This is an optimization exercise on Yosys and OpenROAD, whose aim is small area and a short achievable clock period, not a production implementation. Where RTL was checked, it was by simulation tests only, not by an equivalence proof against the original. Some runs may be left out. An edit can pass the tests and still lose a function that they never use. For runs 2 to 7, only the layout was checked, not whether the RTL still works. Power and IR drop assume default switching activity.

## flow/design.v

```verilog
module carry_lookahead_adder(x, y, result);
	parameter n = 64;
	input [n-1:0] x, y;
	output [n:0] result;
	wire [n-1:0] p, g;
	wire [n:0] c;
	assign c[0] = 1'b0;
	assign result[n] = c[n];
	genvar i;
    genvar j;
	generate
		for(i = 0; i < n; i=i+1)
		begin
			assign p[i] = x[i]|y[i];
			assign g[i] = x[i]&y[i];
			assign c[i+1] = g[i] | (p[i]&c[i]);
		end
	endgenerate
	generate
		for(j = 0; j < n; j=j+1)
		begin
			assign result[j] = x[j] ^ y[j] ^ c[j];
		end
	endgenerate
endmodule
module adder64 (clk, x, y, result);
    input clk;
    input [63:0] x, y;
    output [64:0] result;
    reg [63:0] x_r, y_r;
    reg [64:0] result_r;
    wire [64:0] sum;
    carry_lookahead_adder #(64) add (.x(x_r), .y(y_r), .result(sum));
    always @(posedge clk) begin
        x_r <= x;
        y_r <= y;
        result_r <= sum;
    end
    assign result = result_r;
endmodule
```

## flow/run.sh

```bash
#!/bin/bash
# synth_recipe.tcl (not shown) runs the flow's synth.tcl, then flattens the netlist and writes it again
# the make line also repeats each setting of config.mk as NAME=value (left out here)
make -C /OpenROAD-flow-scripts/flow DESIGN_CONFIG=/design/flow/config.mk WORK_HOME=/design/flow/orfs CLKGATE_MAP_FILE= SYNTH_SCRIPT=/design/flow/synth_recipe.tcl finish
```

## flow/config.mk

```make
export PLATFORM = sky130hd
export DESIGN_NAME = adder64
export DESIGN_NICKNAME = adder64
export VERILOG_FILES = /design/flow/design.v
export SDC_FILE = /design/flow/constraint.sdc
export NUM_CORES = 4
export LEC_CHECK = 0
export CAP_MARGIN = 20
export CORE_MARGIN = 2
export CORE_UTILIZATION = 40
export SLEW_MARGIN = 20
```

## flow/constraint.sdc

```tcl
create_clock -name core_clock -period 28.0 [get_ports {clk}]
set_input_delay 5.6000 -clock core_clock [delete_from_list [all_inputs] [get_ports {clk}]]
set_output_delay 5.6000 -clock core_clock [all_outputs]
set_load 0.01 [all_outputs]
```

run_1/logic_types.png
Bar = 20 um.
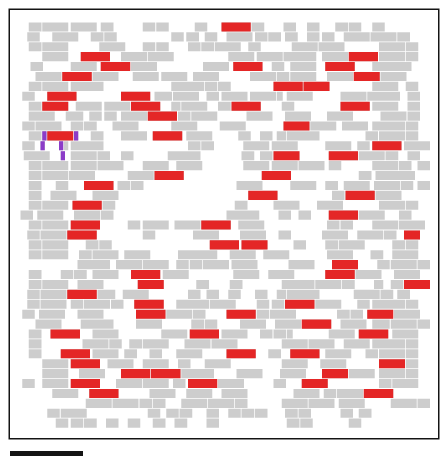
legend:
  fa/ha/maj cells:
    color: red
    cells: 64
    most_used: fa_2
    where: spread over the die
  inv cells:
    color: purple
    cells: 5
    most_used: inv_1
final cell count without fillers: 658
share of cell area taken by multi-input logic gates: 17.4%

run_1/ir_drop.png
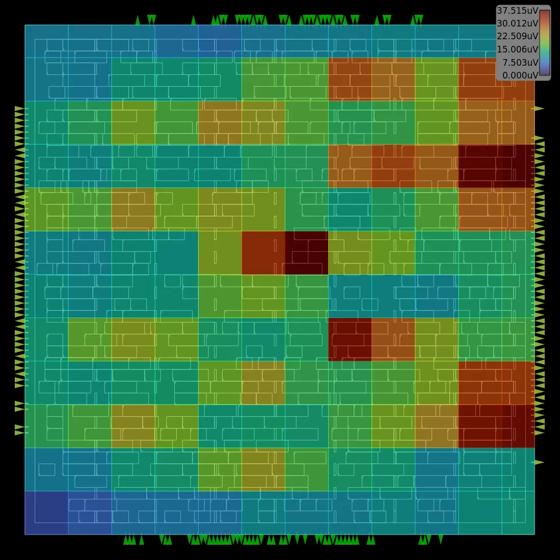
P_int: 0.000512 W
P_sw: 0.000135 W

run_1/io_placement.png
Pins as bars across the die edge, other pins in gray.
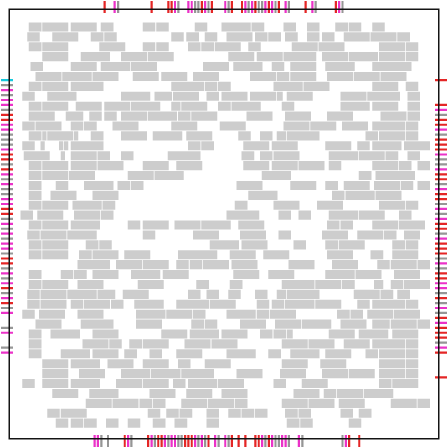
legend:
  clk:
    color: cyan
    pins: 1
    direction: input
    edge: left
  x:
    color: magenta
    pins: 64
    direction: input
    edge: 20 left, 17 bottom, 14 right, 13 top
  result:
    color: red
    pins: 65
    direction: output
    edge: 25 right, 16 bottom, 13 top, 11 left
all pins by edge: 53 right, 52 left, 50 bottom, 39 top
Die Wd: 118 um
Die H: 118 um
number of port buffers: 193

run_1/detail.png
Bar = 10 um. Region (44, 20) to (74, 50) um. Cells in gray, sequential cells in the stronger gray; small squares are vias.
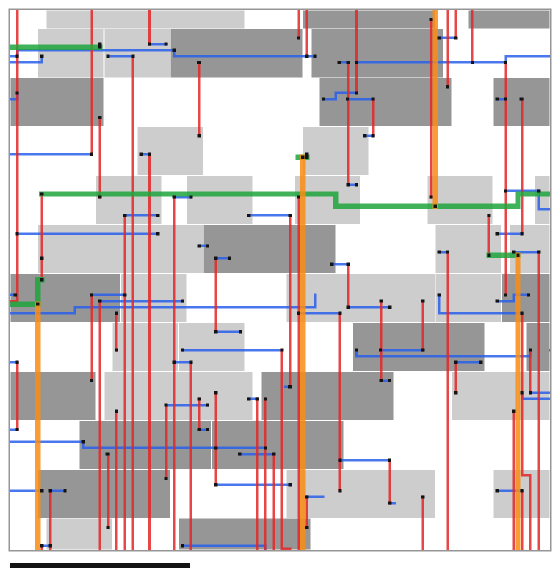
legend:
  metal 1:
    color: blue
  metal 2:
    color: red
  metal 4:
    color: orange
  metal 3:
    color: green
most frequent: clkdlybuf4s50_1 (17), dfxtp_1 (13), fa_2 (3)
sequential cells in the window: 13
cells with their middle in the window: 34
netlist names of flops here include: y_r (5), result_r (4), x_r (4)

==> run 1: stage by stage <==
step | power, W | hold slack (ns) | std cells | util, % | worst slack [ns]
detailed placement | 0.000410 | 0.452 | 627 | 58.3 | -0.958
floorplan | 0.000346 | 0.420 | 262 | - | 0.00380
global placement | 0.000409 | 0.427 | 627 | 58.3 | -0.777
CTS | 0.000655 | 0.468 | 658 | 63.5 | 0.0304
finish | 0.000646 | 0.469 | 658 | 63.7 | 0.932
global route | 0.000678 | 0.484 | 658 | 63.7 | 0.0605
==> run 1: cells by family (layout without fill, tap and decap cells) <==
group,Yosys count,count (layout),synth area share (%)
DFF,193,193,74.9
adders and majority gates,64,64,24.7
buffers and inverters,5,229,0.364
==> run 1: worst max-delay path: cells and delay by family, from the launching register on <==
family	cells	cell delay, ns
adder cells (fa/ha/maj)	64	26.54
flip-flops	1	0.30
buffers and inverters	2	0.14
==> run 1: state kept, by name, summed over array words and instances, names as in the netlist <==
name      cells
result_r     65
y_r          64
x_r          64
==> run 1: report_power, final <==
group          leakage [nW]  internal [W]  total [W]  switching [W]
sequential             1.63      0.000304   0.000314     0.00000997
clock                 0.290      0.000149   0.000242      0.0000934
combinational          1.21     0.0000584  0.0000896      0.0000312
total                  3.13      0.000512   0.000646       0.000135
==> run 1: cell usage in the layout (no fill, tap or decap) <==
master,synthesis,layout
clkbuf_8,0,4
inv_1,5,5
clkbuf_1,0,1
clkinvlp_4,0,4
clkdlybuf4s50_1,0,193
bufinv_16,0,3
dfxtp_1,193,193
fa_2,0,49
clkinv_2,0,2
ha_1,1,1
clkbuf_16,0,17
fa_1,63,14
==> run 1: final cells by class <==
type,instances,area (um2),area share (%)
flip-flops and latches,193,3860,48.1
repair buffers,193,1930,24.0
multi-input cells,64,1400,17.4
clock buffers,22,484,6.02
well taps,172,215,2.68
clock inverters,9,130,1.62
inverters,5,18.8,0.233
==> run 1: per-layer routing <==
metal  vias to the layer above  GRT usage [%]  part of all wire [%]  wire, um
li1                       1220              -                     -         -
met1                      1211           15.3                    37      3270
met2                       125           21.8                    49      4340
met3                        12           8.48                    12      1030
met4                         0           7.15                   1.8       157
met5                         -              0                     0         0
==> run 1: path summary, 6_finish.rpt <==
path,from,to,slack (ns),depth (start not counted)
setup / recovery,y_r[0]$_DFF_P_,result_r[63]$_DFF_P_,0.93,66
hold / removal,x_r[0]$_DFF_P_,result_r[0]$_DFF_P_,0.47,1
setup reg to reg,y_r[0]$_DFF_P_,result_r[63]$_DFF_P_,0.93,66
hold reg to reg,x_r[0]$_DFF_P_,result_r[0]$_DFF_P_,0.47,1
==> run 1: what timing repair did <==
| action | in CTS | in global routing |
|---|---|---|
| pin swaps | 0 | 0 |
| buffers inserted | 0 | 0 |
| resized for setup | 17 | 11 |
| setup endpoints to repair | 4 | 3 |
==> run summary, run 1 <==
outcome=finished clean; Crit path largest cell delay=0.47 ns; arrival time worst endpoint=27.43 ns; critical path class=flop to flop; post-synth top area cell=dfxtp_1; Worst Clk Skew=0.00697 ns; FFs w/ async S/R, synth=0%; Initial Utilization=40.9%; most common cell in the synthesized netlist=dfxtp_1; initial antenna violation count=0; WL final=8800 um; first-pass GRT wire length=14400 um; Avg Vias per Cell=3.90; Final period util=96.7%; top_reg_cell synth=dfxtp_1; Area Growth Syn to Fin=55.9%; required time worst endpoint=28.36 ns; crit-path max FO=1; Die ar.=0.0138 mm2; Min-Delay Path Class=flop to flop; power density cells=80.4 mW/mm2; Area after DPL=0.00736 mm2; commonest cells in the netlist=193 x dfxtp_1, 63 x fa_1, 5 x inv_1, 1 x ha_1; Crit. End Element=flop; number of synthesis warnings=1; Overflow after GRT=0; GP Congestion=0.710; share of cells above drive strength 1=16.3%; Max Clk Rate=0.0369 GHz; drc violations=0; final slew viol count=0; largest net degree at the start of global routing=17; fin crit period=27.07 ns; Syn Nets=455; Detail Route Antenna Nets=0; CP most frequent cell=fa_2; RSZ-0062 raised after global routing=no; Setup TNS=0 ns; num rows=41; DR vias=2568; fillers=954; Post-synth EDFFs=0; H-tree lvl count=4; worst slew pin tran=0.187 ns; Worst-path clk slew=0.06 ns; Max Cap Viol=0; Clock Path Buffers=2; Avg Cell Area, Syn=19.7 um2; hold buffers post-CTS=0; Ports=194; ANT cells=0; nets=667; Synth top area share=74.9%; final hold violations=0; Slew headroom=87.5%; largest cells by area after synthesis=dfxtp_1 75%, fa_1 24%, inv_1 0.36%; Post-Syn Area=0.00516 mm2; CTS Sinks=193; Static Leak=3.13 nW; drt initial violations=96; CTS tree=yes; register area share after synthesis=74.9%; slowest CP cell=fa_1; DR pass1 iterations=4; Netlist cell types=4; FF+latch count, synth=193; routed length per placed instance=13.4 um; Cells after Synth=262; GRT Resource Usage Total=14.1%; Core Footprint=0.0126 mm2
## Run 2: what changed since run 1
==> flow/design.v (replaced) <==
module carry_lookahead_adder(x, y, result);
	parameter n = 64;
	input [n-1:0] x, y;
	output [n:0] result;
	assign result = {1'b0, x} + {1'b0, y};
endmodule
module adder64 (clk, x, y, result);
    input clk;
    input [63:0] x, y;
    output [64:0] result;
    reg [63:0] x_r, y_r;
    reg [64:0] result_r;
    wire [64:0] sum;
    carry_lookahead_adder #(64) add (.x(x_r), .y(y_r), .result(sum));
    always @(posedge clk) begin
        x_r <= x;
        y_r <= y;
        result_r <= sum;
    end
    assign result = result_r;
endmodule
run_2/congestion.png
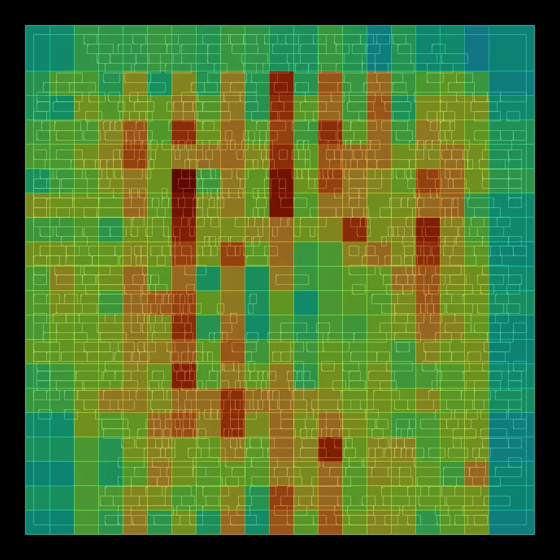
GRT busiest layer: met2
met2 Use GR: 30.1%
Core Util, Final: 54.3%

run_2/placement_by_type.png
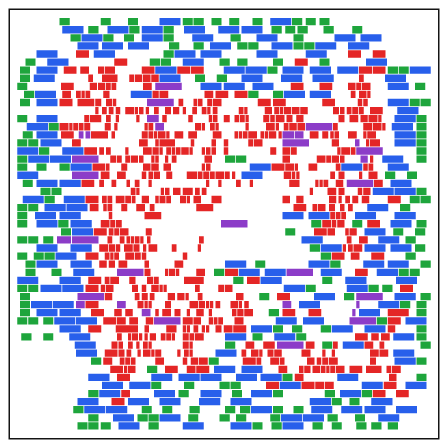
legend:
  sequential cells:
    color: blue
    cells: 193
    share_of_their_area: 38%
  remaining buffers and delay cells:
    color: green
    cells: 193
    share_of_their_area: 19%
  combinational and other logic:
    color: red
    cells: 555
    share_of_their_area: 38%
  clock drivers and dummy loads:
    color: purple
    cells: 32
    share_of_their_area: 5.3%
Core Footprint: 0.0193 mm2
Seq/total area: 36.8%

==> run 2 against run 1 <==
Still clean. Clock skew increased by 0.0045 ns. Cell count increased by 88%. Die area rose by 50%. Clock power decreased by 7%. Utilization is 9.4 points lower. Flip-flop and latch count stayed put. Highest routed layer unchanged.
==> run summary, run 2 <==
ANT cells=0 (unchanged); RSZ-0062 raised after global routing=no; WP buf/inv=1 (-1); Reg-to-Reg End=result_r[63]$_DFF_P_; Detail Route Antenna Nets=0 (unchanged); FFs w/ async S/R, synth=0% (unchanged); WL final=19500 um (+120%); drt initial violations=355 (+270%); Setup TNS=0 ns (unchanged); Die ar.=0.0207 mm2 (+50%); Power, Total=0.000711 W (+10%); Avg Vias per Cell=5.04 (+29%); Syn Nets=971 (+110%); Top Family by Delay on Critical Path=buffers and inverters; Initial Utilization=40.5% (-0.31 points); DR pass1 iterations=7 (+3); drc violations=0 (unchanged); number of port buffers=193 (unchanged); outcome=finished clean; initial antenna violation count=0 (unchanged); required time worst endpoint=22.40 ns (-5.96 ns); Max Cap Viol=0 (unchanged); top_reg_cell synth=dfxtp_1; power density cells=67.7 mW/mm2 (-16%); GRT Resource Usage Total=19.1% (+4.9 points); hold buffers post-CTS=0 (unchanged); fin crit period=6.92 ns (-20.15 ns); Worst-path clk slew=0.07 ns (about the same); Netlist cell types=70 (+66); critical path class=flop to output port; clock root buffer=clkbuf_16; postcts setup bufs=0 (unchanged); share of cells above drive strength 1=5.45% (-11 points); number of synthesis warnings=1 (unchanged); Skew-Pair Late Insertion Delay=0.44 ns; arrival time worst endpoint=1.32 ns (-26.11 ns); nets=1154 (+73%); Avg Cell Area, Syn=10.1 um2 (-49%); Crit path largest cell delay=0.54 ns (+0.07 ns); Worst Clk Skew=0.0115 ns (+0.00454 ns); largest net degree at the start of global routing=18 (+1); H-tree lvl count=4 (unchanged); Crit. End Element=output port; first-pass GRT wire length=30400 um (+110%); Area Growth Syn to Fin=34.0%; GP Congestion=0.869 (+22%); crit-path max FO=1 (unchanged); end point of the critical path=result[30]; R2R depth=10 (-85%); Reg with most FFs=result_r; CTS Sinks=193 (unchanged); critical path depth=1 (-98%); Die Wd=144 um (+23%); Slew headroom=61.0% (-26 points); DR vias=6235 (+140%); most frequent cells in the layout=193 x clkdlybuf4s50_1, 193 x dfxtp_1, 70 x a21oi_1; Cells after Synth=777 (+200%); cts repair resizes=0 (-17); Post-synth EDFFs=0 (unchanged); largest cells by area after synthesis=dfxtp_1 49%, ha_1 10%, a21oi_1 4.5%; Static Leak=4.37 nW (+40%); Die H=144 um (+23%); routed length per placed instance=15.7 um (+18%); # setup viols final=0; CTS Buf Count=17; Max Clk Rate=0.145 GHz (+290%); fillers=1724 (+81%); CP startpoint=result_r[30]$_DFF_P_; R2R Path Start=y_r[13]$_DFF_P_; most common cell in the synthesized netlist=dfxtp_1; Final period util=24.7% (-72 points); Synth top area share=49.3% (-26 points); final hold violations=0 (unchanged); worst reg2reg setup slack=24.88 ns (+23.95 ns); post-synth top area cell=dfxtp_1; commonest cells in the netlist=193 x dfxtp_1, 70 x a21oi_1, 64 x ha_1, 54 x nand2_1, 48 x o21ai_0; CTS tree=yes; Ports=194 (unchanged); Min-Delay Path Class=flop to flop; slowest CP cell=clkdlybuf4s50_1; final slew viol count=0 (unchanged); Largest register FFs=65 (unchanged); Clock Path Buffers=2 (unchanged); Overflow after GRT=0 (unchanged); register area share after synthesis=49.3% (-26 points); FF+latch count, synth=193 (unchanged); num rows=51 (+24%)
-- run 2: cell families (layout without fill, tap and decap cells) --
kind of cell / after synthesis / count (layout) / synth area share, %
and+or+nand+nor: 192 / 192 / 12.2
buffers and inverters: 43 / 239 / 2.46
AOI/OAI and AO/OA: 225 / 225 / 18.9
muxes: 1 / 1 / 0.128
xor gates and xnor gates: 58 / 58 / 6.48
adders and majority gates: 65 / 65 / 10.5
DFF: 193 / 193 / 49.3
-- run 2: how the worst min path moves through the flow --
stage          slack (ns)                   to  cells past startpoint      startpoint
2_1_floorplan        0.42  result_r[0]$_DFF_P_                      1  x_r[0]$_DFF_P_
3_3_place_gp         0.43  result_r[0]$_DFF_P_                      1  x_r[0]$_DFF_P_
3_5_place_dp         0.44  result_r[0]$_DFF_P_                      1  x_r[0]$_DFF_P_
4_1_cts              0.45  result_r[0]$_DFF_P_                      1  x_r[0]$_DFF_P_
5_1_grt              0.48  result_r[0]$_DFF_P_                      1  x_r[0]$_DFF_P_
6_report             0.45  result_r[0]$_DFF_P_                      1  x_r[0]$_DFF_P_
-- run 2: layer usage --
layer  global-route usage (%)  vias to the layer above  wire length (um)
li1                         -                     3163                 -
met1                     25.9                     2837              9160
met2                     30.1                      210              8850
met3                     4.07                       25              1080
met4                     6.81                        0               384
met5                        0                        -                 0
-- run 2: cell type report --
class	instances	area, um2	area share [%]
Inverter	14	52.6	0.500
Sequential cell	193	3860	36.8
Tap cell	265	332	3.16
Clock inverter	12	97.6	0.929
Timing Repair Buffer	193	1930	18.4
Clock buffer	20	447	4.25
Multi-Input combinational cell	541	3780	36.0
-- run 2: through the flow --
stage          hold slack (ns)  std cells  setup WS [ns]  area [um2]
2_1_floorplan            0.420        777          22.07        7840
3_3_place_gp             0.428       1206          21.56        9960
3_5_place_dp             0.442       1206          21.56        9960
4_1_cts                  0.453       1238          21.08       10500
5_1_grt                  0.485       1238          21.06       10500
6_report                 0.452       1238          21.08       10500
-- run 2: where the power goes --
group | internal, W | total, W | switching [W]
registers | 0.000306 | 0.000314 | 0.00000843
clock network | 0.000118 | 0.000225 | 0.000107
logic | 0.0000893 | 0.000171 | 0.0000820
## Run 3: what changed since run 2
==> flow/design.v (replaced) <==
module block_sum2(x, y, s, c);
	parameter n = 64;
	input  [n-1:0] x, y;
	output [n-1:0] s;
	output [n/2-1:0] c;
	genvar j;
	generate
		for (j = 0; j < n/2; j = j + 1)
		begin : blk
			wire c0 = x[2*j] & y[2*j];
			assign s[2*j]   = x[2*j] ^ y[2*j];
			assign s[2*j+1] = x[2*j+1] ^ y[2*j+1] ^ c0;
			assign c[j]     = (x[2*j+1] & y[2*j+1]) | ((x[2*j+1] ^ y[2*j+1]) & c0);
		end
	endgenerate
endmodule
module carry_lookahead_adder(s, c, result);
	parameter n = 64;
	input  [n-1:0] s;
	input  [n/2-1:0] c;
	output [n:0] result;
	wire [n/2:0] ci;    
	assign ci[0] = 1'b0;
	assign result[n] = ci[n/2];
	genvar j;
	generate
		for (j = 0; j < n/2; j = j + 1)
		begin : blk
			assign ci[j+1] = c[j] | (s[2*j] & s[2*j+1] & ci[j]);
			assign result[2*j]   = s[2*j] ^ ci[j];
			assign result[2*j+1] = s[2*j+1] ^ (s[2*j] & ci[j]);
		end
	endgenerate
endmodule
module adder64 (clk, x, y, result);
    input clk;
    input [63:0] x, y;
    output [64:0] result;
    wire [63:0] s;
    wire [31:0] c;
    reg [63:0] s_r;
    reg [31:0] c_r;
    reg [64:0] result_r;
    wire [64:0] sum;
    block_sum2 #(64) pre (.x(x), .y(y), .s(s), .c(c));
    carry_lookahead_adder #(64) add (.s(s_r), .c(c_r), .result(sum));
    always @(posedge clk) begin
        s_r <= s;
        c_r <= c;
        result_r <= sum;
    end
    assign result = result_r;
endmodule
run_3/detail.png
Bar = 10 um. Region (46, 22) to (76, 52) um. Cells in gray, sequential cells in the stronger gray; small squares are vias.
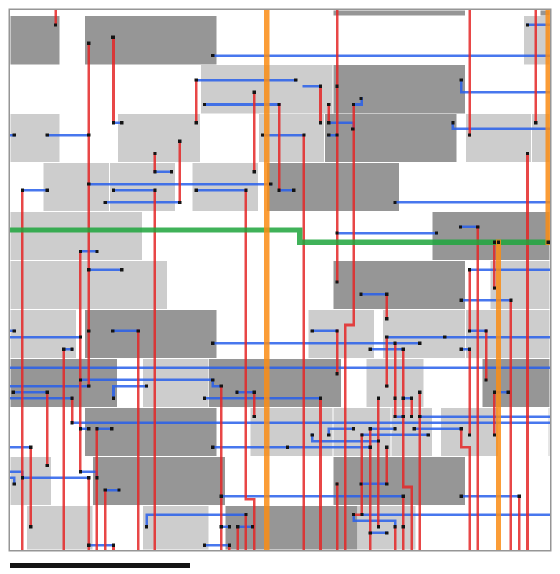
legend:
  metal 4:
    color: orange
  metal 1:
    color: blue
  metal 3:
    color: green
  metal 2:
    color: red
cells with their middle in the window: 37
most frequent: dfxtp_1 (14), clkdlybuf4s50_1 (10)
sequential cells in the window: 14
netlist names of flops here include: s_r (6), result_r (5), c_r (3)

run_3/placement_by_type.png
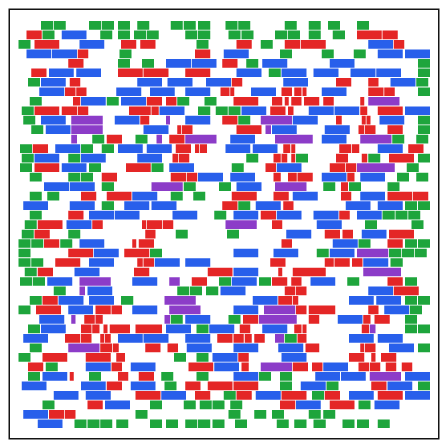
legend:
  remaining buffers and delay cells:
    color: green
    cells: 193
    share_of_their_area: 24%
  clock drivers and dummy loads:
    color: purple
    cells: 31
    share_of_their_area: 7.3%
  combinational and other logic:
    color: red
    cells: 218
    share_of_their_area: 30%
  sequential cells:
    color: blue
    cells: 161
    share_of_their_area: 39%
fin area: 0.00839 mm2
Core Util, Final: 60.7%
num rows: 43
Seq/total area: 38.4%
Core Footprint: 0.0138 mm2

==> run 3 against run 2 <==
Still clean. Worst setup slack improved by 0.021 ns. Synthesized cell count fell by 51%. Clock-buffer cell count fell by 1. Combinational power fell by 29%. Largest cell class unchanged. Highest routed layer unchanged.
==> run summary, run 3 <==
Cells after Synth=379 (-51%); largest cells by area after synthesis=dfxtp_1 57%, ha_1 14%, fa_1 11%; hold buffers post-CTS=0 (unchanged); Area after DPL=0.00779 mm2 (-22%); most common cell in the synthesized netlist=dfxtp_1; most frequent cells in the layout=193 x clkdlybuf4s50_1, 161 x dfxtp_1, 63 x ha_1; crit-path max FO=1 (unchanged); post-synth top area cell=dfxtp_1; Crit. End Element=output port; combinational share of power=18.9% (-5.2 points); commonest cells in the netlist=161 x dfxtp_1, 63 x ha_1, 32 x fa_1, 31 x xor2_1, 11 x a31o_1; WHS Endpoint=result_r[1]$_DFF_P_; number of port buffers=193 (unchanged); initial antenna violation count=0 (unchanged); Static Leak=3.58 nW (-18%); Reg with most FFs=result_r; Area Growth Syn to Fin=48.9%; Ports=194 (unchanged); clock root buffer=clkbuf_16; cts repair resizes=0 (unchanged); Setup TNS=0 ns (unchanged); register area share after synthesis=57.2% (+7.9 points); Reg-to-Reg End=result_r[63]$_DFF_P_; number of synthesis warnings=1 (unchanged); Crit path largest cell delay=0.57 ns (+0.03 ns); Sw Share=23.8% (-4.0 points); R2R depth=10 (unchanged); hold path cells=0 (-1); critical path class=flop to output port; Slew headroom=77.2% (+16 points); drc violations=0 (unchanged); Largest register FFs=65 (unchanged); area of the multi-input gates=0.00241 mm2 (-36%); sequential share of power=44.7% (+0.5 points); GRT Resource Usage Total=15.9% (-3.2 points); Avg Cell Area, Syn=14.9 um2 (+47%); routed length per placed instance=14.5 um (-7.8%); Post-synth EDFFs=0 (unchanged); CTS Sinks=161 (-17%); Min-Delay Path Class=flop to flop; final slew viol count=0 (unchanged); power density cells=76.8 mW/mm2 (+14%); Worst Clk Skew=0.00668 ns (-0.00483 ns); fillers=1098 (-36%); Max Clk Rate=0.145 GHz (+0.30%); ANT cells=0 (unchanged); first-pass GRT wire length=17500 um (-42%); WP buf/inv=1 (unchanged); final hold violations=0 (unchanged); Synth top area share=57.2% (+7.9 points); critical path depth=1 (unchanged); Die ar.=0.0151 mm2 (-27%); outcome=finished clean; Skew-Pair Late Insertion Delay=0.42 ns (-0.02 ns); slowest CP cell=clkdlybuf4s50_1; Top Family by Delay on Critical Path=buffers and inverters; P_sw=0.000153 W (-22%); Netlist cell types=42 (-40%); P_int=0.000491 W (-4.3%); CTS Buf Count=17 (unchanged); postcts setup bufs=0 (unchanged); share of cells above drive strength 1=8.46% (+3.0 points); WL final=11400 um (-42%); Clock Path Buffers=2 (unchanged); Overflow after GRT=0 (unchanged); register area=0.00322 mm2 (-17%); Die Wd=123 um (-15%); nets=815 (-29%); Detail Route Antenna Nets=0 (unchanged); GP Congestion=0.732 (-16%); Final period util=24.6% (-0.075 points); DR pass1 iterations=3 (-4); Initial Utilization=40.8% (+0.23 points); Die H=123 um (-15%); RSZ-0062 raised after global routing=no; top_reg_cell synth=dfxtp_1; FF+latch count, synth=161 (-17%); drt initial violations=110 (-69%); largest net degree at the start of global routing=17 (-1)
==> run 3: stage by stage <==
stage	hold WS [ns]	power, W	util, %	setup WS [ns]	cells
finish	0.325	0.000645	60.7	21.10	783
global route	0.335	0.000677	60.7	21.03	783
CTS	0.327	0.000654	60.7	21.07	783
detailed placement	0.313	0.000418	56.4	21.20	752
global placement	0.312	0.000416	56.4	21.19	752
floorplan	0.310	0.000335	-	21.68	379
==> run 3: layout make-up <==
type	instances	area share, %
Clock buffer	19	5.16
Inverter	1	0.0447
Sequential cell	161	38.4
Multi-Input combinational cell	217	28.7
Tap cell	180	2.68
Timing Repair Buffer	193	23.0
Clock inverter	12	1.98
==> run 3: per-layer routing <==
metal  global-route usage [%]  vias up  share of wire, %
met4                     5.75        0               1.5
met3                     7.76       17               8.3
li1                         -     1763                 -
met5                        0        -                 0
met2                     29.0      111                54
met1                     15.3     1672                37
==> run 3: how the worst max path moves through the flow <==
stage	startpoint	endpoint
after floorplan	y[10]	s_r[11]$_DFF_P_
after global placement	y[38]	s_r[39]$_DFF_P_
after detailed placement	y[38]	s_r[39]$_DFF_P_
after CTS	result_r[5]$_DFF_P_	result[5]
after global routing	result_r[7]$_DFF_P_	result[7]
final	result_r[54]$_DFF_P_	result[54]
==> run 3: cells by family (layout without fill, tap and decap cells) <==
family          count (synthesis)  count (layout)  synth area share (%)
flops                         161             161                  57.2
fa+ha+maj                      95              95                  25.3
compound gates                 55              55                  9.30
simple gates                   36              36                  3.31
xor+xnor                       31              31                  4.82
buf+inv                         1             225                0.0665
==> run 3: power groups by stage <==
stage | clock network [W] | registers (W) | logic [W]
2_1_floorplan | 0 | 0.000302 | 0.0000328
3_3_place_gp | 0 | 0.000293 | 0.000123
3_5_place_dp | 0 | 0.000294 | 0.000124
4_1_cts | 0.000240 | 0.000289 | 0.000125
5_1_grt | 0.000249 | 0.000293 | 0.000135
6_report | 0.000235 | 0.000288 | 0.000122
## Run 4: what changed since run 3
==> flow/flow/run.sh (new file) <==
#!/bin/bash
# Standard layout, with the smallest buffer on every port and no dummy
# clock-tree loads. Full tool output goes to standard.log.
export BUFFER_PORTS_ARGS="-buffer_cell sky130_fd_sc_hd__buf_1"
export CTS_ARGS="-sink_clustering_enable -repair_clock_nets -dont_use_dummy_load"
bash standard.sh > standard.log 2>&1
==> flow/standard.sh (new file) <==
#!/bin/bash
# synth_recipe.tcl (not shown) runs the flow's synth.tcl, then flattens the netlist and writes it again
# the make line also repeats each setting of config.mk as NAME=value (left out here)
make -C /OpenROAD-flow-scripts/flow DESIGN_CONFIG=/design/flow/config.mk WORK_HOME=/design/flow/orfs CLKGATE_MAP_FILE= SYNTH_SCRIPT=/design/flow/synth_recipe.tcl "${@:-finish}"
removed: flow/run.sh
run_4/io_placement.png
Pins as bars across the die edge, other pins in gray.
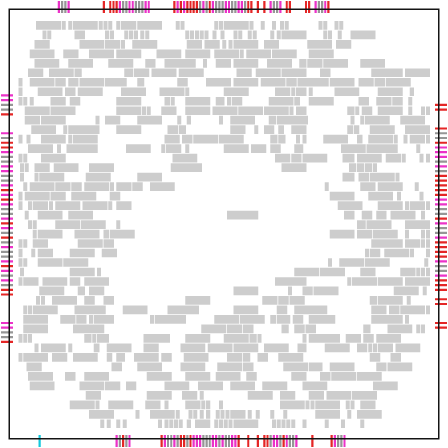
legend:
  x:
    color: magenta
    pins: 64
    direction: input
    edge: 19 top, 18 bottom, 17 left, 10 right
  result:
    color: red
    pins: 65
    direction: output
    edge: 21 right, 20 top, 13 bottom, 11 left
  clk:
    color: cyan
    pins: 1
    direction: input
    edge: bottom
Die H: 123 um
Die Wd: 123 um

run_4/detail.png
Bar = 10 um. Region (46, 22) to (76, 52) um. Cells in gray, sequential cells in the stronger gray; small squares are vias.
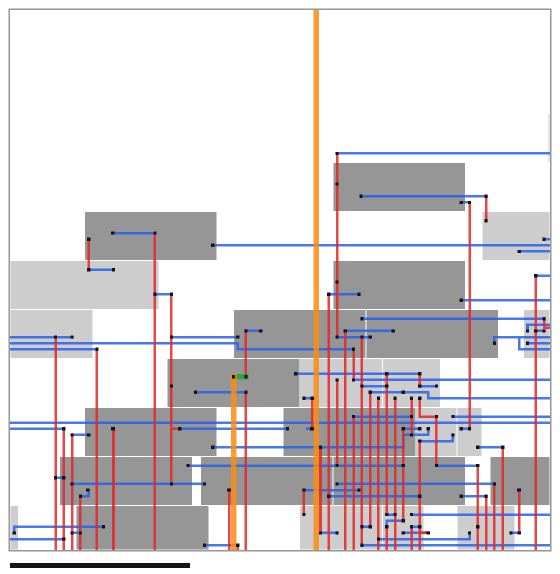
legend:
  metal 1:
    color: blue
  metal 2:
    color: red
  metal 3:
    color: green
  metal 4:
    color: orange
cells with their middle in the window: 23
sequential cells in the window: 12
most frequent: dfxtp_1 (12), ha_1 (3), clkbuf_16 (2)
netlist names of flops here include: s_r (5), result_r (4), c_r (3)

==> run 4 against run 3 <==
Wire length is 12% lower. Non-clock buffer count is the same. Sequential power about the same. Clock skew rose by 0.0079 ns. Cell count down 1.8%. Critical path depth unchanged. Via count shrank 1.8%. Fmax is 6.1% higher. Clock-buffer cell count decreased by 2. Critical endpoint is now result[5]. Largest power group unchanged.
==> run summary, run 4 <==
Die ar.=0.0151 mm2 (unchanged); Final HPWL DP=8180 um; FFs w/ async S/R, synth=0%; most common cell after layout, fill and taps aside=buf_1; Power, Total=0.000550 W (-15%); nets=815 (unchanged); Largest register FFs=65 (unchanged); clock root buffer=clkbuf_16; register area share after synthesis=57.2% (unchanged); Post-synth EDFFs=0 (unchanged); number of synthesis warnings=1 (unchanged); Top Family by Delay on Critical Path=flip-flops; drc violations=0 (unchanged); RSZ-0062 raised after global routing=no; Sw Share=25.6% (+1.8 points); Crit path largest cell delay=0.31 ns (-0.26 ns); Crit. End Element=output port; Skew-Pair Late Insertion Delay=0.42 ns (about the same); DR pass1 iterations=4 (+1); Synth Area in Compound Gates=9.30% (unchanged); GRT Resource Usage Total=13.9% (-2.0 points); simple-gate share of the synthesized area=3.31% (unchanged); arrival time worst endpoint=0.90 ns; vias in the first global route=3551; largest net degree at the start of global routing=17 (unchanged); Worst-path clk slew=0.06 ns; CTS Sinks=161 (unchanged); Regs by FF count=result_r: 65 flops, s_r: 64 flops, c_r: 32 flops; worst ir drop on vdd=0.0422 mV; slowest CP cell=dfxtp_1; P_int=0.000409 W (-17%); fin crit period=6.50 ns; num rows=43 (unchanged); number of port buffers=193 (unchanged); Max Cap Viol=0; post-synthesis adder-cell area fraction=25.3% (unchanged); worst slew pin tran=0.336 ns; post-synth top area cell=dfxtp_1; top_reg_cell synth=dfxtp_1; mux cell area share after synthesis=0% (unchanged); ANT cells=0 (unchanged); commonest cells in the netlist=161 x dfxtp_1, 63 x ha_1, 32 x fa_1, 31 x xor2_1, 11 x a31o_1; WL final=10000 um (-12%); XOR/XNOR Fraction of Synth Area=4.82% (unchanged); initial antenna violation count=0 (unchanged); Static Leak=2.97 nW (-17%); FF+latch count, synth=161 (unchanged); routed length per placed instance=13.0 um (-10%); WP buf/inv=1 (unchanged); Reg with most FFs=result_r; required time worst endpoint=22.40 ns; Setup TNS=0 ns (unchanged); first-pass GRT wire length=15600 um (-11%); Avg Vias per Cell=4.55; Synth top area share=57.2% (unchanged); sequential share of power=52.4% (+7.7 points); drt initial violations=106 (-3.6%); Worst Clk Skew=0.0146 ns (+0.00794 ns); CP cell instances=buf_1; DR vias=3499; share of cells above drive strength 1=6.62% (-1.8 points); P_sw=0.000141 W (-8.2%); CTS tree=yes; fin area=0.00701 mm2 (-16%); Max Clk Rate=0.154 GHz (+6.1%); Post-Syn Area=0.00564 mm2; Ports=194 (unchanged); Initial Utilization=40.8% (unchanged); final slew viol count=0 (unchanged); Final period util=23.2% (-1.4 points); Detail Route Antenna Nets=0 (unchanged); combinational share of power=14.7% (-4.2 points); Cells after Synth=379 (unchanged); most common cell in the synthesized netlist=dfxtp_1; postcts setup bufs=0 (unchanged); Area Growth Syn to Fin=24.4%; Min-Delay Path Class=flop to flop; cts repair resizes=0 (unchanged); Netlist cell types=42 (unchanged); Overflow after GRT=0 (unchanged); critical path class=flop to output port; Core Footprint=0.0138 mm2 (unchanged); final hold violations=0 (unchanged); Slew headroom=77.4% (+0.15 points); Area after DPL=0.00659 mm2 (-15%); # setup viols final=0; Clock Path Buffers=2 (unchanged); hold buffers post-CTS=0 (unchanged); clock power share=32.8%; largest family of logic cells by synthesized area=adder cells; most frequent cells in the layout=193 x buf_1, 161 x dfxtp_1, 63 x ha_1; Avg Cell Area, Syn=14.9 um2 (unchanged); largest cells by area after synthesis=dfxtp_1 57%, ha_1 14%, fa_1 11%; crit-path max FO=1 (unchanged); H-tree lvl count=4; GP Congestion=0.788 (+7.6%); crit path launch type=flop; Syn Nets=603; CTS Buf Count=17 (unchanged); outcome=finished clean; power density cells=78.5 mW/mm2 (+2.1%)
run 4: cell types whose count changed in the layout (fill, tap and decap cells not counted), sizes merged:
cell           delta
clkinv            -7
clkdlybuf4s50   -193
buf             +193
bufinv            -4
clkinvlp          -1
clkbuf            -2
run 4: power groups by stage:
stage                     logic [W]  clock network (W)  registers, W
after floorplan           0.0000328                  0      0.000302
after global placement    0.0000810                  0      0.000293
after detailed placement  0.0000826                  0      0.000294
after CTS                 0.0000836           0.000186      0.000289
after global routing      0.0000927           0.000196      0.000293
final                     0.0000810           0.000181      0.000289
run 4: final cells by class:
type                            count  area, um2
Clock buffer                       17        425
Fill cell                        1212       6810
Inverter                            1       3.75
Multi-Input combinational cell    217       2410
Sequential cell                   161       3220
Tap cell                          180        225
Timing Repair Buffer              193        724
run 4: logic make-up (layout without fill, tap and decap cells):
group / after synthesis / in the layout
flip-flops: 161 / 161
adder cells (fa/ha/maj): 95 / 95
AO/OA/AOI/OAI: 55 / 55
AND/OR/NAND/NOR: 36 / 36
XOR/XNOR: 31 / 31
buffers and inverters: 1 / 211
run 4: routing by layer:
metal,global-route usage (%),vias to the layer above,wire [um]
met4,7.26,0,228
met2,23.0,107,5060
met1,15.2,1632,4060
met5,0,-,0
li1,-,1744,-
met3,5.76,16,659
run 4: worst paths after layout:
check,startpoint,to,slack [ns],cells past startpoint
worst max-delay path,result_r[5]$_DFF_P_,result[5],21.50,1
worst min-delay path,s_r[1]$_DFF_P_,result_r[1]$_DFF_P_,0.33,0
worst max register to register,s_r[11]$_DFF_P_,result_r[63]$_DFF_P_,25.48,10
worst min register to register,s_r[1]$_DFF_P_,result_r[1]$_DFF_P_,0.33,0
run 4: metrics by stage:
| stage | instances | hold WS (ns) | worst slack, ns | util, % |
|---|---|---|---|---|
| after global placement | 752 | 0.312 | 21.54 | 47.6 |
| after global routing | 769 | 0.334 | 21.43 | 50.7 |
| after CTS | 769 | 0.329 | 21.45 | 50.7 |
| after detailed placement | 752 | 0.320 | 21.54 | 47.6 |
| after floorplan | 379 | 0.310 | 21.68 | - |
| final | 769 | 0.329 | 21.50 | 50.7 |
## Run 5: what changed since run 4
==> flow/flow/run.sh (replaced) <==
#!/bin/bash
# Standard layout, with the smallest buffer on every port and a lighter
# clock tree. Full tool output goes to standard.log.
export BUFFER_PORTS_ARGS="-buffer_cell sky130_fd_sc_hd__buf_1"
export CTS_ARGS="-sink_clustering_enable -repair_clock_nets -dont_use_dummy_load -buf_list sky130_fd_sc_hd__clkbuf_4 -sink_clustering_size 20"
bash standard.sh > standard.log 2>&1
run_5/congestion.png
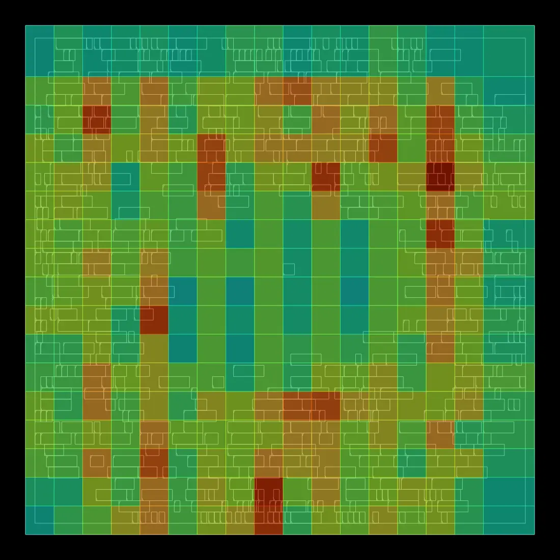
met1 usage: 15.3%
Core Util, Final: 48.6%
met3 Use GR: 5.48%

run_5/logic_types.png
Bar = 20 um.
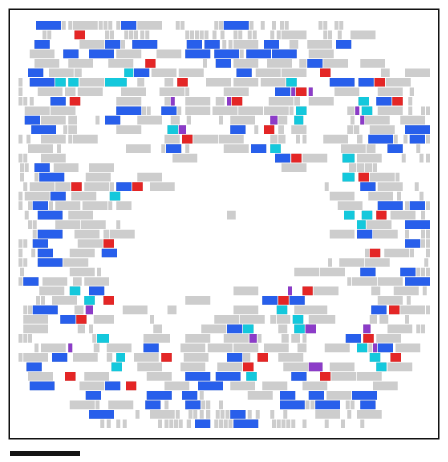
legend:
  xor and xnor cells:
    color: red
    cells: 31
    most_used: xor2_1
    where: spread over the die
  nand cells:
    color: purple
    cells: 16
    most_used: nand2_1
  non-inverting ao/oa cells:
    color: cyan
    cells: 30
    most_used: a31o_1
    where: spread over the die
  fa/ha/maj cells:
    color: blue
    cells: 95
    most_used: ha_1
    where: spread over the die
most common cell after layout, fill and taps aside: buf_1
share of cell area taken by multi-input logic gates: 35.9%

==> run 5 against run 4 <==
Highest routed layer unchanged. Non-clock buffer count unchanged. Largest power group unchanged. Fmax shrank 2.1%. Synthesized cell count stayed put. Worst setup slack lost 0.14 ns. Flip-flop and latch count did not move. Still clean. Cell area shrank 4.2%. Power shrank 16%.
==> run summary, run 5 <==
fin crit period=6.64 ns (+0.143 ns); cts repair resizes=0 (unchanged); Crit. End Element=output port; Static Leak=2.84 nW (-4.4%); CTS Sinks=161 (unchanged); GRT Resource Usage Total=13.7% (-0.18 points); required time worst endpoint=22.40 ns (about the same); clock root buffer=clkbuf_4; commonest cells in the netlist=161 x dfxtp_1, 63 x ha_1, 32 x fa_1, 31 x xor2_1, 11 x a31o_1; Final HPWL DP=8180 um (unchanged); drc violations=0 (unchanged); worst slew pin tran=0.334 ns (-0.00250 ns); sequential share of power=62.4% (+10 points); number of port buffers=193 (unchanged); Netlist cell types=42 (unchanged); Max Clk Rate=0.151 GHz (-2.1%); critical path class=flop to output port; Die H=123 um (unchanged); nets=815 (unchanged); largest net degree at the start of global routing=17 (unchanged); most common cell in the synthesized netlist=dfxtp_1; Initial Utilization=40.8% (unchanged); DR pass1 iterations=4 (unchanged); Post-Syn Area=0.00564 mm2 (unchanged); Avg Cell Area, Syn=14.9 um2 (unchanged); Slew headroom=77.5% (+0.17 points); Syn Nets=603 (unchanged); Skew-Pair Late Insertion Delay=0.54 ns (+0.12 ns); P_sw=0.000130 W (-8.1%); min-delay src=s_r[1]$_DFF_P_; WP buf/inv=1 (unchanged); drt initial violations=107 (+0.94%); register area share after synthesis=57.2% (unchanged); Core Footprint=0.0138 mm2 (unchanged); share of cells above drive strength 1=6.62% (unchanged); Avg Vias per Cell=4.56 (+0.16%); Sw Share=28.1% (+2.5 points); largest cells by area after synthesis=dfxtp_1 57%, ha_1 14%, fa_1 11%; Regs by FF count=result_r: 65 flops, s_r: 64 flops, c_r: 32 flops; Detail Route Antenna Nets=0 (unchanged); met3 wire length=691 um (+4.9%); post-synth top area cell=dfxtp_1; vias in the first global route=3536 (-0.42%); Area Growth Syn to Fin=19.2%; Setup TNS=0 ns (unchanged); DR vias=3509 (+0.29%); CP cell instances=buf_1; Reg-to-Reg End=result_r[33]$_DFF_P_; Max Cap Viol=0 (unchanged); outcome=finished clean; P_int=0.000331 W (-19%); Post-synth EDFFs=0 (unchanged); Die Wd=123 um (unchanged); power density cells=68.6 mW/mm2 (-13%); Overflow after GRT=0 (unchanged); Ports=194 (unchanged); Die ar.=0.0151 mm2 (unchanged); met1 WL=4060 um (about the same); Reg with most FFs=result_r; WHS Endpoint=result_r[1]$_DFF_P_; crit path launch type=flop; Synth top area share=57.2% (unchanged); FFs w/ async S/R, synth=0% (unchanged); hold buffers post-CTS=0 (unchanged); slowest CP cell=dfxtp_1; initial antenna violation count=1 (+1); FF+latch count, synth=161 (unchanged); most frequent cells in the layout=193 x buf_1, 161 x dfxtp_1, 63 x ha_1; clock power share=20.0% (-13 points); Worst-path clk slew=0.12 ns (+0.06 ns); final cell count without fillers=770 (+0.13%); Largest register FFs=65 (unchanged); worst reg2reg setup slack=25.48 ns (about the same); Final period util=23.7% (+0.51 points); WL final=9900 um (-0.96%); GP Congestion=0.788 (unchanged); CTS Buf Count=17 (unchanged); CTS tree=yes; Worst Clk Skew=0.0325 ns (+0.0179 ns)
run 5: changes by cell type in the layout (fill, tap and decap cells not counted):
cell / previous run / this run
clkbuf_16: 17 / 0
clkbuf_4: 0 / 17
diode_2: 0 / 1
run 5: power by group through the flow:
stage,combinational (W),clock (W),sequential [W]
after floorplan,0.0000328,0,0.000302
after global placement,0.0000810,0,0.000293
after detailed placement,0.0000826,0,0.000294
after CTS,0.0000835,0.0000969,0.000289
after global routing,0.0000927,0.000107,0.000293
final,0.0000808,0.0000923,0.000288
run 5: final cells by class:
class                   count  area (um2)  area share, %
flip-flops and latches    161        3220           48.0
clock buffers              17         128           1.90
diodes                      1        2.50         0.0373
repair buffers            193         724           10.8
multi-input cells         217        2410           35.9
well taps                 180         225           3.35
inverters                   1        3.75         0.0559
run 5: worst max path at each step:
stage / cells past startpoint / slack, ns / endpoint / from
final: 1 / 21.36 / result[4] / result_r[4]$_DFF_P_
after global routing: 1 / 21.23 / result[4] / result_r[4]$_DFF_P_
after CTS: 1 / 21.28 / result[5] / result_r[5]$_DFF_P_
after detailed placement: 3 / 21.54 / s_r[15]$_DFF_P_ / y[14]
after global placement: 3 / 21.54 / s_r[39]$_DFF_P_ / y[38]
after floorplan: 2 / 21.68 / s_r[11]$_DFF_P_ / y[10]
run 5: kinds of logic after synthesis:
logic type | synth area share [%]
xor+xnor | 4.82
simple gates | 3.31
compound gates | 9.30
flops | 57.2
buf+inv | 0.0665
fa+ha+maj | 25.3
run 5: per-layer routing:
layer  track usage [%]  vias up
met3              5.48       15
met2              22.6      109
li1                  -     1747
met4              7.04        0
met5                 0        -
met1              15.3     1638
run 5: metrics by stage:
step / setup WS (ns) / total power [W] / cell area (um2) / util (%) / hold WS (ns)
after floorplan: 21.68 / 0.000335 / 5640 / - / 0.310
after global placement: 21.54 / 0.000374 / 6590 / 47.6 / 0.312
after detailed placement: 21.54 / 0.000376 / 6590 / 47.6 / 0.320
after CTS: 21.28 / 0.000469 / 6720 / 48.6 / 0.344
after global routing: 21.23 / 0.000492 / 6720 / 48.6 / 0.349
final: 21.36 / 0.000461 / 6720 / 48.6 / 0.344
## Run 6: what changed since run 5
==> flow/flow/run.sh (replaced) <==
#!/bin/bash
# Standard layout, with the smallest buffer on every port and a lighter
# clock tree. Full tool output goes to standard.log.
export BUFFER_PORTS_ARGS="-buffer_cell sky130_fd_sc_hd__buf_1"
export CTS_ARGS="-sink_clustering_enable -repair_clock_nets -dont_use_dummy_load -buf_list sky130_fd_sc_hd__clkbuf_8 -root_buf sky130_fd_sc_hd__clkbuf_16 -sink_clustering_size 25 -sink_clustering_max_diameter 80"
bash standard.sh > standard.log 2>&1
--- a/flow/config.mk
+++ b/flow/config.mk
@@ -7,5 +7,5 @@
 export LEC_CHECK = 0
 export CAP_MARGIN = 20
 export CORE_MARGIN = 2
-export CORE_UTILIZATION = 40
+export CORE_UTILIZATION = 60
 export SLEW_MARGIN = 20
run_6/ir_drop.png
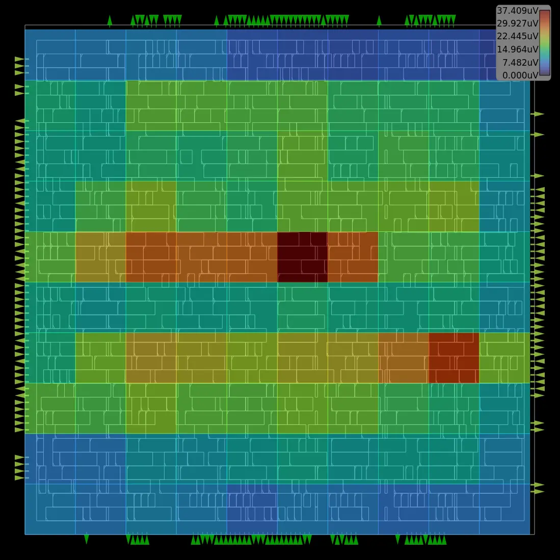
P_sw: 0.000131 W
Power, Total: 0.000492 W
power density cells: 73.0 mW/mm2
P_int: 0.000361 W

run_6/detail.png
Bar = 10 um. Region (35, 15) to (65, 45) um. Cells in gray, sequential cells in the stronger gray; small squares are vias.
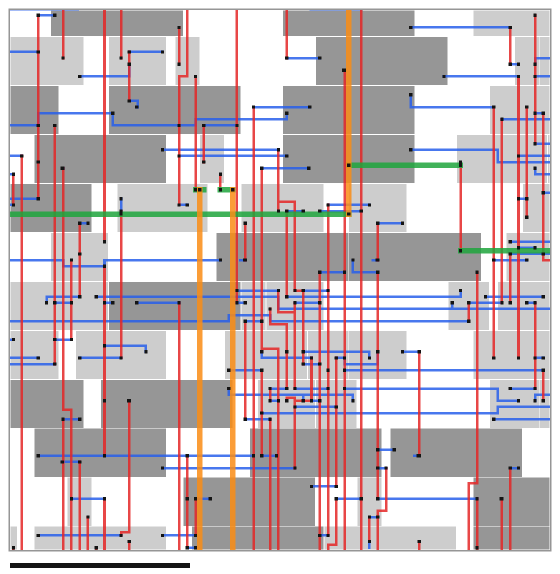
legend:
  metal 1:
    color: blue
  metal 4:
    color: orange
  metal 2:
    color: red
  metal 3:
    color: green
sequential cells in the window: 18
most frequent: dfxtp_1 (18), ha_1 (5), buf_1 (5)
cells with their middle in the window: 47
netlist names of flops here include: result_r (7), s_r (7), c_r (4)

==> run 6 against run 5 <==
Largest cell class unchanged. Clock skew increased by 0.0031 ns. Sequential share of layout area decreased by 0.20 points. Clock-buffer cell count unchanged. Worst setup slack improved by 0.19 ns. Combinational power about the same. Clock power increased by 33%. Largest power group unchanged.
==> run summary, run 6 <==
most frequent cells in the layout=193 x buf_1, 161 x dfxtp_1, 63 x ha_1; Slew headroom=77.5% (about the same); Reg with most FFs=result_r; share of cells above drive strength 1=6.62% (unchanged); required time worst endpoint=22.40 ns (about the same); Overflow after GRT=0 (unchanged); final cell count without fillers=700 (-9.1%); Regs by FF count=result_r: 65 flops, s_r: 64 flops, c_r: 32 flops; GP Congestion=0.796 (+1.1%); FF+latch count, synth=161 (unchanged); CTS tree=yes; largest family of logic cells by synthesized area=adder cells; Ports=194 (unchanged); Die Wd=101 um (-18%); largest cells by area after synthesis=dfxtp_1 57%, ha_1 14%, fa_1 11%; Top Family by Delay on Critical Path=flip-flops; slowest CP cell=dfxtp_1; Sw Share=26.6% (-1.5 points); WHS Endpoint=result_r[1]$_DFF_P_; CTS Buf Count=17 (unchanged); ANT cells=0 (-1); Detail Route Antenna Nets=0 (unchanged); Netlist cell types=42 (unchanged); sequential share of power=58.5% (-3.9 points); met1 WL=3720 um (-8.4%); CP cell instances=buf_1; simple-gate share of the synthesized area=3.31% (unchanged); CTS Sinks=161 (unchanged); Synth Area in Compound Gates=9.30% (unchanged); FFs w/ async S/R, synth=0% (unchanged); Initial Utilization=61.3% (+21 points); crit path launch type=flop; drc violations=0 (unchanged); Max Clk Rate=0.155 GHz (+3.0%); drt initial violations=49 (-54%); clock root buffer=clkbuf_16; register area share after synthesis=57.2% (unchanged); Setup TNS=0 ns (unchanged); Core Footprint=0.00920 mm2 (-33%); Area Growth Syn to Fin=19.7%; Worst-path clk slew=0.09 ns (-0.03 ns); worst slew pin tran=0.334 ns (+0.000212 ns); Crit. End Element=output port; Die ar.=0.0102 mm2 (-32%); Worst Clk Skew=0.0356 ns (+0.00310 ns); number of synthesis warnings=1; critical path class=flop to output port; WP buf/inv=1 (unchanged); met3 wire length=700 um (+1.3%); GRT Resource Usage Total=19.6% (+5.9 points); Post-synth EDFFs=0 (unchanged); mux cell area share after synthesis=0% (unchanged); DR vias=3501 (-0.23%); cts repair resizes=0 (unchanged); most common cell in the synthesized netlist=dfxtp_1; DR pass1 iterations=4 (unchanged); Max Cap Viol=0 (unchanged); outcome=finished clean; hold buffers post-CTS=0 (unchanged); Avg Vias per Cell=5.00 (+9.7%); Skew-Pair Late Insertion Delay=0.37 ns (-0.17 ns); Syn Nets=603 (unchanged); Avg Cell Area, Syn=14.9 um2 (unchanged); initial antenna violation count=0 (-1); Final HPWL DP=7880 um (-3.7%); Synth top area share=57.2% (unchanged); post-synth top area cell=dfxtp_1; Post-Syn Area=0.00564 mm2 (unchanged); Reg-to-Reg End=result_r[33]$_DFF_P_; commonest cells in the netlist=161 x dfxtp_1, 63 x ha_1, 32 x fa_1, 31 x xor2_1, 11 x a31o_1; most common cell after layout, fill and taps aside=buf_1; nets=815 (unchanged); clock power share=25.1% (+5.1 points); Largest register FFs=65 (unchanged); Final Hold Slack=0.335 ns (-0.00889 ns); fin crit period=6.45 ns (-0.193 ns); min-delay src=s_r[1]$_DFF_P_; Die H=101 um (-18%); worst reg2reg setup slack=25.53 ns (+0.05 ns); largest net degree at the start of global routing=17 (unchanged); XOR/XNOR Fraction of Synth Area=4.82% (unchanged); WL final=9520 um (-3.8%)
==> run 6: cell types whose count changed in the layout (fill, tap and decap cells not counted), sizes merged <==
cell	previous run	this run
diode	1	0
==> run 6: worst max-delay path by stage <==
stage / startpoint / endpoint / cells past startpoint
floorplan: y[10] / s_r[11]$_DFF_P_ / 2
global placement: y[34] / s_r[35]$_DFF_P_ / 3
detailed placement: y[40] / s_r[41]$_DFF_P_ / 3
CTS: result_r[63]$_DFF_P_ / result[63] / 1
global route: result_r[11]$_DFF_P_ / result[11] / 1
finish: result_r[63]$_DFF_P_ / result[63] / 1
==> run 6: cell type report <==
type / count / area [um2]
Sequential cell: 161 / 3220
Multi-Input combinational cell: 217 / 2410
Fill cell: 702 / 2450
Inverter: 1 / 3.75
Timing Repair Buffer: 193 / 724
Tap cell: 111 / 139
Clock buffer: 17 / 245
==> run 6: logic make-up after synthesis <==
family / count (synthesis)
fa+ha+maj: 95
compound gates: 55
simple gates: 36
buf+inv: 1
flops: 161
xor+xnor: 31
==> run 6: routing by layer <==
| layer | vias up | global-route usage [%] |
|---|---|---|
| met5 | - | 0 |
| met4 | 0 | 6.34 |
| met3 | 13 | 7.42 |
| met2 | 116 | 35.2 |
| met1 | 1635 | 21.4 |
| li1 | 1737 | - |
==> run 6: power by group through the flow <==
stage          Sequential [W]  Combinational (W)  Clock [W]
2_1_floorplan        0.000302          0.0000328          0
3_3_place_gp         0.000292          0.0000799          0
3_5_place_dp         0.000293          0.0000826          0
4_1_cts              0.000288          0.0000832   0.000127
5_1_grt              0.000292          0.0000933   0.000136
6_report             0.000288          0.0000809   0.000123
==> run 6: stage by stage <==
| step | instance area [um2] | power (W) | worst slack (ns) | utilization [%] |
|---|---|---|---|---|
| 6_report | 6750 | 0.000492 | 21.55 | 73.4 |
| 5_1_grt | 6750 | 0.000522 | 21.50 | 73.4 |
| 4_1_cts | 6750 | 0.000499 | 21.53 | 73.4 |
| 3_5_place_dp | 6500 | 0.000376 | 21.54 | 70.7 |
| 3_3_place_gp | 6500 | 0.000372 | 21.54 | 70.7 |
| 2_1_floorplan | 5640 | 0.000335 | 21.68 | - |
## Run 7: what changed since run 6
==> flow/flow/run.sh (replaced) <==
#!/bin/bash
# Standard layout, with the smallest buffer on every port and a lighter
# clock tree. Full tool output goes to standard.log.
export BUFFER_PORTS_ARGS="-buffer_cell sky130_fd_sc_hd__buf_1"
export CTS_ARGS="-sink_clustering_enable -repair_clock_nets -dont_use_dummy_load -buf_list sky130_fd_sc_hd__clkbuf_8 -root_buf sky130_fd_sc_hd__clkbuf_16 -sink_clustering_size 40 -sink_clustering_max_diameter 150"
bash standard.sh > standard.log 2>&1
run_7/congestion.png
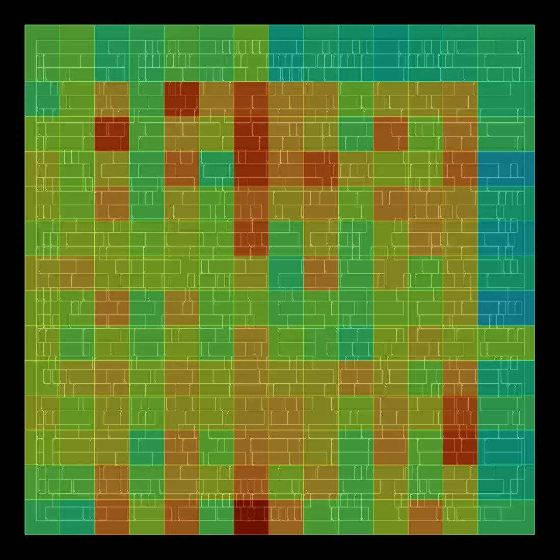
GRT Resource Usage Total: 19.6%
met3 Use GR: 7.42%
routed length per placed instance: 13.6 um
met2 Use GR: 35.2%

run_7/logic_types.png
Bar = 20 um.
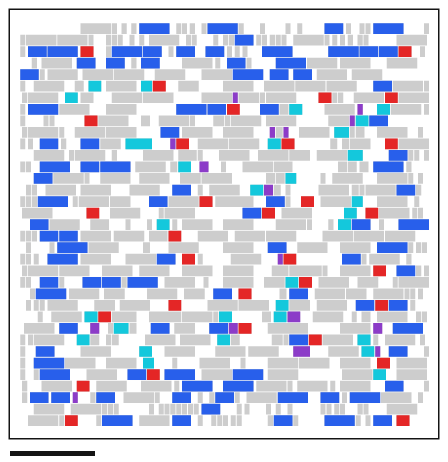
legend:
  xor and xnor cells:
    color: red
    cells: 31
    most_used: xor2_1
    where: spread over the die
  non-inverting ao/oa cells:
    color: cyan
    cells: 30
    most_used: a31o_1
  fa/ha/maj cells:
    color: blue
    cells: 95
    most_used: ha_1
    where: spread over the die
  nand cells:
    color: purple
    cells: 16
    most_used: nand2_1
final cell count without fillers: 700
share of cell area taken by multi-input logic gates: 35.7%

==> run 7 against run 6 <==
Critical path depth unchanged. Synthesized cell count is the same. First-iteration DRC count stayed put. Combinational power about the same. Cell area unchanged.
==> run summary, run 7 <==
Worst-path clk slew=0.09 ns (about the same); GP Congestion=0.796 (unchanged); cts repair resizes=0 (unchanged); Core Footprint=0.00920 mm2 (unchanged); hold buffers post-CTS=0 (unchanged); Avg Vias per Cell=5.00 (unchanged); fin crit period=6.45 ns (unchanged); critical path class=flop to output port; Overflow after GRT=0 (unchanged); slowest CP cell=dfxtp_1; required time worst endpoint=22.40 ns (about the same); share of cells above drive strength 1=6.62% (unchanged); drt initial violations=49 (unchanged); Reg-to-Reg End=result_r[33]$_DFF_P_; Area Growth Syn to Fin=19.7% (unchanged); Crit. End Element=output port; CP startpoint=result_r[63]$_DFF_P_; Reg with most FFs=result_r; nets=815 (unchanged); commonest cells in the netlist=161 x dfxtp_1, 63 x ha_1, 32 x fa_1, 31 x xor2_1, 11 x a31o_1; Die ar.=0.0102 mm2 (unchanged); Initial Utilization=61.3% (unchanged); Power, Total=0.000492 W (unchanged); Max Cap Viol=0 (unchanged); DR pass1 iterations=4 (unchanged); largest net degree at the start of global routing=17 (unchanged); Final HPWL DP=7880 um (unchanged); most common cell after layout, fill and taps aside=buf_1; most common cell in the synthesized netlist=dfxtp_1; Skew-Pair Late Insertion Delay=0.37 ns (about the same); area of the multi-input gates=0.00241 mm2 (unchanged); Post-Syn Area=0.00564 mm2 (unchanged); Final WS setup=21.55 ns (unchanged); largest cells by area after synthesis=dfxtp_1 57%, ha_1 14%, fa_1 11%; FFs w/ async S/R, synth=0% (unchanged); ANT cells=0 (unchanged); met3 wire length=700 um (unchanged); Synth top area share=57.2% (unchanged); WP buf/inv=1 (unchanged); Syn Nets=603 (unchanged); crit path launch type=flop; Netlist cell types=42 (unchanged); CTS tree=yes; fillers=702 (unchanged); CP cell instances=buf_1; outcome=finished clean; Avg Cell Area, Syn=14.9 um2 (unchanged); FF+latch count, synth=161 (unchanged); register area share after synthesis=57.2% (unchanged); Final Hold Slack=0.335 ns (unchanged); clock root buffer=clkbuf_16; pre-CTS worst setup slack=21.54 ns (unchanged); Ports=194 (unchanged); register area=0.00322 mm2 (unchanged); drc violations=0 (unchanged)
[run 7: cell counts after synthesis]
No cell type changed its count.
[run 7: cell type report]
class	count	share of cell area, %
flip-flops and latches	161	47.8
inverters	1	0.0556
repair buffers	193	10.7
well taps	111	2.06
clock buffers	17	3.64
multi-input cells	217	35.7
[run 7: how the worst min path moves through the flow]
| stage | startpoint | endpoint | slack, ns | depth (start not counted) |
|---|---|---|---|---|
| finish | s_r[1]$_DFF_P_ | result_r[1]$_DFF_P_ | 0.33 | 0 |
| floorplan | s_r[0]$_DFF_P_ | result_r[0]$_DFF_P_ | 0.31 | 0 |
| detailed placement | s_r[0]$_DFF_P_ | result_r[0]$_DFF_P_ | 0.32 | 0 |
| CTS | s_r[0]$_DFF_P_ | result_r[0]$_DFF_P_ | 0.33 | 0 |
| global placement | s_r[1]$_DFF_P_ | result_r[1]$_DFF_P_ | 0.31 | 0 |
| global route | s_r[0]$_DFF_P_ | result_r[0]$_DFF_P_ | 0.34 | 0 |
[run 7: layer usage]
layer | vias to the layer above | GRT usage, %
met5 | - | 0
met4 | 0 | 6.34
met3 | 13 | 7.42
met2 | 116 | 35.2
met1 | 1635 | 21.4
li1 | 1737 | -
[run 7: through the flow]
stage	cell area [um2]	util (%)	instances
after global routing	6750	73.4	700
after global placement	6500	70.7	683
after CTS	6750	73.4	700
final	6750	73.4	700
after floorplan	5640	-	379
after detailed placement	6500	70.7	683
[run 7: report_power, final]
part	internal, W	switching, W
logic	0.0000352	0.0000457
clock network	0.0000573	0.0000661
registers	0.000269	0.0000193
[run 7: cells by family after synthesis]
family,Yosys count,synth area share [%]
AOI/OAI and AO/OA,55,9.30
xor gates and xnor gates,31,4.82
adders and majority gates,95,25.3
buffers and inverters,1,0.0665
DFF,161,57.2
and+or+nand+nor,36,3.31
## Run 8: what changed since run 7
==> flow/design.v (replaced) <==
module half_adder(a, b, s, co);
	input a, b;
	output s, co;
	assign s = a ^ b;
	assign co = a & b;
endmodule
module full_adder(a, b, ci, s, co);
	input a, b, ci;
	output s, co;
	assign s = a ^ b ^ ci;
	assign co = (a & b) | ((a ^ b) & ci);
endmodule
module block_sum(x, y, s, c);
	parameter n = 64;
	parameter K = 3;
	localparam NB = (n + K - 1) / K;
	input  [n-1:0] x, y;
	output [n-1:0] s;
	output [NB-1:0] c;
	wire [n:0] cc;      
	genvar i;
	generate
		for (i = 0; i < n; i = i + 1)
		begin : bit_
			if (i % K == 0)
			begin : h
				half_adder ha (.a(x[i]), .b(y[i]), .s(s[i]), .co(cc[i+1]));
			end
			else
			begin : f
				full_adder fa (.a(x[i]), .b(y[i]), .ci(cc[i]), .s(s[i]), .co(cc[i+1]));
			end
			if ((i % K == K - 1) || (i == n - 1))
			begin : out_
				assign c[i / K] = cc[i+1];
			end
		end
	endgenerate
endmodule
module carry_lookahead_adder(s, c, result);
	parameter n = 64;
	parameter K = 3;
	localparam NB = (n + K - 1) / K;
	input  [n-1:0] s;
	input  [NB-1:0] c;
	output [n:0] result;
	wire [NB:0] ci;     
	wire [n-1:0] t;     
	assign ci[0] = 1'b0;
	assign result[n] = ci[NB];
	genvar i, b;
	generate
		for (i = 0; i < n; i = i + 1)
		begin : bit_
			if (i % K == 0)
			begin : first
				assign t[i] = ci[i / K];
			end
			else
			begin : rest
				assign t[i] = t[i-1] & s[i-1];
			end
			assign result[i] = s[i] ^ t[i];
		end
		for (b = 0; b < NB; b = b + 1)
		begin : blk
			localparam LO = b * K;
			localparam HI = (b * K + K - 1 < n - 1) ? b * K + K - 1 : n - 1;
			assign ci[b+1] = c[b] | (&s[HI:LO] & ci[b]);
		end
	endgenerate
endmodule
module adder64 (clk, x, y, result);
    input clk;
    input [63:0] x, y;
    output [64:0] result;
    localparam K = 3;
    localparam NB = (64 + K - 1) / K;
    wire [63:0] s;
    wire [NB-1:0] c;
    reg [63:0] s_r;
    reg [NB-1:0] c_r;
    reg [64:0] result_r;
    wire [64:0] sum;
    block_sum #(64, K) pre (.x(x), .y(y), .s(s), .c(c));
    carry_lookahead_adder #(64, K) add (.s(s_r), .c(c_r), .result(sum));
    always @(posedge clk) begin
        s_r <= s;
        c_r <= c;
        result_r <= sum;
    end
    assign result = result_r;
endmodule
==> flow/flow/run.sh (replaced) <==
#!/bin/bash
# Standard layout, with the smallest buffer on every port and a lighter
# clock tree. Full tool output goes to standard.log.
export BUFFER_PORTS_ARGS="-buffer_cell sky130_fd_sc_hd__buf_1"
export CTS_ARGS="-sink_clustering_enable -repair_clock_nets -dont_use_dummy_load -buf_list {sky130_fd_sc_hd__clkbuf_4 sky130_fd_sc_hd__clkbuf_8} -root_buf sky130_fd_sc_hd__clkbuf_16"
bash standard.sh > standard.log 2>&1
--- a/flow/config.mk
+++ b/flow/config.mk
@@ -9,3 +9,5 @@
 export CORE_MARGIN = 2
 export CORE_UTILIZATION = 60
 export SLEW_MARGIN = 20
+export SYNTH_HIERARCHICAL = 1
+export SYNTH_MINIMUM_KEEP_SIZE = 0
run_8/io_placement.png
Pins as bars across the die edge, other pins in gray.
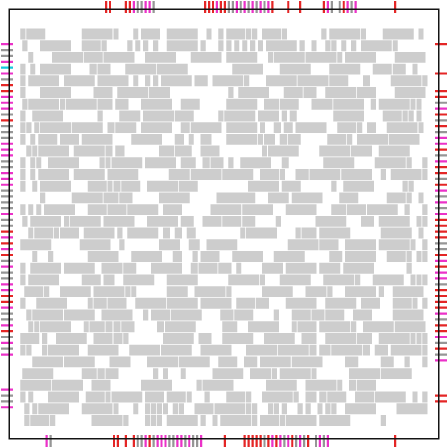
legend:
  result:
    color: red
    pins: 65
    direction: output
    edge: 25 right, 16 bottom, 15 top, 9 left
  x:
    color: magenta
    pins: 64
    direction: input
    edge: 24 left, 15 bottom, 13 right, 12 top
  clk:
    color: cyan
    pins: 1
    direction: input
    edge: left
all pins by edge: 58 left, 51 right, 46 bottom, 39 top
Die H: 99.4 um
Die Wd: 99.4 um

run_8/logic_types.png
Bar = 20 um.
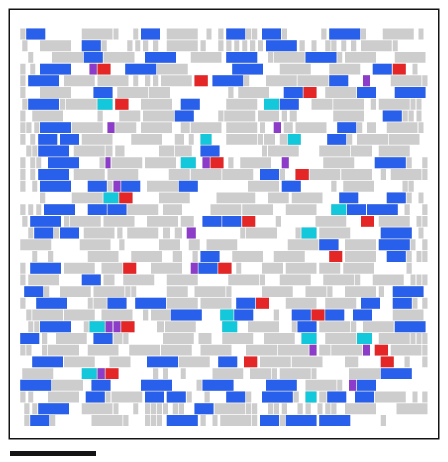
legend:
  nand cells:
    color: purple
    cells: 16
    most_used: nand3_1
  non-inverting ao/oa cells:
    color: cyan
    cells: 15
    most_used: a41o_1
  xor and xnor cells:
    color: red
    cells: 20
    most_used: xor2_1
    where: spread over the die
  fa/ha/maj cells:
    color: blue
    cells: 105
    most_used: ha_1
    where: spread over the die
final cell count without fillers: 660
share of cell area taken by multi-input logic gates: 35.0%

==> run 8 against run 7 <==
Still clean on timing, DRC and antenna. Cell area is 5.5% lower. Clock-buffer cell count stayed put. Flip-flop and latch count is 10 lower. Utilization is 0.57 points lower. Fmax is 1.1% lower. Via count is 8.5% lower. Sequential share of layout area is 0.38 points lower. Largest cell class unchanged.
==> run summary, run 8 <==
critical path class=input port to flop; Reg with most FFs=result_r; hold buffers post-CTS=0 (unchanged); slowest CP cell=fa_1; outcome=finished clean; fin crit period=6.52 ns (+0.0713 ns); Slew headroom=74.8%; drt initial violations=43 (-12%); simple-gate share of the synthesized area=3.18% (-0.12 points); FF+latch count, synth=151 (-6.2%); Synth top area share=55.3% (-1.8 points); Max Cap Viol=0 (unchanged); fillers=669 (-4.7%); GP Congestion=0.722 (-9.4%); Core Footprint=0.00876 mm2 (-4.7%); share of cells above drive strength 1=3.99% (-2.6 points); drc violations=0 (unchanged); Avg Cell Area, Syn=14.9 um2 (about the same); most common cell after layout, fill and taps aside=buf_1; area of the multi-input gates=0.00223 mm2 (-7.4%); largest net degree at the start of global routing=17 (unchanged); Worst-path clk slew=0.06 ns (-0.03 ns); routed length per placed instance=13.7 um (+0.37%); CP cell instances=buf_1 > ha_1 > fa_1 > fa_1; register area=0.00302 mm2 (-6.2%); Netlist cell types=29 (-31%); number of port buffers=193; largest family of logic cells by synthesized area=adder cells; Final HPWL DP=7430 um (-5.7%); Crit. End Element=flop; Area Growth Syn to Fin=16.8%; GRT Resource Usage Total=19.5% (-0.095 points); Overflow after GRT=0 (unchanged); Ports=194 (unchanged); required time worst endpoint=28.20 ns (+5.80 ns); Cells after Synth=367; ANT cells=0 (unchanged); Avg Vias per Cell=4.85 (-2.9%); Skew-Pair Late Insertion Delay=0.36 ns (about the same); Syn Nets=601 (-0.33%); Synth Area in Compound Gates=4.65% (-4.6 points); nets=788 (-3.3%); mux cell area share after synthesis=0% (unchanged); largest cells by area after synthesis=dfxtp_1 55%, fa_1 15%, ha_1 14%; Post-Syn Area=0.00546 mm2 (-3.1%); CTS tree=yes; clock root buffer=clkbuf_16; Die ar.=0.00988 mm2 (-3.0%); Core Util, Final=72.8% (-0.57 points); cts repair resizes=0 (unchanged); post-synth top area cell=dfxtp_1; DR pass1 iterations=4 (unchanged); most common cell in the synthesized netlist=dfxtp_1; register area share after synthesis=55.3% (-1.8 points)
## run 8: layout make-up
| cell class | count | share of cell area [%] |
|---|---|---|
| well taps | 108 | 2.12 |
| multi-input cells | 186 | 35.0 |
| flip-flops and latches | 151 | 47.4 |
| inverters | 5 | 0.294 |
| repair buffers | 193 | 11.4 |
| clock buffers | 17 | 3.84 |
## run 8: kinds of logic after synthesis
kind of cell / count (synthesis)
DFF: 151
adders and majority gates: 105
and+or+nand+nor: 32
buffers and inverters: 30
AOI/OAI and AO/OA: 29
xor gates and xnor gates: 20
## run 8: per-stage QoR
| stage | area [um2] | total power [W] | setup slack (ns) | hold WS [ns] |
|---|---|---|---|---|
| 3_3_place_gp | 6130 | 0.000354 | 21.15 | 0.313 |
| 6_report | 6380 | 0.000470 | 21.48 | 0.330 |
| 3_5_place_dp | 6130 | 0.000357 | 21.12 | 0.312 |
| 2_1_floorplan | 5460 | 0.000319 | 21.25 | 0.389 |
| 5_1_grt | 6380 | 0.000500 | 21.46 | 0.343 |
| 4_1_cts | 6380 | 0.000477 | 21.50 | 0.331 |
## run 8: layer usage
| metal | share of wire, % | vias up | track usage, % |
|---|---|---|---|
| met5 | 0 | - | 0 |
| met4 | 0.91 | 0 | 7.27 |
| met3 | 8.1 | 10 | 6.47 |
| met2 | 51 | 127 | 33.7 |
| met1 | 40 | 1464 | 22.7 |
| li1 | - | 1603 | - |
## run 8: Yosys stat by module, one instance, submodules excluded, excerpt
module,flip-flops and latches,cell area [um2],times used,cells
adder64,151,3020,1,151
full_adder,0,20.0,42,1
half_adder,0,12.5,22,1
## run 8: worst paths after layout
kind         cells after the start            from  slack, ns                    to
min                              0  s_r[2]$_DFF_P_       0.33   result_r[2]$_DFF_P_
max                              4           x[36]      21.48       s_r[38]$_DFF_P_
min reg2reg                      0  s_r[2]$_DFF_P_       0.33   result_r[2]$_DFF_P_
max reg2reg                     11  c_r[0]$_DFF_P_      25.20  result_r[62]$_DFF_P_
## run 8: critical path, delay by kind of cell
| family | cells | cell delay, ns |
|---|---|---|
| adder cells (fa/ha/maj) | 3 | 1.05 |
| buffers and inverters | 1 | 0.07 |
## run 8: report_power, final
group          switching (W)  leakage [nW]  internal (W)
Combinational      0.0000448          1.36     0.0000327
Clock              0.0000619         0.127     0.0000571
Sequential         0.0000174          1.27      0.000256
## Run 9: what changed since run 8
==> flow/flow/run.sh (replaced) <==
#!/bin/bash
# Standard layout, with the smallest buffer on every port and a lighter
# clock tree. Full tool output goes to standard.log.
export BUFFER_PORTS_ARGS="-buffer_cell sky130_fd_sc_hd__buf_1"
export CTS_ARGS="-sink_clustering_enable -repair_clock_nets -dont_use_dummy_load -buf_list sky130_fd_sc_hd__clkbuf_4 -root_buf sky130_fd_sc_hd__clkbuf_16"
bash standard.sh > standard.log 2>&1
--- a/flow/config.mk
+++ b/flow/config.mk
@@ -7,7 +7,8 @@
 export LEC_CHECK = 0
 export CAP_MARGIN = 20
 export CORE_MARGIN = 2
-export CORE_UTILIZATION = 60
+export CORE_UTILIZATION = 80
+export PLACE_DENSITY = 0.85
 export SLEW_MARGIN = 20
 export SYNTH_HIERARCHICAL = 1
 export SYNTH_MINIMUM_KEEP_SIZE = 0
run_9/io_placement.png
Pins as bars across the die edge, other pins in gray.
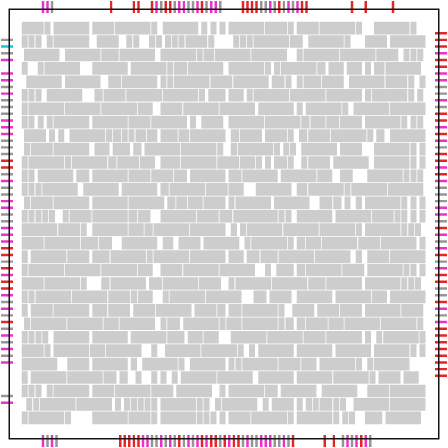
legend:
  result:
    color: red
    pins: 65
    direction: output
    edge: 24 right, 17 top, 16 bottom, 8 left
  clk:
    color: cyan
    pins: 1
    direction: input
    edge: left
  x:
    color: magenta
    pins: 64
    direction: input
    edge: 20 left, 18 bottom, 15 right, 11 top
Die Wd: 86.6 um
Die H: 86.6 um

run_9/placement_by_type.png
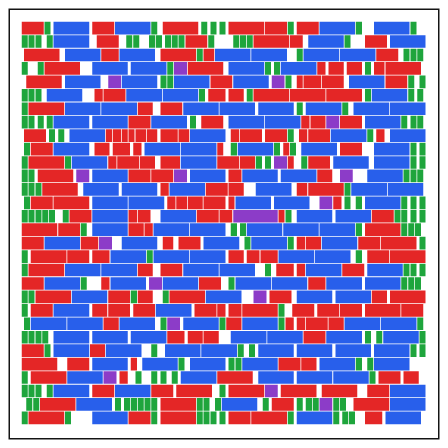
legend:
  combinational and other logic:
    color: red
    cells: 191
    share_of_their_area: 37%
  sequential cells:
    color: blue
    cells: 151
    share_of_their_area: 49%
  remaining buffers and delay cells:
    color: green
    cells: 193
    share_of_their_area: 12%
  clock drivers:
    color: purple
    cells: 17
    share_of_their_area: 2.4%
Core Util, Final: 93.4%
fin area: 0.00624 mm2
num rows: 30
Core Footprint: 0.00668 mm2

==> run 9 against run 8 <==
Global-route usage rose by 13 points. Register-to-register slack got worse by 0.21 ns. Critical path type unchanged. Synthesized cell count did not move. Largest cell class unchanged. Critical endpoint is now s_r[56]$_DFF_P_. Sequential share of layout area rose by 1.0 points. Largest power group unchanged.
==> run summary, run 9 <==
postcts setup bufs=0; CTS tree=yes; top_reg_cell synth=dfxtp_1; Slew headroom=68.9% (-5.9 points); R2R depth=11 (unchanged); Regs by FF count=result_r: 65 flops, s_r: 64 flops, c_r: 22 flops; most frequent cells in the layout=193 x buf_1, 151 x dfxtp_1, 63 x ha_1; Initial Utilization=81.7%; RSZ-0062 raised after global routing=no; Avg Cell Area, Syn=14.9 um2 (unchanged); CP cell instances=buf_1 > ha_1 > fa_1 > fa_1; GP Congestion=0.822 (+14%); GRT busiest layer=met2; post-synth top area cell=dfxtp_1; initial antenna violation count=0; Synth top area share=55.3% (unchanged); Post-Syn Area=0.00546 mm2 (unchanged); CTS Buf Count=17; critical path class=input port to flop; fillers=225 (-66%); Max Cap Viol=0 (unchanged); commonest cells in the netlist=151 x dfxtp_1, 63 x ha_1, 42 x fa_1, 25 x buf_4, 20 x xor2_1; WHS Endpoint=result_r[2]$_DFF_P_; power density cells=72.2 mW/mm2; share of cells above drive strength 1=3.99% (unchanged); Max Clk Rate=0.151 GHz; clock root buffer=clkbuf_16; Crit path largest cell delay=0.49 ns; WL final=11600 um; H-tree lvl count=4; Reg with most FFs=result_r; register area share after synthesis=55.3% (unchanged); DR vias=3560; nets=788 (unchanged); final hold violations=0; met1 usage=30.6% (+7.9 points); Setup TNS=0 ns; Min-Delay Path Class=flop to flop; R2R Path Start=s_r[5]$_DFF_P_; number of synthesis warnings=7; Worst-path clk slew=0.09 ns (+0.03 ns); hold path cells=0 (unchanged); met3 Use GR=11.3% (+4.9 points); # setup viols final=0; crit path launch type=input port; GRT Resource Usage Total=32.9% (+13 points); largest net degree at the start of global routing=17 (unchanged); Static Leak=2.72 nW; Syn Nets=601 (unchanged); final slew viol count=0; Avg Vias per Cell=5.63 (+16%); slowest CP cell=fa_1; min-delay src=s_r[2]$_DFF_P_; Overflow after GRT=0 (unchanged); Final period util=23.6%; worst ir drop on vdd=0.0446 mV; cts repair resizes=0 (unchanged); number of port buffers=193 (unchanged); Clock Path Buffers=2; required time worst endpoint=28.20 ns (about the same); Area Growth Syn to Fin=14.3%; Die ar.=0.00750 mm2 (-24%); most common cell in the synthesized netlist=dfxtp_1; routed length per placed instance=18.4 um (+35%); worst slew pin tran=0.462 ns; ANT cells=0 (unchanged); FF+latch count, synth=151 (unchanged); drt initial violations=150 (+250%); Detail Route Antenna Nets=0; Final HPWL DP=9110 um (+23%); vias in the first global route=3977; CP most frequent cell=fa_1; FFs w/ async S/R, synth=0%; Largest register FFs=65; largest cells by area after synthesis=dfxtp_1 55%, fa_1 15%, ha_1 14%; CTS Sinks=151; first-pass GRT wire length=17900 um; drc violations=0 (unchanged); Crit. End Element=flop; Post-synth EDFFs=0; Worst Clk Skew=0.0424 ns; hold buffers post-CTS=0 (unchanged); DR pass1 iterations=4 (unchanged); Skew-Pair Late Insertion Delay=0.37 ns (about the same); outcome=finished clean; crit-path max FO=1; met2 Use GR=60.2% (+27 points); arrival time worst endpoint=6.81 ns; most common cell after layout, fill and taps aside=buf_1; Ports=194 (unchanged); worst reg2reg setup slack=24.99 ns (-0.21 ns); Netlist cell types=29 (unchanged); Reg-to-Reg End=result_r[62]$_DFF_P_; fin crit period=6.60 ns (+0.0801 ns); Cells after Synth=367 (unchanged)
[run 9: cell counts after synthesis]
Identical to the previous run, type by type.
[run 9: final cells by class]
type / count / area [um2] / area share (%)
flip-flops and latches: 151 / 3020 / 48.4
multi-input cells: 186 / 2230 / 35.8
repair buffers: 193 / 724 / 11.6
clock buffers: 17 / 145 / 2.32
well taps: 80 / 100 / 1.60
inverters: 5 / 18.8 / 0.301
[run 9: cell families after synthesis]
family / Yosys count / synth area share, %
flops: 151 / 55.3
xor+xnor: 20 / 3.21
compound gates: 29 / 4.65
fa+ha+maj: 105 / 29.8
buf+inv: 30 / 3.78
simple gates: 32 / 3.18
[run 9: worst max-delay path by stage]
stage                     cells past startpoint         endpoint  start
after floorplan                               4   c_r[0]$_DFF_P_   x[0]
after detailed placement                      4  s_r[35]$_DFF_P_  x[33]
after CTS                                     4  s_r[56]$_DFF_P_  x[54]
after global placement                        4  s_r[38]$_DFF_P_  x[36]
final                                         4  s_r[56]$_DFF_P_  x[54]
after global routing                          4  s_r[56]$_DFF_P_  x[54]
[run 9: per-module statistics from Yosys (local to each module, per instance), a selection]
module | times used | cells | flops+latches | cell area [um2]
full_adder | 42 | 1 | 0 | 20.0
adder64 | 1 | 151 | 151 | 3020
half_adder | 22 | 1 | 0 | 12.5
[run 9: metal layers]
layer | routed length, um | part of all wire [%]
met5 | 0 | 0
met4 | 647 | 5.6
met3 | 850 | 7.3
met2 | 6250 | 54
met1 | 3890 | 33
[run 9: power by group]
| part | total [W] | switching (W) | internal (W) | leakage (nW) |
|---|---|---|---|---|
| registers | 0.000276 | 0.0000206 | 0.000256 | 1.27 |
| logic | 0.0000824 | 0.0000489 | 0.0000336 | 1.36 |
| clock network | 0.0000920 | 0.0000588 | 0.0000332 | 0.0859 |
| total | 0.000451 | 0.000128 | 0.000322 | 2.72 |
[run 9: metrics by stage]
step / power, W / cell area (um2) / std cells / hold WS (ns) / setup WS, ns
final: 0.000451 / 6240 / 632 / 0.335 / 21.40
after global routing: 0.000474 / 6240 / 632 / 0.351 / 21.43
after CTS: 0.000453 / 6240 / 632 / 0.337 / 21.44
after detailed placement: 0.000361 / 6100 / 615 / 0.316 / 21.12
after global placement: 0.000351 / 6100 / 615 / 0.312 / 21.17
after floorplan: 0.000319 / 5460 / 367 / 0.389 / 21.25
[run 9: critical path, delay by kind of cell]
family / cells / cell delay [ns]
buf+inv: 1 / 0.08
fa+ha+maj: 3 / 1.13
## Run 10: what changed since run 9
==> flow/flow/run.sh (replaced) <==
#!/bin/bash
# Standard layout, with the smallest buffer on every port and a lighter
# clock tree. Full tool output goes to standard.log.
export BUFFER_PORTS_ARGS="-buffer_cell sky130_fd_sc_hd__buf_1"
export CTS_ARGS="-sink_clustering_enable -repair_clock_nets -dont_use_dummy_load -buf_list sky130_fd_sc_hd__clkbuf_8 -root_buf sky130_fd_sc_hd__clkbuf_16 -sink_clustering_size 25 -sink_clustering_max_diameter 80"
bash standard.sh > standard.log 2>&1
--- a/flow/config.mk
+++ b/flow/config.mk
@@ -7,8 +7,7 @@
 export LEC_CHECK = 0
 export CAP_MARGIN = 20
 export CORE_MARGIN = 2
-export CORE_UTILIZATION = 80
-export PLACE_DENSITY = 0.85
+export CORE_UTILIZATION = 60
 export SLEW_MARGIN = 20
 export SYNTH_HIERARCHICAL = 1
 export SYNTH_MINIMUM_KEEP_SIZE = 0
run_10/ir_drop.png
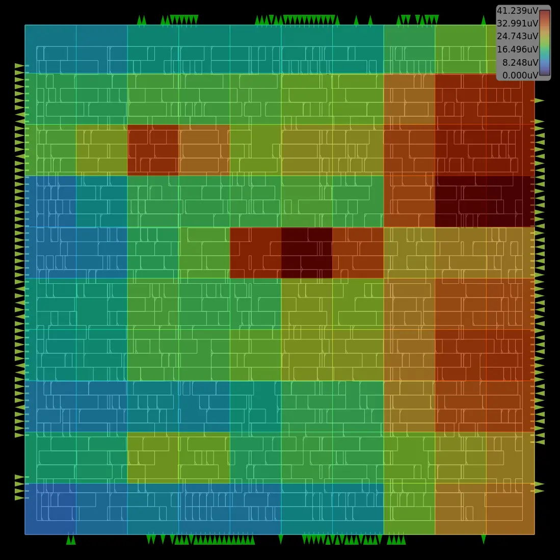
Power, Total: 0.000470 W
P_int: 0.000346 W
power density cells: 73.7 mW/mm2
P_sw: 0.000124 W

run_10/placement_by_type.png
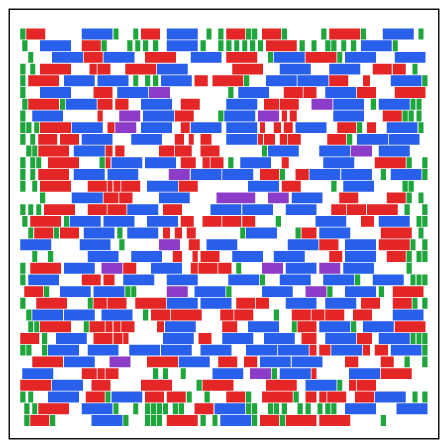
legend:
  sequential cells:
    color: blue
    cells: 151
    share_of_their_area: 48%
  clock drivers:
    color: purple
    cells: 17
    share_of_their_area: 3.9%
  remaining buffers and delay cells:
    color: green
    cells: 193
    share_of_their_area: 12%
  combinational and other logic:
    color: red
    cells: 191
    share_of_their_area: 36%
Core Footprint: 0.00876 mm2
Seq/total area: 47.4%
fin area: 0.00638 mm2

==> run 10 against run 9 <==
Via count decreased by 10%. Clock-buffer cell count unchanged. Utilization decreased by 21 points. Cell count increased by 4.4%. Register-to-register slack improved by 0.21 ns. Worst setup slack improved by 0.080 ns. Die area increased by 32%. Cell area increased by 2.2%. Wire length decreased by 23%. Clock power increased by 29%. First-iteration DRC count decreased by 71%.
==> run summary, run 10 <==
Skew-Pair Late Insertion Delay=0.36 ns (about the same); number of synthesis warnings=7 (unchanged); num rows=34 (+13%); slowest CP cell=fa_1; most frequent cells in the layout=193 x buf_1, 151 x dfxtp_1, 63 x ha_1; Crit. End Element=flop; fillers=669 (+200%); Cells after Synth=367 (unchanged); met2 routed WL=4620 um (-26%); cts repair resizes=0 (unchanged); FFs w/ async S/R, synth=0% (unchanged); Min-Delay Path Class=flop to flop; Initial Utilization=62.3% (-19 points); most common cell after layout, fill and taps aside=buf_1; Max Clk Rate=0.153 GHz (+1.2%); crit path launch type=input port; clock root buffer=clkbuf_16; mux cell area share after synthesis=0% (unchanged); min-delay src=s_r[2]$_DFF_P_; Netlist cell types=29 (unchanged); postcts setup bufs=0 (unchanged); ANT cells=0 (unchanged); Slew headroom=74.8% (+5.9 points); Placed Instances=643 (+4.6%); Regs by FF count=result_r: 65 flops, s_r: 64 flops, c_r: 22 flops; crit-path max FO=1 (unchanged); Clock Path Buffers=2 (unchanged); vias in the first global route=3371 (-15%); Worst-path clk slew=0.06 ns (-0.03 ns); final slew viol count=0 (unchanged); Reg with most FFs=result_r; Ports=194 (unchanged); nets=788 (unchanged); required time worst endpoint=28.20 ns (about the same); Area Growth Syn to Fin=16.8%; Overflow after GRT=0 (unchanged); R2R depth=11 (unchanged); worst slew pin tran=0.374 ns (-0.0880 ns); Static Leak=2.77 nW (+1.5%); GRT Resource Usage Total=19.5% (-13 points); routed length per placed instance=13.7 um (-26%); # setup viols final=0 (unchanged); CTS tree=yes; outcome=finished clean; share of cells above drive strength 1=3.99% (unchanged); Die Wd=99.4 um (+15%); Die ar.=0.00988 mm2 (+32%); Post-synth EDFFs=0 (unchanged); DR pass1 iterations=4 (unchanged); CP most frequent cell=fa_1; DR top layer=met4; fin crit period=6.52 ns (-0.0801 ns); largest cells by area after synthesis=dfxtp_1 55%, fa_1 15%, ha_1 14%; Largest register FFs=65 (unchanged); largest family of logic cells by synthesized area=adder cells; Final Hold Slack=0.330 ns (-0.00488 ns); Post-Syn Area=0.00546 mm2 (unchanged); Detail Route Antenna Nets=0 (unchanged); worst reg2reg setup slack=25.20 ns (+0.21 ns); Crit path largest cell delay=0.46 ns (-0.03 ns); Avg Cell Area, Syn=14.9 um2 (unchanged); commonest cells in the netlist=151 x dfxtp_1, 63 x ha_1, 42 x fa_1, 25 x buf_4, 20 x xor2_1; CTS Sinks=151 (unchanged); number of port buffers=193 (unchanged)
-- run 10: routing by layer --
metal  track usage, %  vias to the layer above
li1                 -                     1603
met1             22.7                     1464
met2             33.7                      127
met3             6.47                       10
met4             7.27                        0
met5                0                        -
-- run 10: how the worst max path moves through the flow --
stage	startpoint	endpoint	slack [ns]	cells past startpoint
final	x[36]	s_r[38]$_DFF_P_	21.48	4
after detailed placement	x[6]	s_r[8]$_DFF_P_	21.12	4
after floorplan	x[0]	c_r[0]$_DFF_P_	21.25	4
after global routing	x[6]	s_r[8]$_DFF_P_	21.46	4
after global placement	x[6]	s_r[8]$_DFF_P_	21.15	4
after CTS	x[36]	s_r[38]$_DFF_P_	21.50	4
-- run 10: logic make-up (layout without fill, tap and decap cells) --
family | count (synthesis) | after routing
simple gates | 32 | 32
flops | 151 | 151
fa+ha+maj | 105 | 105
xor+xnor | 20 | 20
compound gates | 29 | 29
buf+inv | 30 | 215
-- run 10: area by class of cell --
type / count / area [um2] / share of cell area (%)
multi-input combinational: 186 / 2230 / 35.0
sequential: 151 / 3020 / 47.4
timing repair buffer: 193 / 724 / 11.4
tap: 108 / 135 / 2.12
inverter: 5 / 18.8 / 0.294
clock buffer: 17 / 245 / 3.84
-- run 10: metrics by stage --
stage,util [%],setup WS [ns]
after floorplan,-,21.25
after global placement,70.0,21.15
after detailed placement,70.0,21.12
after CTS,72.8,21.50
after global routing,72.8,21.46
final,72.8,21.48
-- run 10: power breakdown --
part	leakage (nW)	total, W	switching, W	internal, W
clock network	0.127	0.000119	0.0000619	0.0000571
logic	1.36	0.0000775	0.0000448	0.0000327
registers	1.27	0.000273	0.0000174	0.000256
-- run 10: modules after synthesis (local to each module, per instance), a selection --
module      flops+latches  copies in the design
adder64               151                     1
half_adder              0                    22
full_adder              0                    42
-- run 10: worst register-to-register path, delay by kind of cell (launching register included) --
kind,cells,cell delay (ns)
adders and majority gates,2,0.36
and+or+nand+nor,1,0.25
DFF,1,0.31
AOI/OAI and AO/OA,7,1.65
xor gates and xnor gates,1,0.15
## Run 11: what changed since run 10
--- a/flow/design.v
+++ b/flow/design.v
@@ -37,6 +37,13 @@
 		end
 	endgenerate
 endmodule
+module carry_cell(p, g, ci, co);
+	parameter W = 3;
+	input [W-1:0] p;
+	input g, ci;
+	output co;
+	assign co = g | (&p & ci);
+endmodule
 module carry_lookahead_adder(s, c, result);
 	parameter n = 64;
 	parameter K = 3;
@@ -66,7 +73,7 @@
 		begin : blk
 			localparam LO = b * K;
 			localparam HI = (b * K + K - 1 < n - 1) ? b * K + K - 1 : n - 1;
-			assign ci[b+1] = c[b] | (&s[HI:LO] & ci[b]);
+			carry_cell #(HI - LO + 1) cc (.p(s[HI:LO]), .g(c[b]), .ci(ci[b]), .co(ci[b+1]));
 		end
 	endgenerate
 endmodule
==> flow/flow/run.sh (replaced) <==
#!/bin/bash
# Standard layout, with the smallest buffer on every port and a lighter
# clock tree. Full tool output goes to standard.log.
export BUFFER_PORTS_ARGS="-buffer_cell sky130_fd_sc_hd__buf_1"
export CTS_ARGS="-sink_clustering_enable -repair_clock_nets -dont_use_dummy_load -buf_list sky130_fd_sc_hd__clkbuf_8 -root_buf sky130_fd_sc_hd__clkbuf_8"
bash standard.sh > standard.log 2>&1
run_11/logic_types.png
Bar = 20 um.
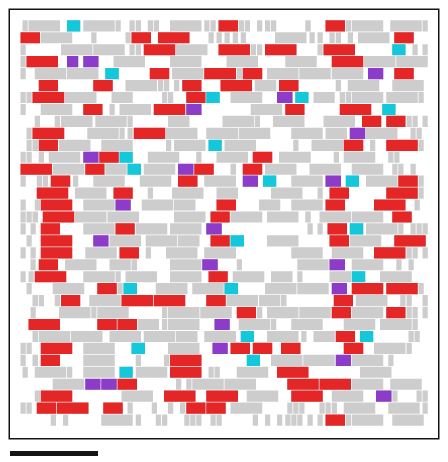
legend:
  fa/ha/maj cells:
    color: red
    cells: 104
    most_used: ha_1
    where: spread over the die
  non-inverting ao/oa cells:
    color: purple
    cells: 22
    most_used: a41o_1
    where: spread over the die
  xor and xnor cells:
    color: cyan
    cells: 21
    most_used: xor2_1
share of cell area taken by multi-input logic gates: 32.9%
final cell count without fillers: 617

run_11/io_placement.png
Pins as bars across the die edge, other pins in gray.
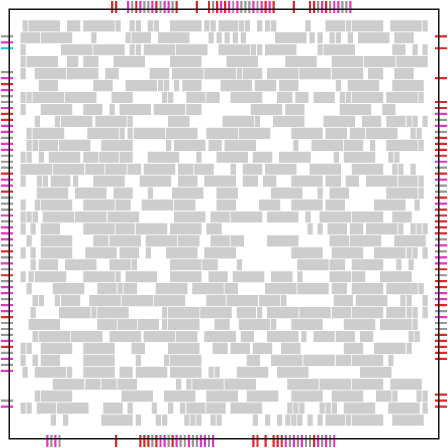
legend:
  clk:
    color: cyan
    pins: 1
    direction: input
    edge: left
  x:
    color: magenta
    pins: 64
    direction: input
    edge: 23 left, 15 bottom, 15 top, 11 right
  result:
    color: red
    pins: 65
    direction: output
    edge: 28 right, 15 top, 13 bottom, 9 left
all pins by edge: 56 left, 50 right, 45 top, 43 bottom
Die H: 97.5 um
Die Wd: 97.5 um

==> run 11 against run 10 <==
Still clean on timing, DRC and antenna. First-iteration DRC count decreased by 16%. Power decreased by 2.4%. Synthesized area shrank 4.1%. Via count fell by 9.1%. Cell count is 6.5% lower. Non-clock buffer count unchanged. Register-to-register slack lost 3.2 ns. Clock skew decreased by 0.0064 ns. Wire length fell by 10%. Utilization fell by 1.4 points. Critical endpoint is now result[33]. Largest cell class unchanged. Highest routed layer unchanged.
==> run summary, run 11 <==
final slew viol count=0 (unchanged); CTS Sinks=151 (unchanged); number of synthesis warnings=7 (unchanged); Area Growth Syn to Fin=17.1%; crit-path max FO=1 (unchanged); DR pass1 iterations=4 (unchanged); routed length per placed instance=13.1 um (-4.2%); cts repair resizes=0 (unchanged); nets=744 (-5.6%); Max Clk Rate=0.154 GHz (+0.52%); number of port buffers=193 (unchanged); Crit path largest cell delay=0.31 ns (-0.15 ns); Overflow after GRT=0 (unchanged); Clock Path Buffers=2 (unchanged); required time worst endpoint=22.40 ns (-5.80 ns); power density cells=74.7 mW/mm2 (+1.4%); Initial Utilization=61.0% (-1.3 points); FFs w/ async S/R, synth=0% (unchanged); Ports=194 (unchanged); commonest cells in the netlist=151 x dfxtp_1, 62 x ha_1, 42 x fa_1, 26 x buf_4; # setup viols final=0 (unchanged); postcts setup bufs=0 (unchanged); Regs by FF count=result_r: 65 flops, s_r: 64 flops, c_r: 22 flops; GRT Resource Usage Total=18.5% (-1.1 points); fin crit period=6.49 ns (-0.0341 ns); largest cells by area after synthesis=dfxtp_1 58%, fa_1 16%, ha_1 15%; most frequent cells in the layout=193 x buf_1, 151 x dfxtp_1, 62 x ha_1; P_sw=0.000118 W (-4.7%); Static Leak=2.74 nW (-1.1%); R2R depth=23 (+12); Cells after Synth=325 (-11%); Min-Delay Path Class=flop to flop; clock root buffer=clkbuf_8; crit path launch type=flop; fillers=654 (-2.2%); share of cells above drive strength 1=3.34% (-0.65 points); Die ar.=0.00950 mm2 (-3.9%); Skew-Pair Late Insertion Delay=0.41 ns (+0.05 ns); Detail Route Antenna Nets=0 (unchanged); CTS tree=yes; Core Footprint=0.00859 mm2 (-1.9%); Largest register FFs=65 (unchanged); Avg Cell Area, Syn=16.1 um2 (+8.3%); outcome=finished clean; sequential share of power=59.0% (+0.8 points)
run 11: final timing paths:
check                       startpoint                    to  slack (ns)
hold reg to reg         s_r[2]$_DFF_P_   result_r[2]$_DFF_P_        0.35
setup reg to reg        c_r[0]$_DFF_P_  result_r[62]$_DFF_P_       22.00
hold / removal          s_r[2]$_DFF_P_   result_r[2]$_DFF_P_        0.35
setup / recovery  result_r[33]$_DFF_P_            result[33]       21.51
run 11: logic make-up after synthesis:
| logic type | count (synthesis) | share of synthesized area (%) |
|---|---|---|
| other | 1 | 0.0716 |
| buffers and inverters | 26 | 3.72 |
| AOI/OAI and AO/OA | 22 | 4.15 |
| xor gates and xnor gates | 21 | 3.51 |
| DFF | 151 | 57.7 |
| adders and majority gates | 104 | 30.9 |
run 11: cell type report:
type / instances / area, um2 / area share, %
Sequential cell: 151 / 3020 / 49.2
Multi-Input combinational cell: 148 / 2020 / 32.9
Timing Repair Buffer: 193 / 724 / 11.8
Clock buffer: 17 / 234 / 3.81
Tap cell: 108 / 135 / 2.20
run 11: stage by stage:
stage	instances	utilization [%]	worst slack (ns)	hold WS [ns]	area, um2
after floorplan	325	-	21.25	0.423	5240
after global placement	600	68.7	21.16	0.336	5900
after detailed placement	600	68.7	21.15	0.343	5900
after CTS	617	71.4	21.46	0.356	6140
after global routing	617	71.4	21.43	0.361	6140
final	617	71.4	21.51	0.354	6140
run 11: power by group through the flow:
stage / registers (W) / logic, W / clock network (W)
floorplan: 0.000286 / 0.0000286 / 0
global placement: 0.000275 / 0.0000726 / 0
detailed placement: 0.000276 / 0.0000747 / 0
CTS: 0.000271 / 0.0000756 / 0.000119
global route: 0.000275 / 0.0000845 / 0.000126
finish: 0.000271 / 0.0000733 / 0.000115
run 11: metal layers:
metal	share of wire [%]	track usage, %
met5	0	0
met4	0.97	7.16
met3	10	8.13
met2	49	31.2
met1	40	20.6
run 11: per-module statistics from Yosys (local to each module, per instance), excerpt:
module      flops+latches  cells  copies in the design  cell area, um2
full_adder              0      1                    42            20.0
half_adder              0      1                    22            12.5
adder64               151    151                     1            3020
## Run 12: what changed since run 11
--- a/flow/flow/run.sh
+++ b/flow/flow/run.sh
@@ -3,4 +3,5 @@
 # clock tree. Full tool output goes to standard.log.
 export BUFFER_PORTS_ARGS="-buffer_cell sky130_fd_sc_hd__buf_1"
 export CTS_ARGS="-sink_clustering_enable -repair_clock_nets -dont_use_dummy_load -buf_list sky130_fd_sc_hd__clkbuf_8 -root_buf sky130_fd_sc_hd__clkbuf_8"
+export SETUP_SLACK_MARGIN=21.65
 bash standard.sh > standard.log 2>&1
run_12/detail.png
Bar = 10 um. Region (34, 14) to (64, 44) um. Cells in gray, sequential cells in the stronger gray; small squares are vias.
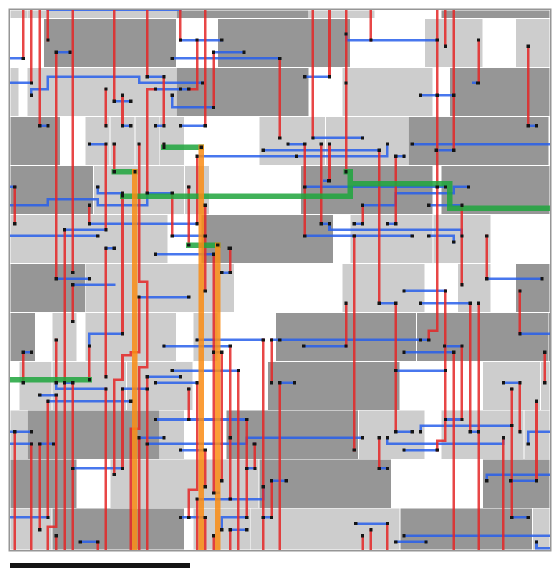
legend:
  metal 1:
    color: blue
  metal 3:
    color: green
  metal 2:
    color: red
  metal 4:
    color: orange
netlist names of flops here include: result_r (8), s_r (8), c_r (4)
cells with their middle in the window: 50
sequential cells in the window: 20
most frequent: dfxtp_1 (15), buf_1 (8), dfxtp_2 (5)

run_12/placement_by_type.png
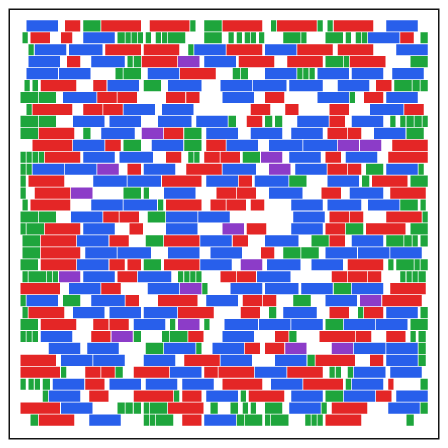
legend:
  sequential cells:
    color: blue
    cells: 151
    share_of_their_area: 44%
  clock drivers:
    color: purple
    cells: 17
    share_of_their_area: 3.4%
  remaining buffers and delay cells:
    color: green
    cells: 193
    share_of_their_area: 17%
  combinational and other logic:
    color: red
    cells: 148
    share_of_their_area: 35%
Core Footprint: 0.00859 mm2
Seq/total area: 43.6%
Core Util, Final: 81.7%
num rows: 34

==> run 12 against run 11 <==
Clock skew grew 0.0021 ns. Highest routed layer unchanged. Wire length is 16% higher. First-iteration DRC count shrank 28%. Critical path depth is the same. Sequential share of layout area shrank 5.7 points. Cell count did not move. Clock-buffer cell count stayed put. Cell area rose by 14%. Fmax is 0.25% higher. Clock power about the same. Power is 7.2% higher. Register-to-register slack lost 0.05 ns.
==> run summary, run 12 <==
crit-path max FO=1 (unchanged); CTS Sinks=151 (unchanged); Detail Route Antenna Nets=0 (unchanged); final slew viol count=0 (unchanged); most frequent cells in the layout=121 x dfxtp_1, 96 x buf_1, 57 x buf_6; Die ar.=0.00950 mm2 (unchanged); outcome=finished clean; DR pass1 iterations=4 (unchanged); routed length per placed instance=15.2 um (+16%); R2R Path Start=c_r[0]$_DFF_P_; Skew-Pair Late Insertion Delay=0.42 ns (about the same); clock root buffer=clkbuf_8; Power, Total=0.000492 W; largest cells by area after synthesis=dfxtp_1 58%, fa_1 16%, ha_1 15%; Clock Path Buffers=2 (unchanged); postcts setup bufs=0 (unchanged); crit path launch type=flop; Post-Syn Area=0.00524 mm2; Worst-path clk slew=0.07 ns; number of port buffers=193 (unchanged); slowest CP cell=dfxtp_2; post-synth top area cell=dfxtp_1; Cells after Synth=325 (unchanged); Ports=194 (unchanged); Largest register FFs=65 (unchanged); FFs w/ async S/R, synth=0% (unchanged); drt initial violations=26; DR vias=3041; Regs by FF count=result_r: 65 flops, s_r: 64 flops, c_r: 22 flops; P_sw=0.000125 W (+5.6%); Min-Delay Path Class=flop to flop; commonest cells in the netlist=151 x dfxtp_1, 62 x ha_1, 42 x fa_1, 26 x buf_4; H-tree lvl count=4; nets=744 (unchanged); CTS tree=yes; most common cell after layout, fill and taps aside=dfxtp_1; GRT Resource Usage Total=20.2% (+1.7 points); Die H=97.5 um (unchanged); Static Leak=3.08 nW (+13%); Crit path largest cell delay=0.35 ns (+0.04 ns); Overflow after GRT=0 (unchanged); CTS Buf Count=17; number of synthesis warnings=7 (unchanged); Initial Utilization=61.0% (unchanged)
run 12: worst register-to-register path, cell delays in order, from the launching register on:
cell and delay, ns:
dfxtp_1 0.30, a41o_1 0.22, a41o_1 0.25, a41o_1 0.25, a41o_1 0.26, a41o_1 0.25
a41o_1 0.26, a41o_1 0.27, a41o_1 0.27, a41o_1 0.25, a41o_1 0.25, a41o_1 0.25
a41o_1 0.25, a41o_1 0.26, a41o_1 0.26, a41o_1 0.27, a41o_1 0.26, a41o_1 0.26
a41o_1 0.25, a41o_1 0.26, a41o_1 0.27, ha_1 0.19, ha_1 0.19, xor2_1 0.15
run 12: per-stage QoR:
step / instance area (um2) / hold slack, ns / worst slack [ns] / instances
2_1_floorplan: 5670 / 0.423 / 21.33 / 325
3_3_place_gp: 6270 / 0.335 / 21.20 / 600
3_5_place_dp: 6270 / 0.342 / 21.15 / 600
4_1_cts: 6830 / 0.346 / 21.50 / 617
5_1_grt: 7020 / 0.353 / 21.48 / 617
6_report: 7020 / 0.346 / 21.53 / 617
run 12: worst paths after layout:
check                                             to  slack, ns  cells past startpoint
worst min register to register   result_r[0]$_DFF_P_       0.35                      0
worst min-delay path             result_r[0]$_DFF_P_       0.35                      0
worst max-delay path                      result[52]      21.53                      1
worst max register to register  result_r[62]$_DFF_P_      21.95                     23
run 12: timing repair:
item,4_1_cts,5_1_grt
setup endpoints to repair,79,79
pin swaps,37,22
hold endpoints to repair,0,0
hold buffers,0,0
resized for setup,128,62
run 12: per-layer routing:
metal	routed length, um	vias up	global-route usage, %
met5	0	-	0
met4	266	0	9.40
met3	719	21	8.13
met2	5060	123	35.2
met1	3310	1452	21.3
li1	-	1445	-
run 12: power by group through the flow:
stage,Clock (W),Combinational (W),Sequential [W]
4_1_cts,0.000120,0.0000934,0.000273
2_1_floorplan,0,0.0000334,0.000286
5_1_grt,0.000128,0.000111,0.000280
3_5_place_dp,0,0.0000791,0.000276
6_report,0.000116,0.0000998,0.000276
3_3_place_gp,0,0.0000756,0.000275
run 12: Yosys stat by module (local to each module, per instance), excerpt:
module,flip-flops and latches,cells inside
half_adder,0,1
full_adder,0,1
adder64,151,151
run 12: layout make-up:
class / instances / area [um2]
Fill cell: 466 / 1570
Timing Repair Buffer: 193 / 1200
Tap cell: 108 / 135
Multi-Input combinational cell: 148 / 2390
Clock buffer: 17 / 234
Sequential cell: 151 / 3060
run 12: cell families after synthesis:
| logic type | after synthesis | share of synthesized area [%] |
|---|---|---|
| flops | 151 | 57.7 |
| buf+inv | 26 | 3.72 |
| compound gates | 22 | 4.15 |
| fa+ha+maj | 104 | 30.9 |
| xor+xnor | 21 | 3.51 |
| other cells | 1 | 0.0716 |
## Run 13: what changed since run 12
==> flow/flow/run.sh (replaced) <==
#!/bin/bash
# Standard layout, with the smallest buffer on every port and a lighter
# clock tree. Full tool output goes to standard.log.
export BUFFER_PORTS_ARGS="-buffer_cell sky130_fd_sc_hd__buf_1"
export CTS_ARGS="-sink_clustering_enable -repair_clock_nets -dont_use_dummy_load -buf_list sky130_fd_sc_hd__clkbuf_8 -root_buf sky130_fd_sc_hd__clkbuf_8"
bash standard.sh > standard.log 2>&1
--- a/flow/config.mk
+++ b/flow/config.mk
@@ -7,7 +7,8 @@
 export LEC_CHECK = 0
 export CAP_MARGIN = 20
 export CORE_MARGIN = 2
-export CORE_UTILIZATION = 60
+export CORE_UTILIZATION = 75
+export PLACE_DENSITY = 0.8
 export SLEW_MARGIN = 20
 export SYNTH_HIERARCHICAL = 1
 export SYNTH_MINIMUM_KEEP_SIZE = 0
run_13/io_placement.png
Pins as bars across the die edge, other pins in gray.
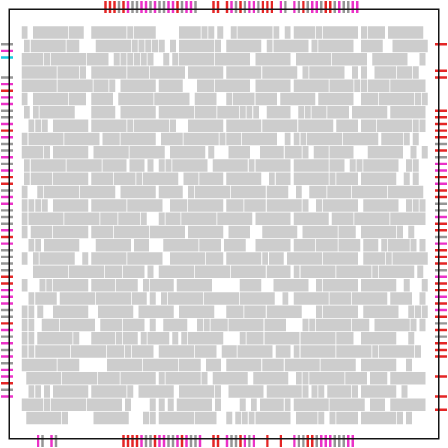
legend:
  result:
    color: red
    pins: 65
    direction: output
    edge: 28 right, 15 top, 13 bottom, 9 left
  clk:
    color: cyan
    pins: 1
    direction: input
    edge: left
  x:
    color: magenta
    pins: 64
    direction: input
    edge: 21 left, 18 top, 17 bottom, 8 right
all pins by edge: 52 left, 51 top, 47 bottom, 44 right
Die Wd: 87.6 um
Die H: 87.6 um

run_13/congestion.png
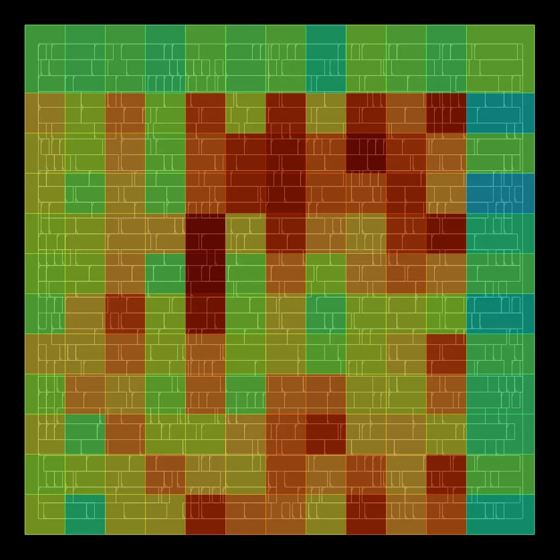
Core Util, Final: 90.1%
GRT Resource Usage Total: 28.2%
routed length per placed instance: 16.9 um
met1 usage: 27.7%

==> run 13 against run 12 <==
Synthesized cell count is the same. Cell count is 1.9% lower. Sequential power hardly changed. Largest cell class unchanged. Power fell by 5.0%. Highest routed layer unchanged.
==> run summary, run 13 <==
number of synthesis warnings=7 (unchanged); Min-Delay Path Class=flop to flop; Die ar.=0.00767 mm2 (-19%); Initial Utilization=77.1% (+16 points); FFs w/ async S/R, synth=0% (unchanged); Post-Syn Area=0.00524 mm2 (unchanged); most common cell after layout, fill and taps aside=buf_1; crit path launch type=flop; Final Hold Slack=0.353 ns (+0.00717 ns); Synth top area share=57.7%; post-synth top area cell=dfxtp_1; commonest cells in the netlist=151 x dfxtp_1, 62 x ha_1, 42 x fa_1, 26 x buf_4; largest cells by area after synthesis=dfxtp_1 58%, fa_1 16%, ha_1 15%; clock root buffer=clkbuf_8; Top Family by Delay on Critical Path=flip-flops; Overflow after GRT=0 (unchanged); outcome=finished clean; H-tree lvl count=4 (unchanged); register area=0.00302 mm2 (-1.2%); hold buffers post-CTS=0 (unchanged); nets=744 (unchanged); crit-path max FO=1 (unchanged); Final WS setup=21.46 ns (-0.0672 ns); fin crit period=6.54 ns; fin area=0.00612 mm2 (-13%); fillers=286 (-39%); pre-CTS worst setup slack=21.13 ns (-0.0217 ns); Core Footprint=0.00679 mm2 (-21%); # setup viols final=0; ANT cells=0; number of port buffers=193 (unchanged); Skew-Pair Late Insertion Delay=0.43 ns (about the same); Regs by FF count=result_r: 65 flops, s_r: 64 flops, c_r: 22 flops; CTS tree=yes; arrival time worst endpoint=0.94 ns; Ports=194 (unchanged); CTS Buf Count=17 (unchanged); critical path class=flop to output port; postcts setup bufs=0 (unchanged); slowest CP cell=dfxtp_1; num rows=30 (-12%); Static Leak=2.74 nW (-11%); Max Cap Viol=0; Cells after Synth=325 (unchanged); area of the multi-input gates=0.00202 mm2 (-15%); Sw Share=26.9%; Max Clk Rate=0.153 GHz; Largest register FFs=65 (unchanged); Crit path largest cell delay=0.34 ns (about the same); CTS Sinks=151 (unchanged); Area after DPL=0.00589 mm2 (-6.1%); Detail Route Antenna Nets=0 (unchanged); Clock Path Buffers=2 (unchanged); Worst-path clk slew=0.08 ns (about the same); most frequent cells in the layout=193 x buf_1, 151 x dfxtp_1, 62 x ha_1; DR pass1 iterations=4 (unchanged); cts repair resizes=0 (-100%); drt initial violations=74 (+180%); P_sw=0.000125 W (+0.47%); DR vias=3126 (+2.8%)
==> run 13: cell counts after synthesis <==
Identical to the previous run, type by type.
==> run 13: layout make-up <==
type                            instances  share of cell area, %
Sequential cell                       151                   49.4
Tap cell                               96                   1.96
Multi-Input combinational cell        148                   33.0
Clock buffer                           17                   3.82
Timing Repair Buffer                  193                   11.8
==> run 13: through the flow <==
step	instances	power, W	util, %
after CTS	605	0.000469	90.1
after global placement	588	0.000345	86.7
after detailed placement	588	0.000353	86.7
after floorplan	325	0.000315	-
final	605	0.000467	90.1
after global routing	605	0.000489	90.1
==> run 13: routing by layer <==
layer	vias up	share of wire, %	track usage (%)
li1	1450	-	-
met1	1477	35	27.7
met2	160	54	52.0
met3	39	7.5	9.05
met4	0	3.7	15.7
met5	-	0	0
==> run 13: power by group through the flow <==
stage               clock network (W)   logic, W  registers (W)
detailed placement                  0  0.0000759       0.000277
floorplan                           0  0.0000286       0.000286
finish                       0.000116  0.0000781       0.000273
global route                 0.000125  0.0000873       0.000276
global placement                    0  0.0000707       0.000275
CTS                          0.000117  0.0000786       0.000273
==> run 13: final timing paths <==
check	startpoint	endpoint	slack, ns	cells past startpoint
max	result_r[31]$_DFF_P_	result[31]	21.46	1
min	s_r[2]$_DFF_P_	result_r[2]$_DFF_P_	0.35	0
max reg2reg	c_r[0]$_DFF_P_	result_r[62]$_DFF_P_	21.83	23
min reg2reg	s_r[2]$_DFF_P_	result_r[2]$_DFF_P_	0.35	0
==> run 13: modules after synthesis (local to each module, per instance), a selection <==
module	copies in the design	cell area (um2)	cells inside	flip-flops and latches
adder64	1	3020	151	151
full_adder	42	20.0	1	0
half_adder	22	12.5	1	0
==> run 13: cell families (layout without fill, tap and decap cells) <==
logic type	after synthesis	after routing	share of synthesized area (%)
buf+inv	26	210	3.72
other cells	1	1	0.0716
fa+ha+maj	104	104	30.9
compound gates	22	22	4.15
xor+xnor	21	21	3.51
flops	151	151	57.7
## Run 14: what changed since run 13
==> flow/flow/run.sh (replaced) <==
#!/bin/bash
# Standard layout, with the smallest buffer on every port and a lighter
# clock tree. Full tool output goes to standard.log.
export BUFFER_PORTS_ARGS="-buffer_cell sky130_fd_sc_hd__buf_1"
export CTS_ARGS="-sink_clustering_enable -repair_clock_nets -dont_use_dummy_load -buf_list sky130_fd_sc_hd__clkbuf_8 -root_buf sky130_fd_sc_hd__clkbuf_4"
bash standard.sh > standard.log 2>&1
--- a/flow/config.mk
+++ b/flow/config.mk
@@ -7,8 +7,7 @@
 export LEC_CHECK = 0
 export CAP_MARGIN = 20
 export CORE_MARGIN = 2
-export CORE_UTILIZATION = 75
-export PLACE_DENSITY = 0.8
+export CORE_UTILIZATION = 60
 export SLEW_MARGIN = 20
 export SYNTH_HIERARCHICAL = 1
 export SYNTH_MINIMUM_KEEP_SIZE = 0
run_14/congestion.png
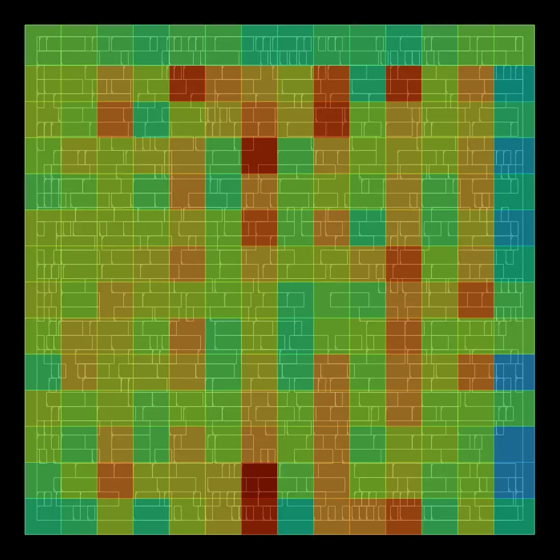
met1 usage: 20.6%
routed length per placed instance: 13.1 um

run_14/ir_drop.png
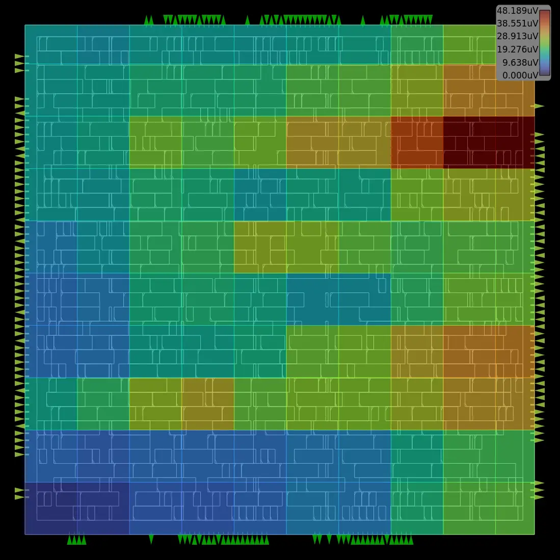
P_sw: 0.000118 W
power density cells: 74.4 mW/mm2
P_int: 0.000338 W
Power, Total: 0.000456 W

==> run 14 against run 13 <==
Via count is 6.9% lower. Cell count is 2.0% higher. Flip-flop and latch count unchanged. Critical path type unchanged. Critical endpoint is now result[33]. Largest cell class unchanged. Highest routed layer unchanged.
==> run summary, run 14 <==
WP buf/inv=1; Top Family by Delay on Critical Path=flip-flops; DR vias=2910 (-6.9%); share of cells above drive strength 1=3.34%; ANT cells=0 (unchanged); met3 wire length=806 um (+5.6%); DR pass1 iterations=5 (+1); Die ar.=0.00950 mm2 (+24%); top_reg_cell synth=dfxtp_1; Final WS setup=21.39 ns (-0.0750 ns); critical path class=flop to output port; Detail Route Antenna Nets=0 (unchanged); Reg with most FFs=result_r; Crit. End Element=output port; Largest register FFs=65 (unchanged); Core Footprint=0.00859 mm2 (+26%); CTS tree=yes; required time worst endpoint=22.40 ns; commonest cells in the netlist=151 x dfxtp_1, 62 x ha_1, 42 x fa_1, 26 x buf_4; FF+latch count, synth=151; CTS Buf Count=17 (unchanged); vias in the first global route=3168; Max Cap Viol=0 (unchanged); met1 WL=3240 um (-8.1%); WL final=8070 um; final slew viol count=0; Post-synth EDFFs=0; crit-path max FO=1 (unchanged); Synth top area share=57.7% (unchanged); RSZ-0062 raised after global routing=no; Die Wd=97.5 um (+11%); GRT Resource Usage Total=18.5% (-9.8 points); first-pass GRT wire length=13600 um; Min-Delay Path Class=flop to flop; worst ir drop on vdd=0.0314 mV; Ports=194 (unchanged); GP Congestion=0.737; num rows=34 (+13%); pre-CTS worst setup slack=21.15 ns (+0.0177 ns); Static Leak=2.73 nW (about the same); Regs by FF count=result_r: 65 flops, s_r: 64 flops, c_r: 22 flops; final hold violations=0; cts repair resizes=0 (unchanged); nets=744 (unchanged); Final Hold Slack=0.354 ns (+0.000698 ns); clock root buffer=clkbuf_4; Clock Path Buffers=2 (unchanged); most frequent cells in the layout=193 x buf_1, 151 x dfxtp_1, 62 x ha_1; Final period util=23.6%; initial antenna violation count=0; Cells after Synth=325 (unchanged); Overflow after GRT=0 (unchanged); FFs w/ async S/R, synth=0% (unchanged); number of port buffers=193 (unchanged); largest net degree at the start of global routing=17; Final HPWL DP=6810 um; most common cell after layout, fill and taps aside=buf_1; drc violations=0; Crit path largest cell delay=0.31 ns (-0.03 ns); Syn Nets=558; Skew-Pair Late Insertion Delay=0.54 ns (+0.11 ns); # setup viols final=0 (unchanged); met2 routed WL=3930 um (-29%); Die H=97.5 um (+11%); most common cell in the synthesized netlist=dfxtp_1; outcome=finished clean; slowest CP cell=dfxtp_1; fin crit period=6.61 ns (+0.0750 ns); CP cell instances=buf_1; hold buffers post-CTS=0 (unchanged); Avg Cell Area, Syn=16.1 um2; number of synthesis warnings=7 (unchanged); drt initial violations=40 (-46%); Area Growth Syn to Fin=17.0%; Worst-path clk slew=0.07 ns (about the same); Max Clk Rate=0.151 GHz (-1.1%); post-synth top area cell=dfxtp_1; Avg Vias per Cell=4.72; Core Util, Final=71.4% (-19 points); postcts setup bufs=0 (unchanged); fillers=655 (+130%); Post-Syn Area=0.00524 mm2 (unchanged); Setup TNS=0 ns; H-tree lvl count=4 (unchanged); arrival time worst endpoint=1.01 ns (+0.07 ns); Netlist cell types=8; register area share after synthesis=57.7%; Initial Utilization=61.0% (-16 points); CTS Sinks=151 (unchanged); largest cells by area after synthesis=dfxtp_1 58%, fa_1 16%, ha_1 15%; DR top layer=met4; crit path launch type=flop; Worst Clk Skew=0.0258 ns
==> run 14: path summary, 6_finish.rpt <==
path | slack [ns] | start | cells past startpoint | to
worst min-delay path | 0.35 | s_r[2]$_DFF_P_ | 0 | result_r[2]$_DFF_P_
worst max-delay path | 21.39 | result_r[33]$_DFF_P_ | 1 | result[33]
worst max register to register | 21.99 | c_r[0]$_DFF_P_ | 23 | result_r[62]$_DFF_P_
worst min register to register | 0.35 | s_r[2]$_DFF_P_ | 0 | result_r[2]$_DFF_P_
==> run 14: power breakdown <==
group          total (W)  switching (W)  internal (W)
Sequential      0.000271      0.0000148      0.000256
Clock           0.000112      0.0000610     0.0000514
Combinational  0.0000732      0.0000423     0.0000309
Total           0.000456       0.000118      0.000338
==> run 14: Yosys stat by module (local to each module, per instance), a selection <==
module      area, um2  flip-flops and latches  cells  times used
adder64          3020                     151    151           1
full_adder       20.0                       0      1          42
half_adder       12.5                       0      1          22
==> run 14: per-stage QoR <==
stage	instances	area [um2]	power, W
2_1_floorplan	325	5240	0.000315
3_3_place_gp	600	5900	0.000348
3_5_place_dp	600	5900	0.000350
4_1_cts	617	6130	0.000463
5_1_grt	617	6130	0.000484
6_report	617	6130	0.000456
==> run 14: kinds of logic (layout without fill, tap and decap cells) <==
| kind of cell | Yosys count | count (layout) | share of synthesized area [%] |
|---|---|---|---|
| adder cells (fa/ha/maj) | 104 | 104 | 30.9 |
| other | 1 | 1 | 0.0716 |
| buffers and inverters | 26 | 210 | 3.72 |
| XOR/XNOR | 21 | 21 | 3.51 |
| AO/OA/AOI/OAI | 22 | 22 | 4.15 |
| flip-flops | 151 | 151 | 57.7 |
==> run 14: final cells by class <==
cell class	instances	area [um2]	share of cell area, %
sequential	151	3020	49.3
multi-input combinational	148	2020	33.0
timing repair buffer	193	724	11.8
clock buffer	17	228	3.71
tap	108	135	2.20
==> run 14: per-layer routing <==
layer  vias up  global-route usage, %
met5         -                      0
met4         0                   7.16
met3        10                   8.13
met2       129                   31.2
met1      1325                   20.6
li1       1446                      -

==> layout pictures side by side <==
Gate families picked out.
Plate I
Bar = 20 um.
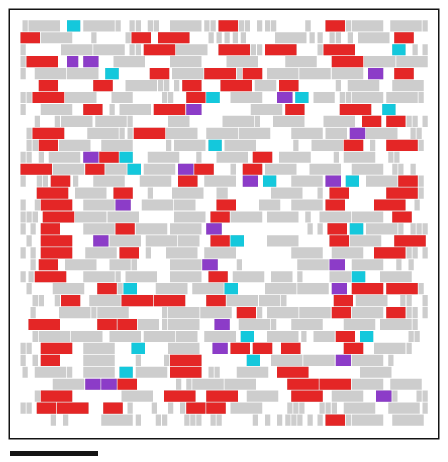
Plate II
Bar = 20 um.
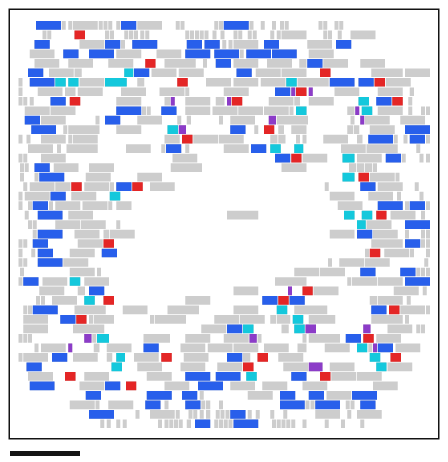
Plate III
Bar = 20 um.
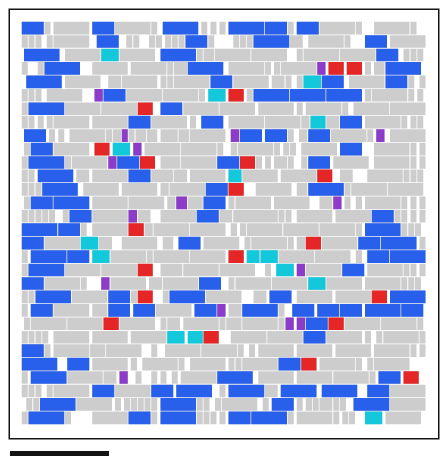
Plate IV
Bar = 20 um.
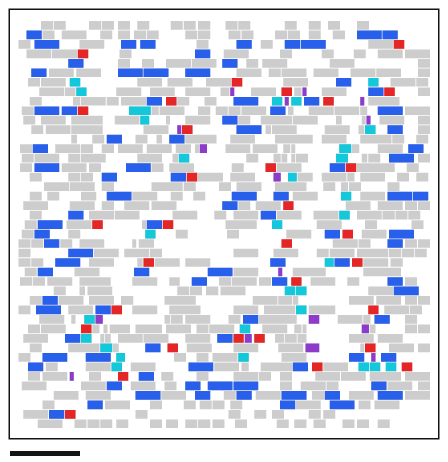
Plate V
Bar = 50 um.
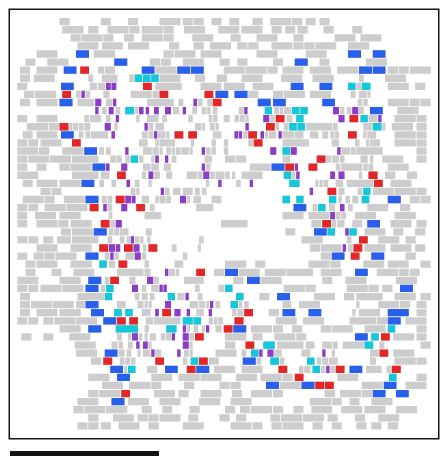
Plate VI
Bar = 20 um.
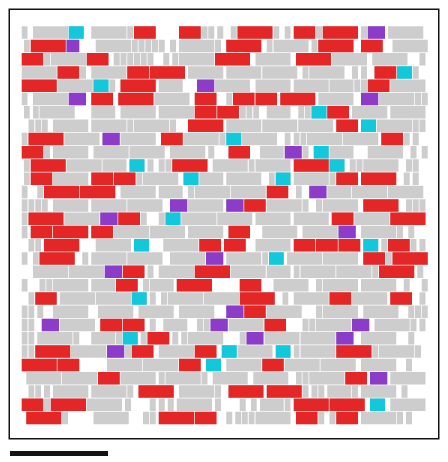
| picture | from |
|---|---|
| Plate V | run 2 |
| Plate I | run 14 |
| Plate VI | run 13 |
| Plate III | run 9 |
| Plate II | run 4 |
| Plate IV | run 3 |


==> layout pictures side by side <==
Static IR drop.
image #1
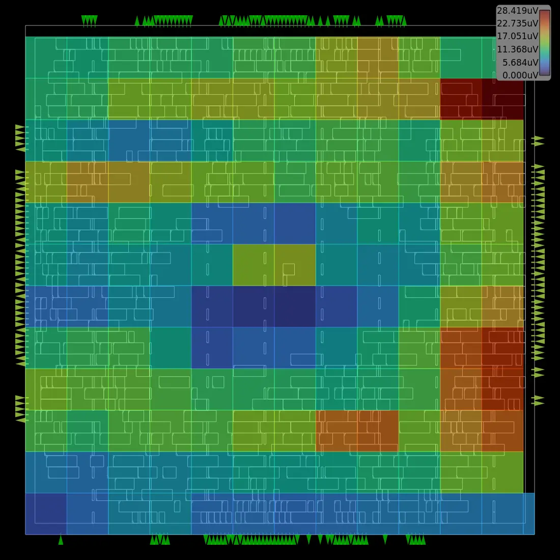
image #2
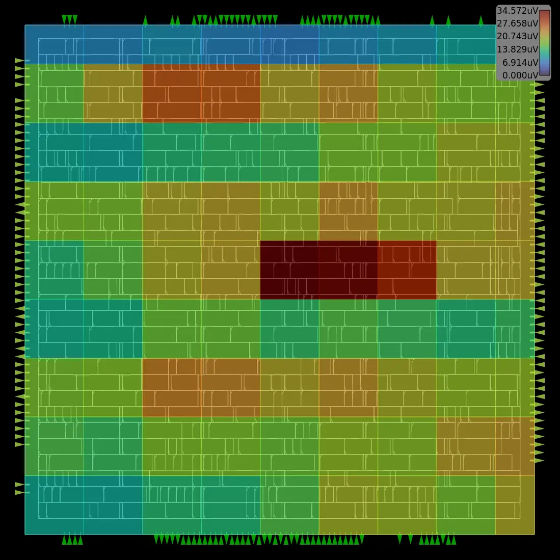
image #3
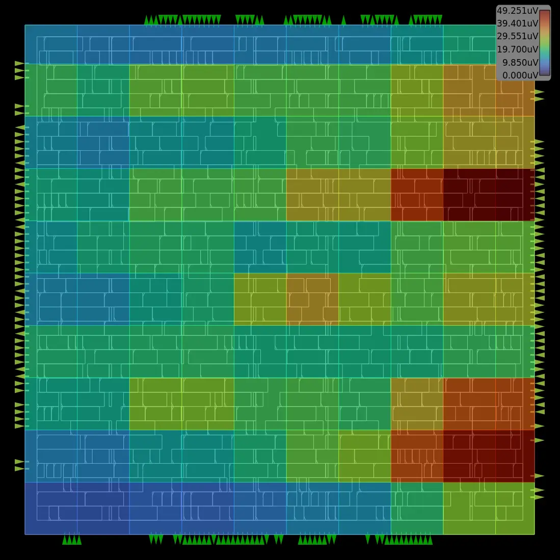
image #4
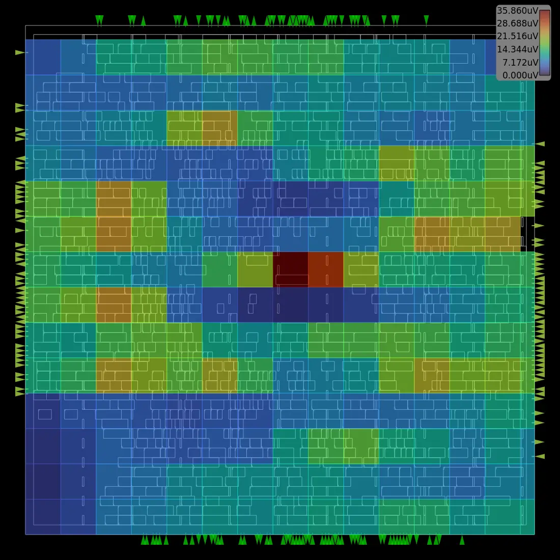
image #5
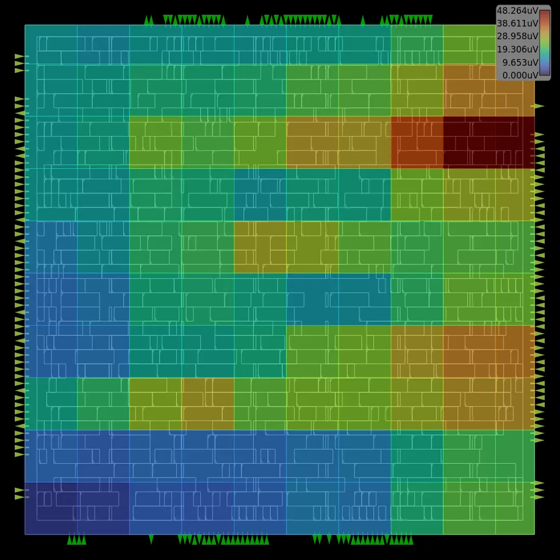
image #6
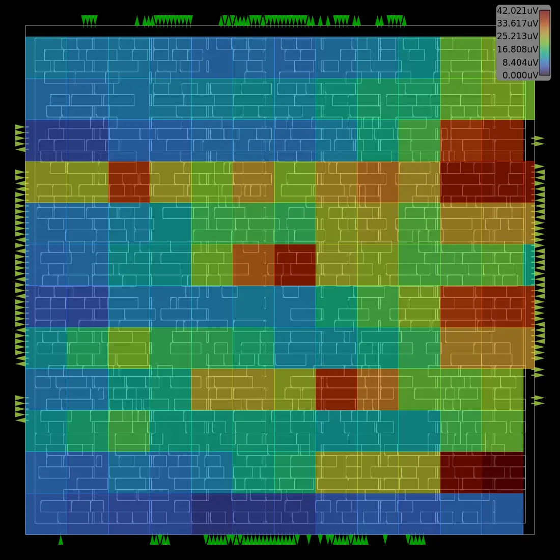
- image #6 = run 3
- image #1 = run 5
- image #4 = run 2
- image #5 = run 11
- image #3 = run 12
- image #2 = run 9

-- what the ideal ports hide --
In the flow no input, the clock included, has a driving cell. The finished layouts below were timed again as built, in two steps. Step 1: set_driving_cell puts a clkbuf_16 on clk and a buf_2 on each other input, an assumption about the parent block. Step 2 adds t to the input delays and takes it off the output delays; t is the mean of the earliest and latest rising clock arrival at the registers after step 1. Input paths then give back, and output paths get back, about the clock's delay inside the block. a / b / c = ideal / step 1 / step 2; a / b = the first two.
run	t (ns)	setup WS [ns]	worst setup path at the end	worst slew at a driven data input, ns	pins driven straight from the clock port
run 1	0.449	0.932 / 0.932 / 0.932	register to register	0.07	1
run 2	0.478	21.081 / 21.035 / 21.513	register to output	0.07	1
run 3	0.457	21.102 / 21.062 / 21.176	input to register	0.06	1
run 4	0.452	21.498 / 21.457 / 21.518	input to register	0.04	1
run 5	0.558	21.356 / 21.320 / 21.527	input to register	0.04	1
run 6	0.384	21.548 / 21.513 / 21.508	input to register	0.04	1
run 7	0.384	21.548 / 21.513 / 21.508	input to register	0.04	1
run 8	0.379	21.477 / 21.489 / 21.110	input to register	0.06	1
run 9	0.382	21.397 / 21.397 / 21.015	input to register	0.06	1
run 10	0.379	21.477 / 21.489 / 21.110	input to register	0.06	1
run 11	0.433	21.511 / 21.480 / 21.123	input to register	0.05	1
run 12	0.443	21.527 / 21.494 / 21.161	input to register	0.06	1
run 13	0.443	21.460 / 21.431 / 21.111	input to register	0.06	1
run 14	0.558	21.385 / 21.355 / 21.122	input to register	0.05	1
After both steps setup and hold are still met in every run listed. The setup slack of run 11, which loses most, moves by -0.031 ns with the drivers and by -0.388 ns with both steps.
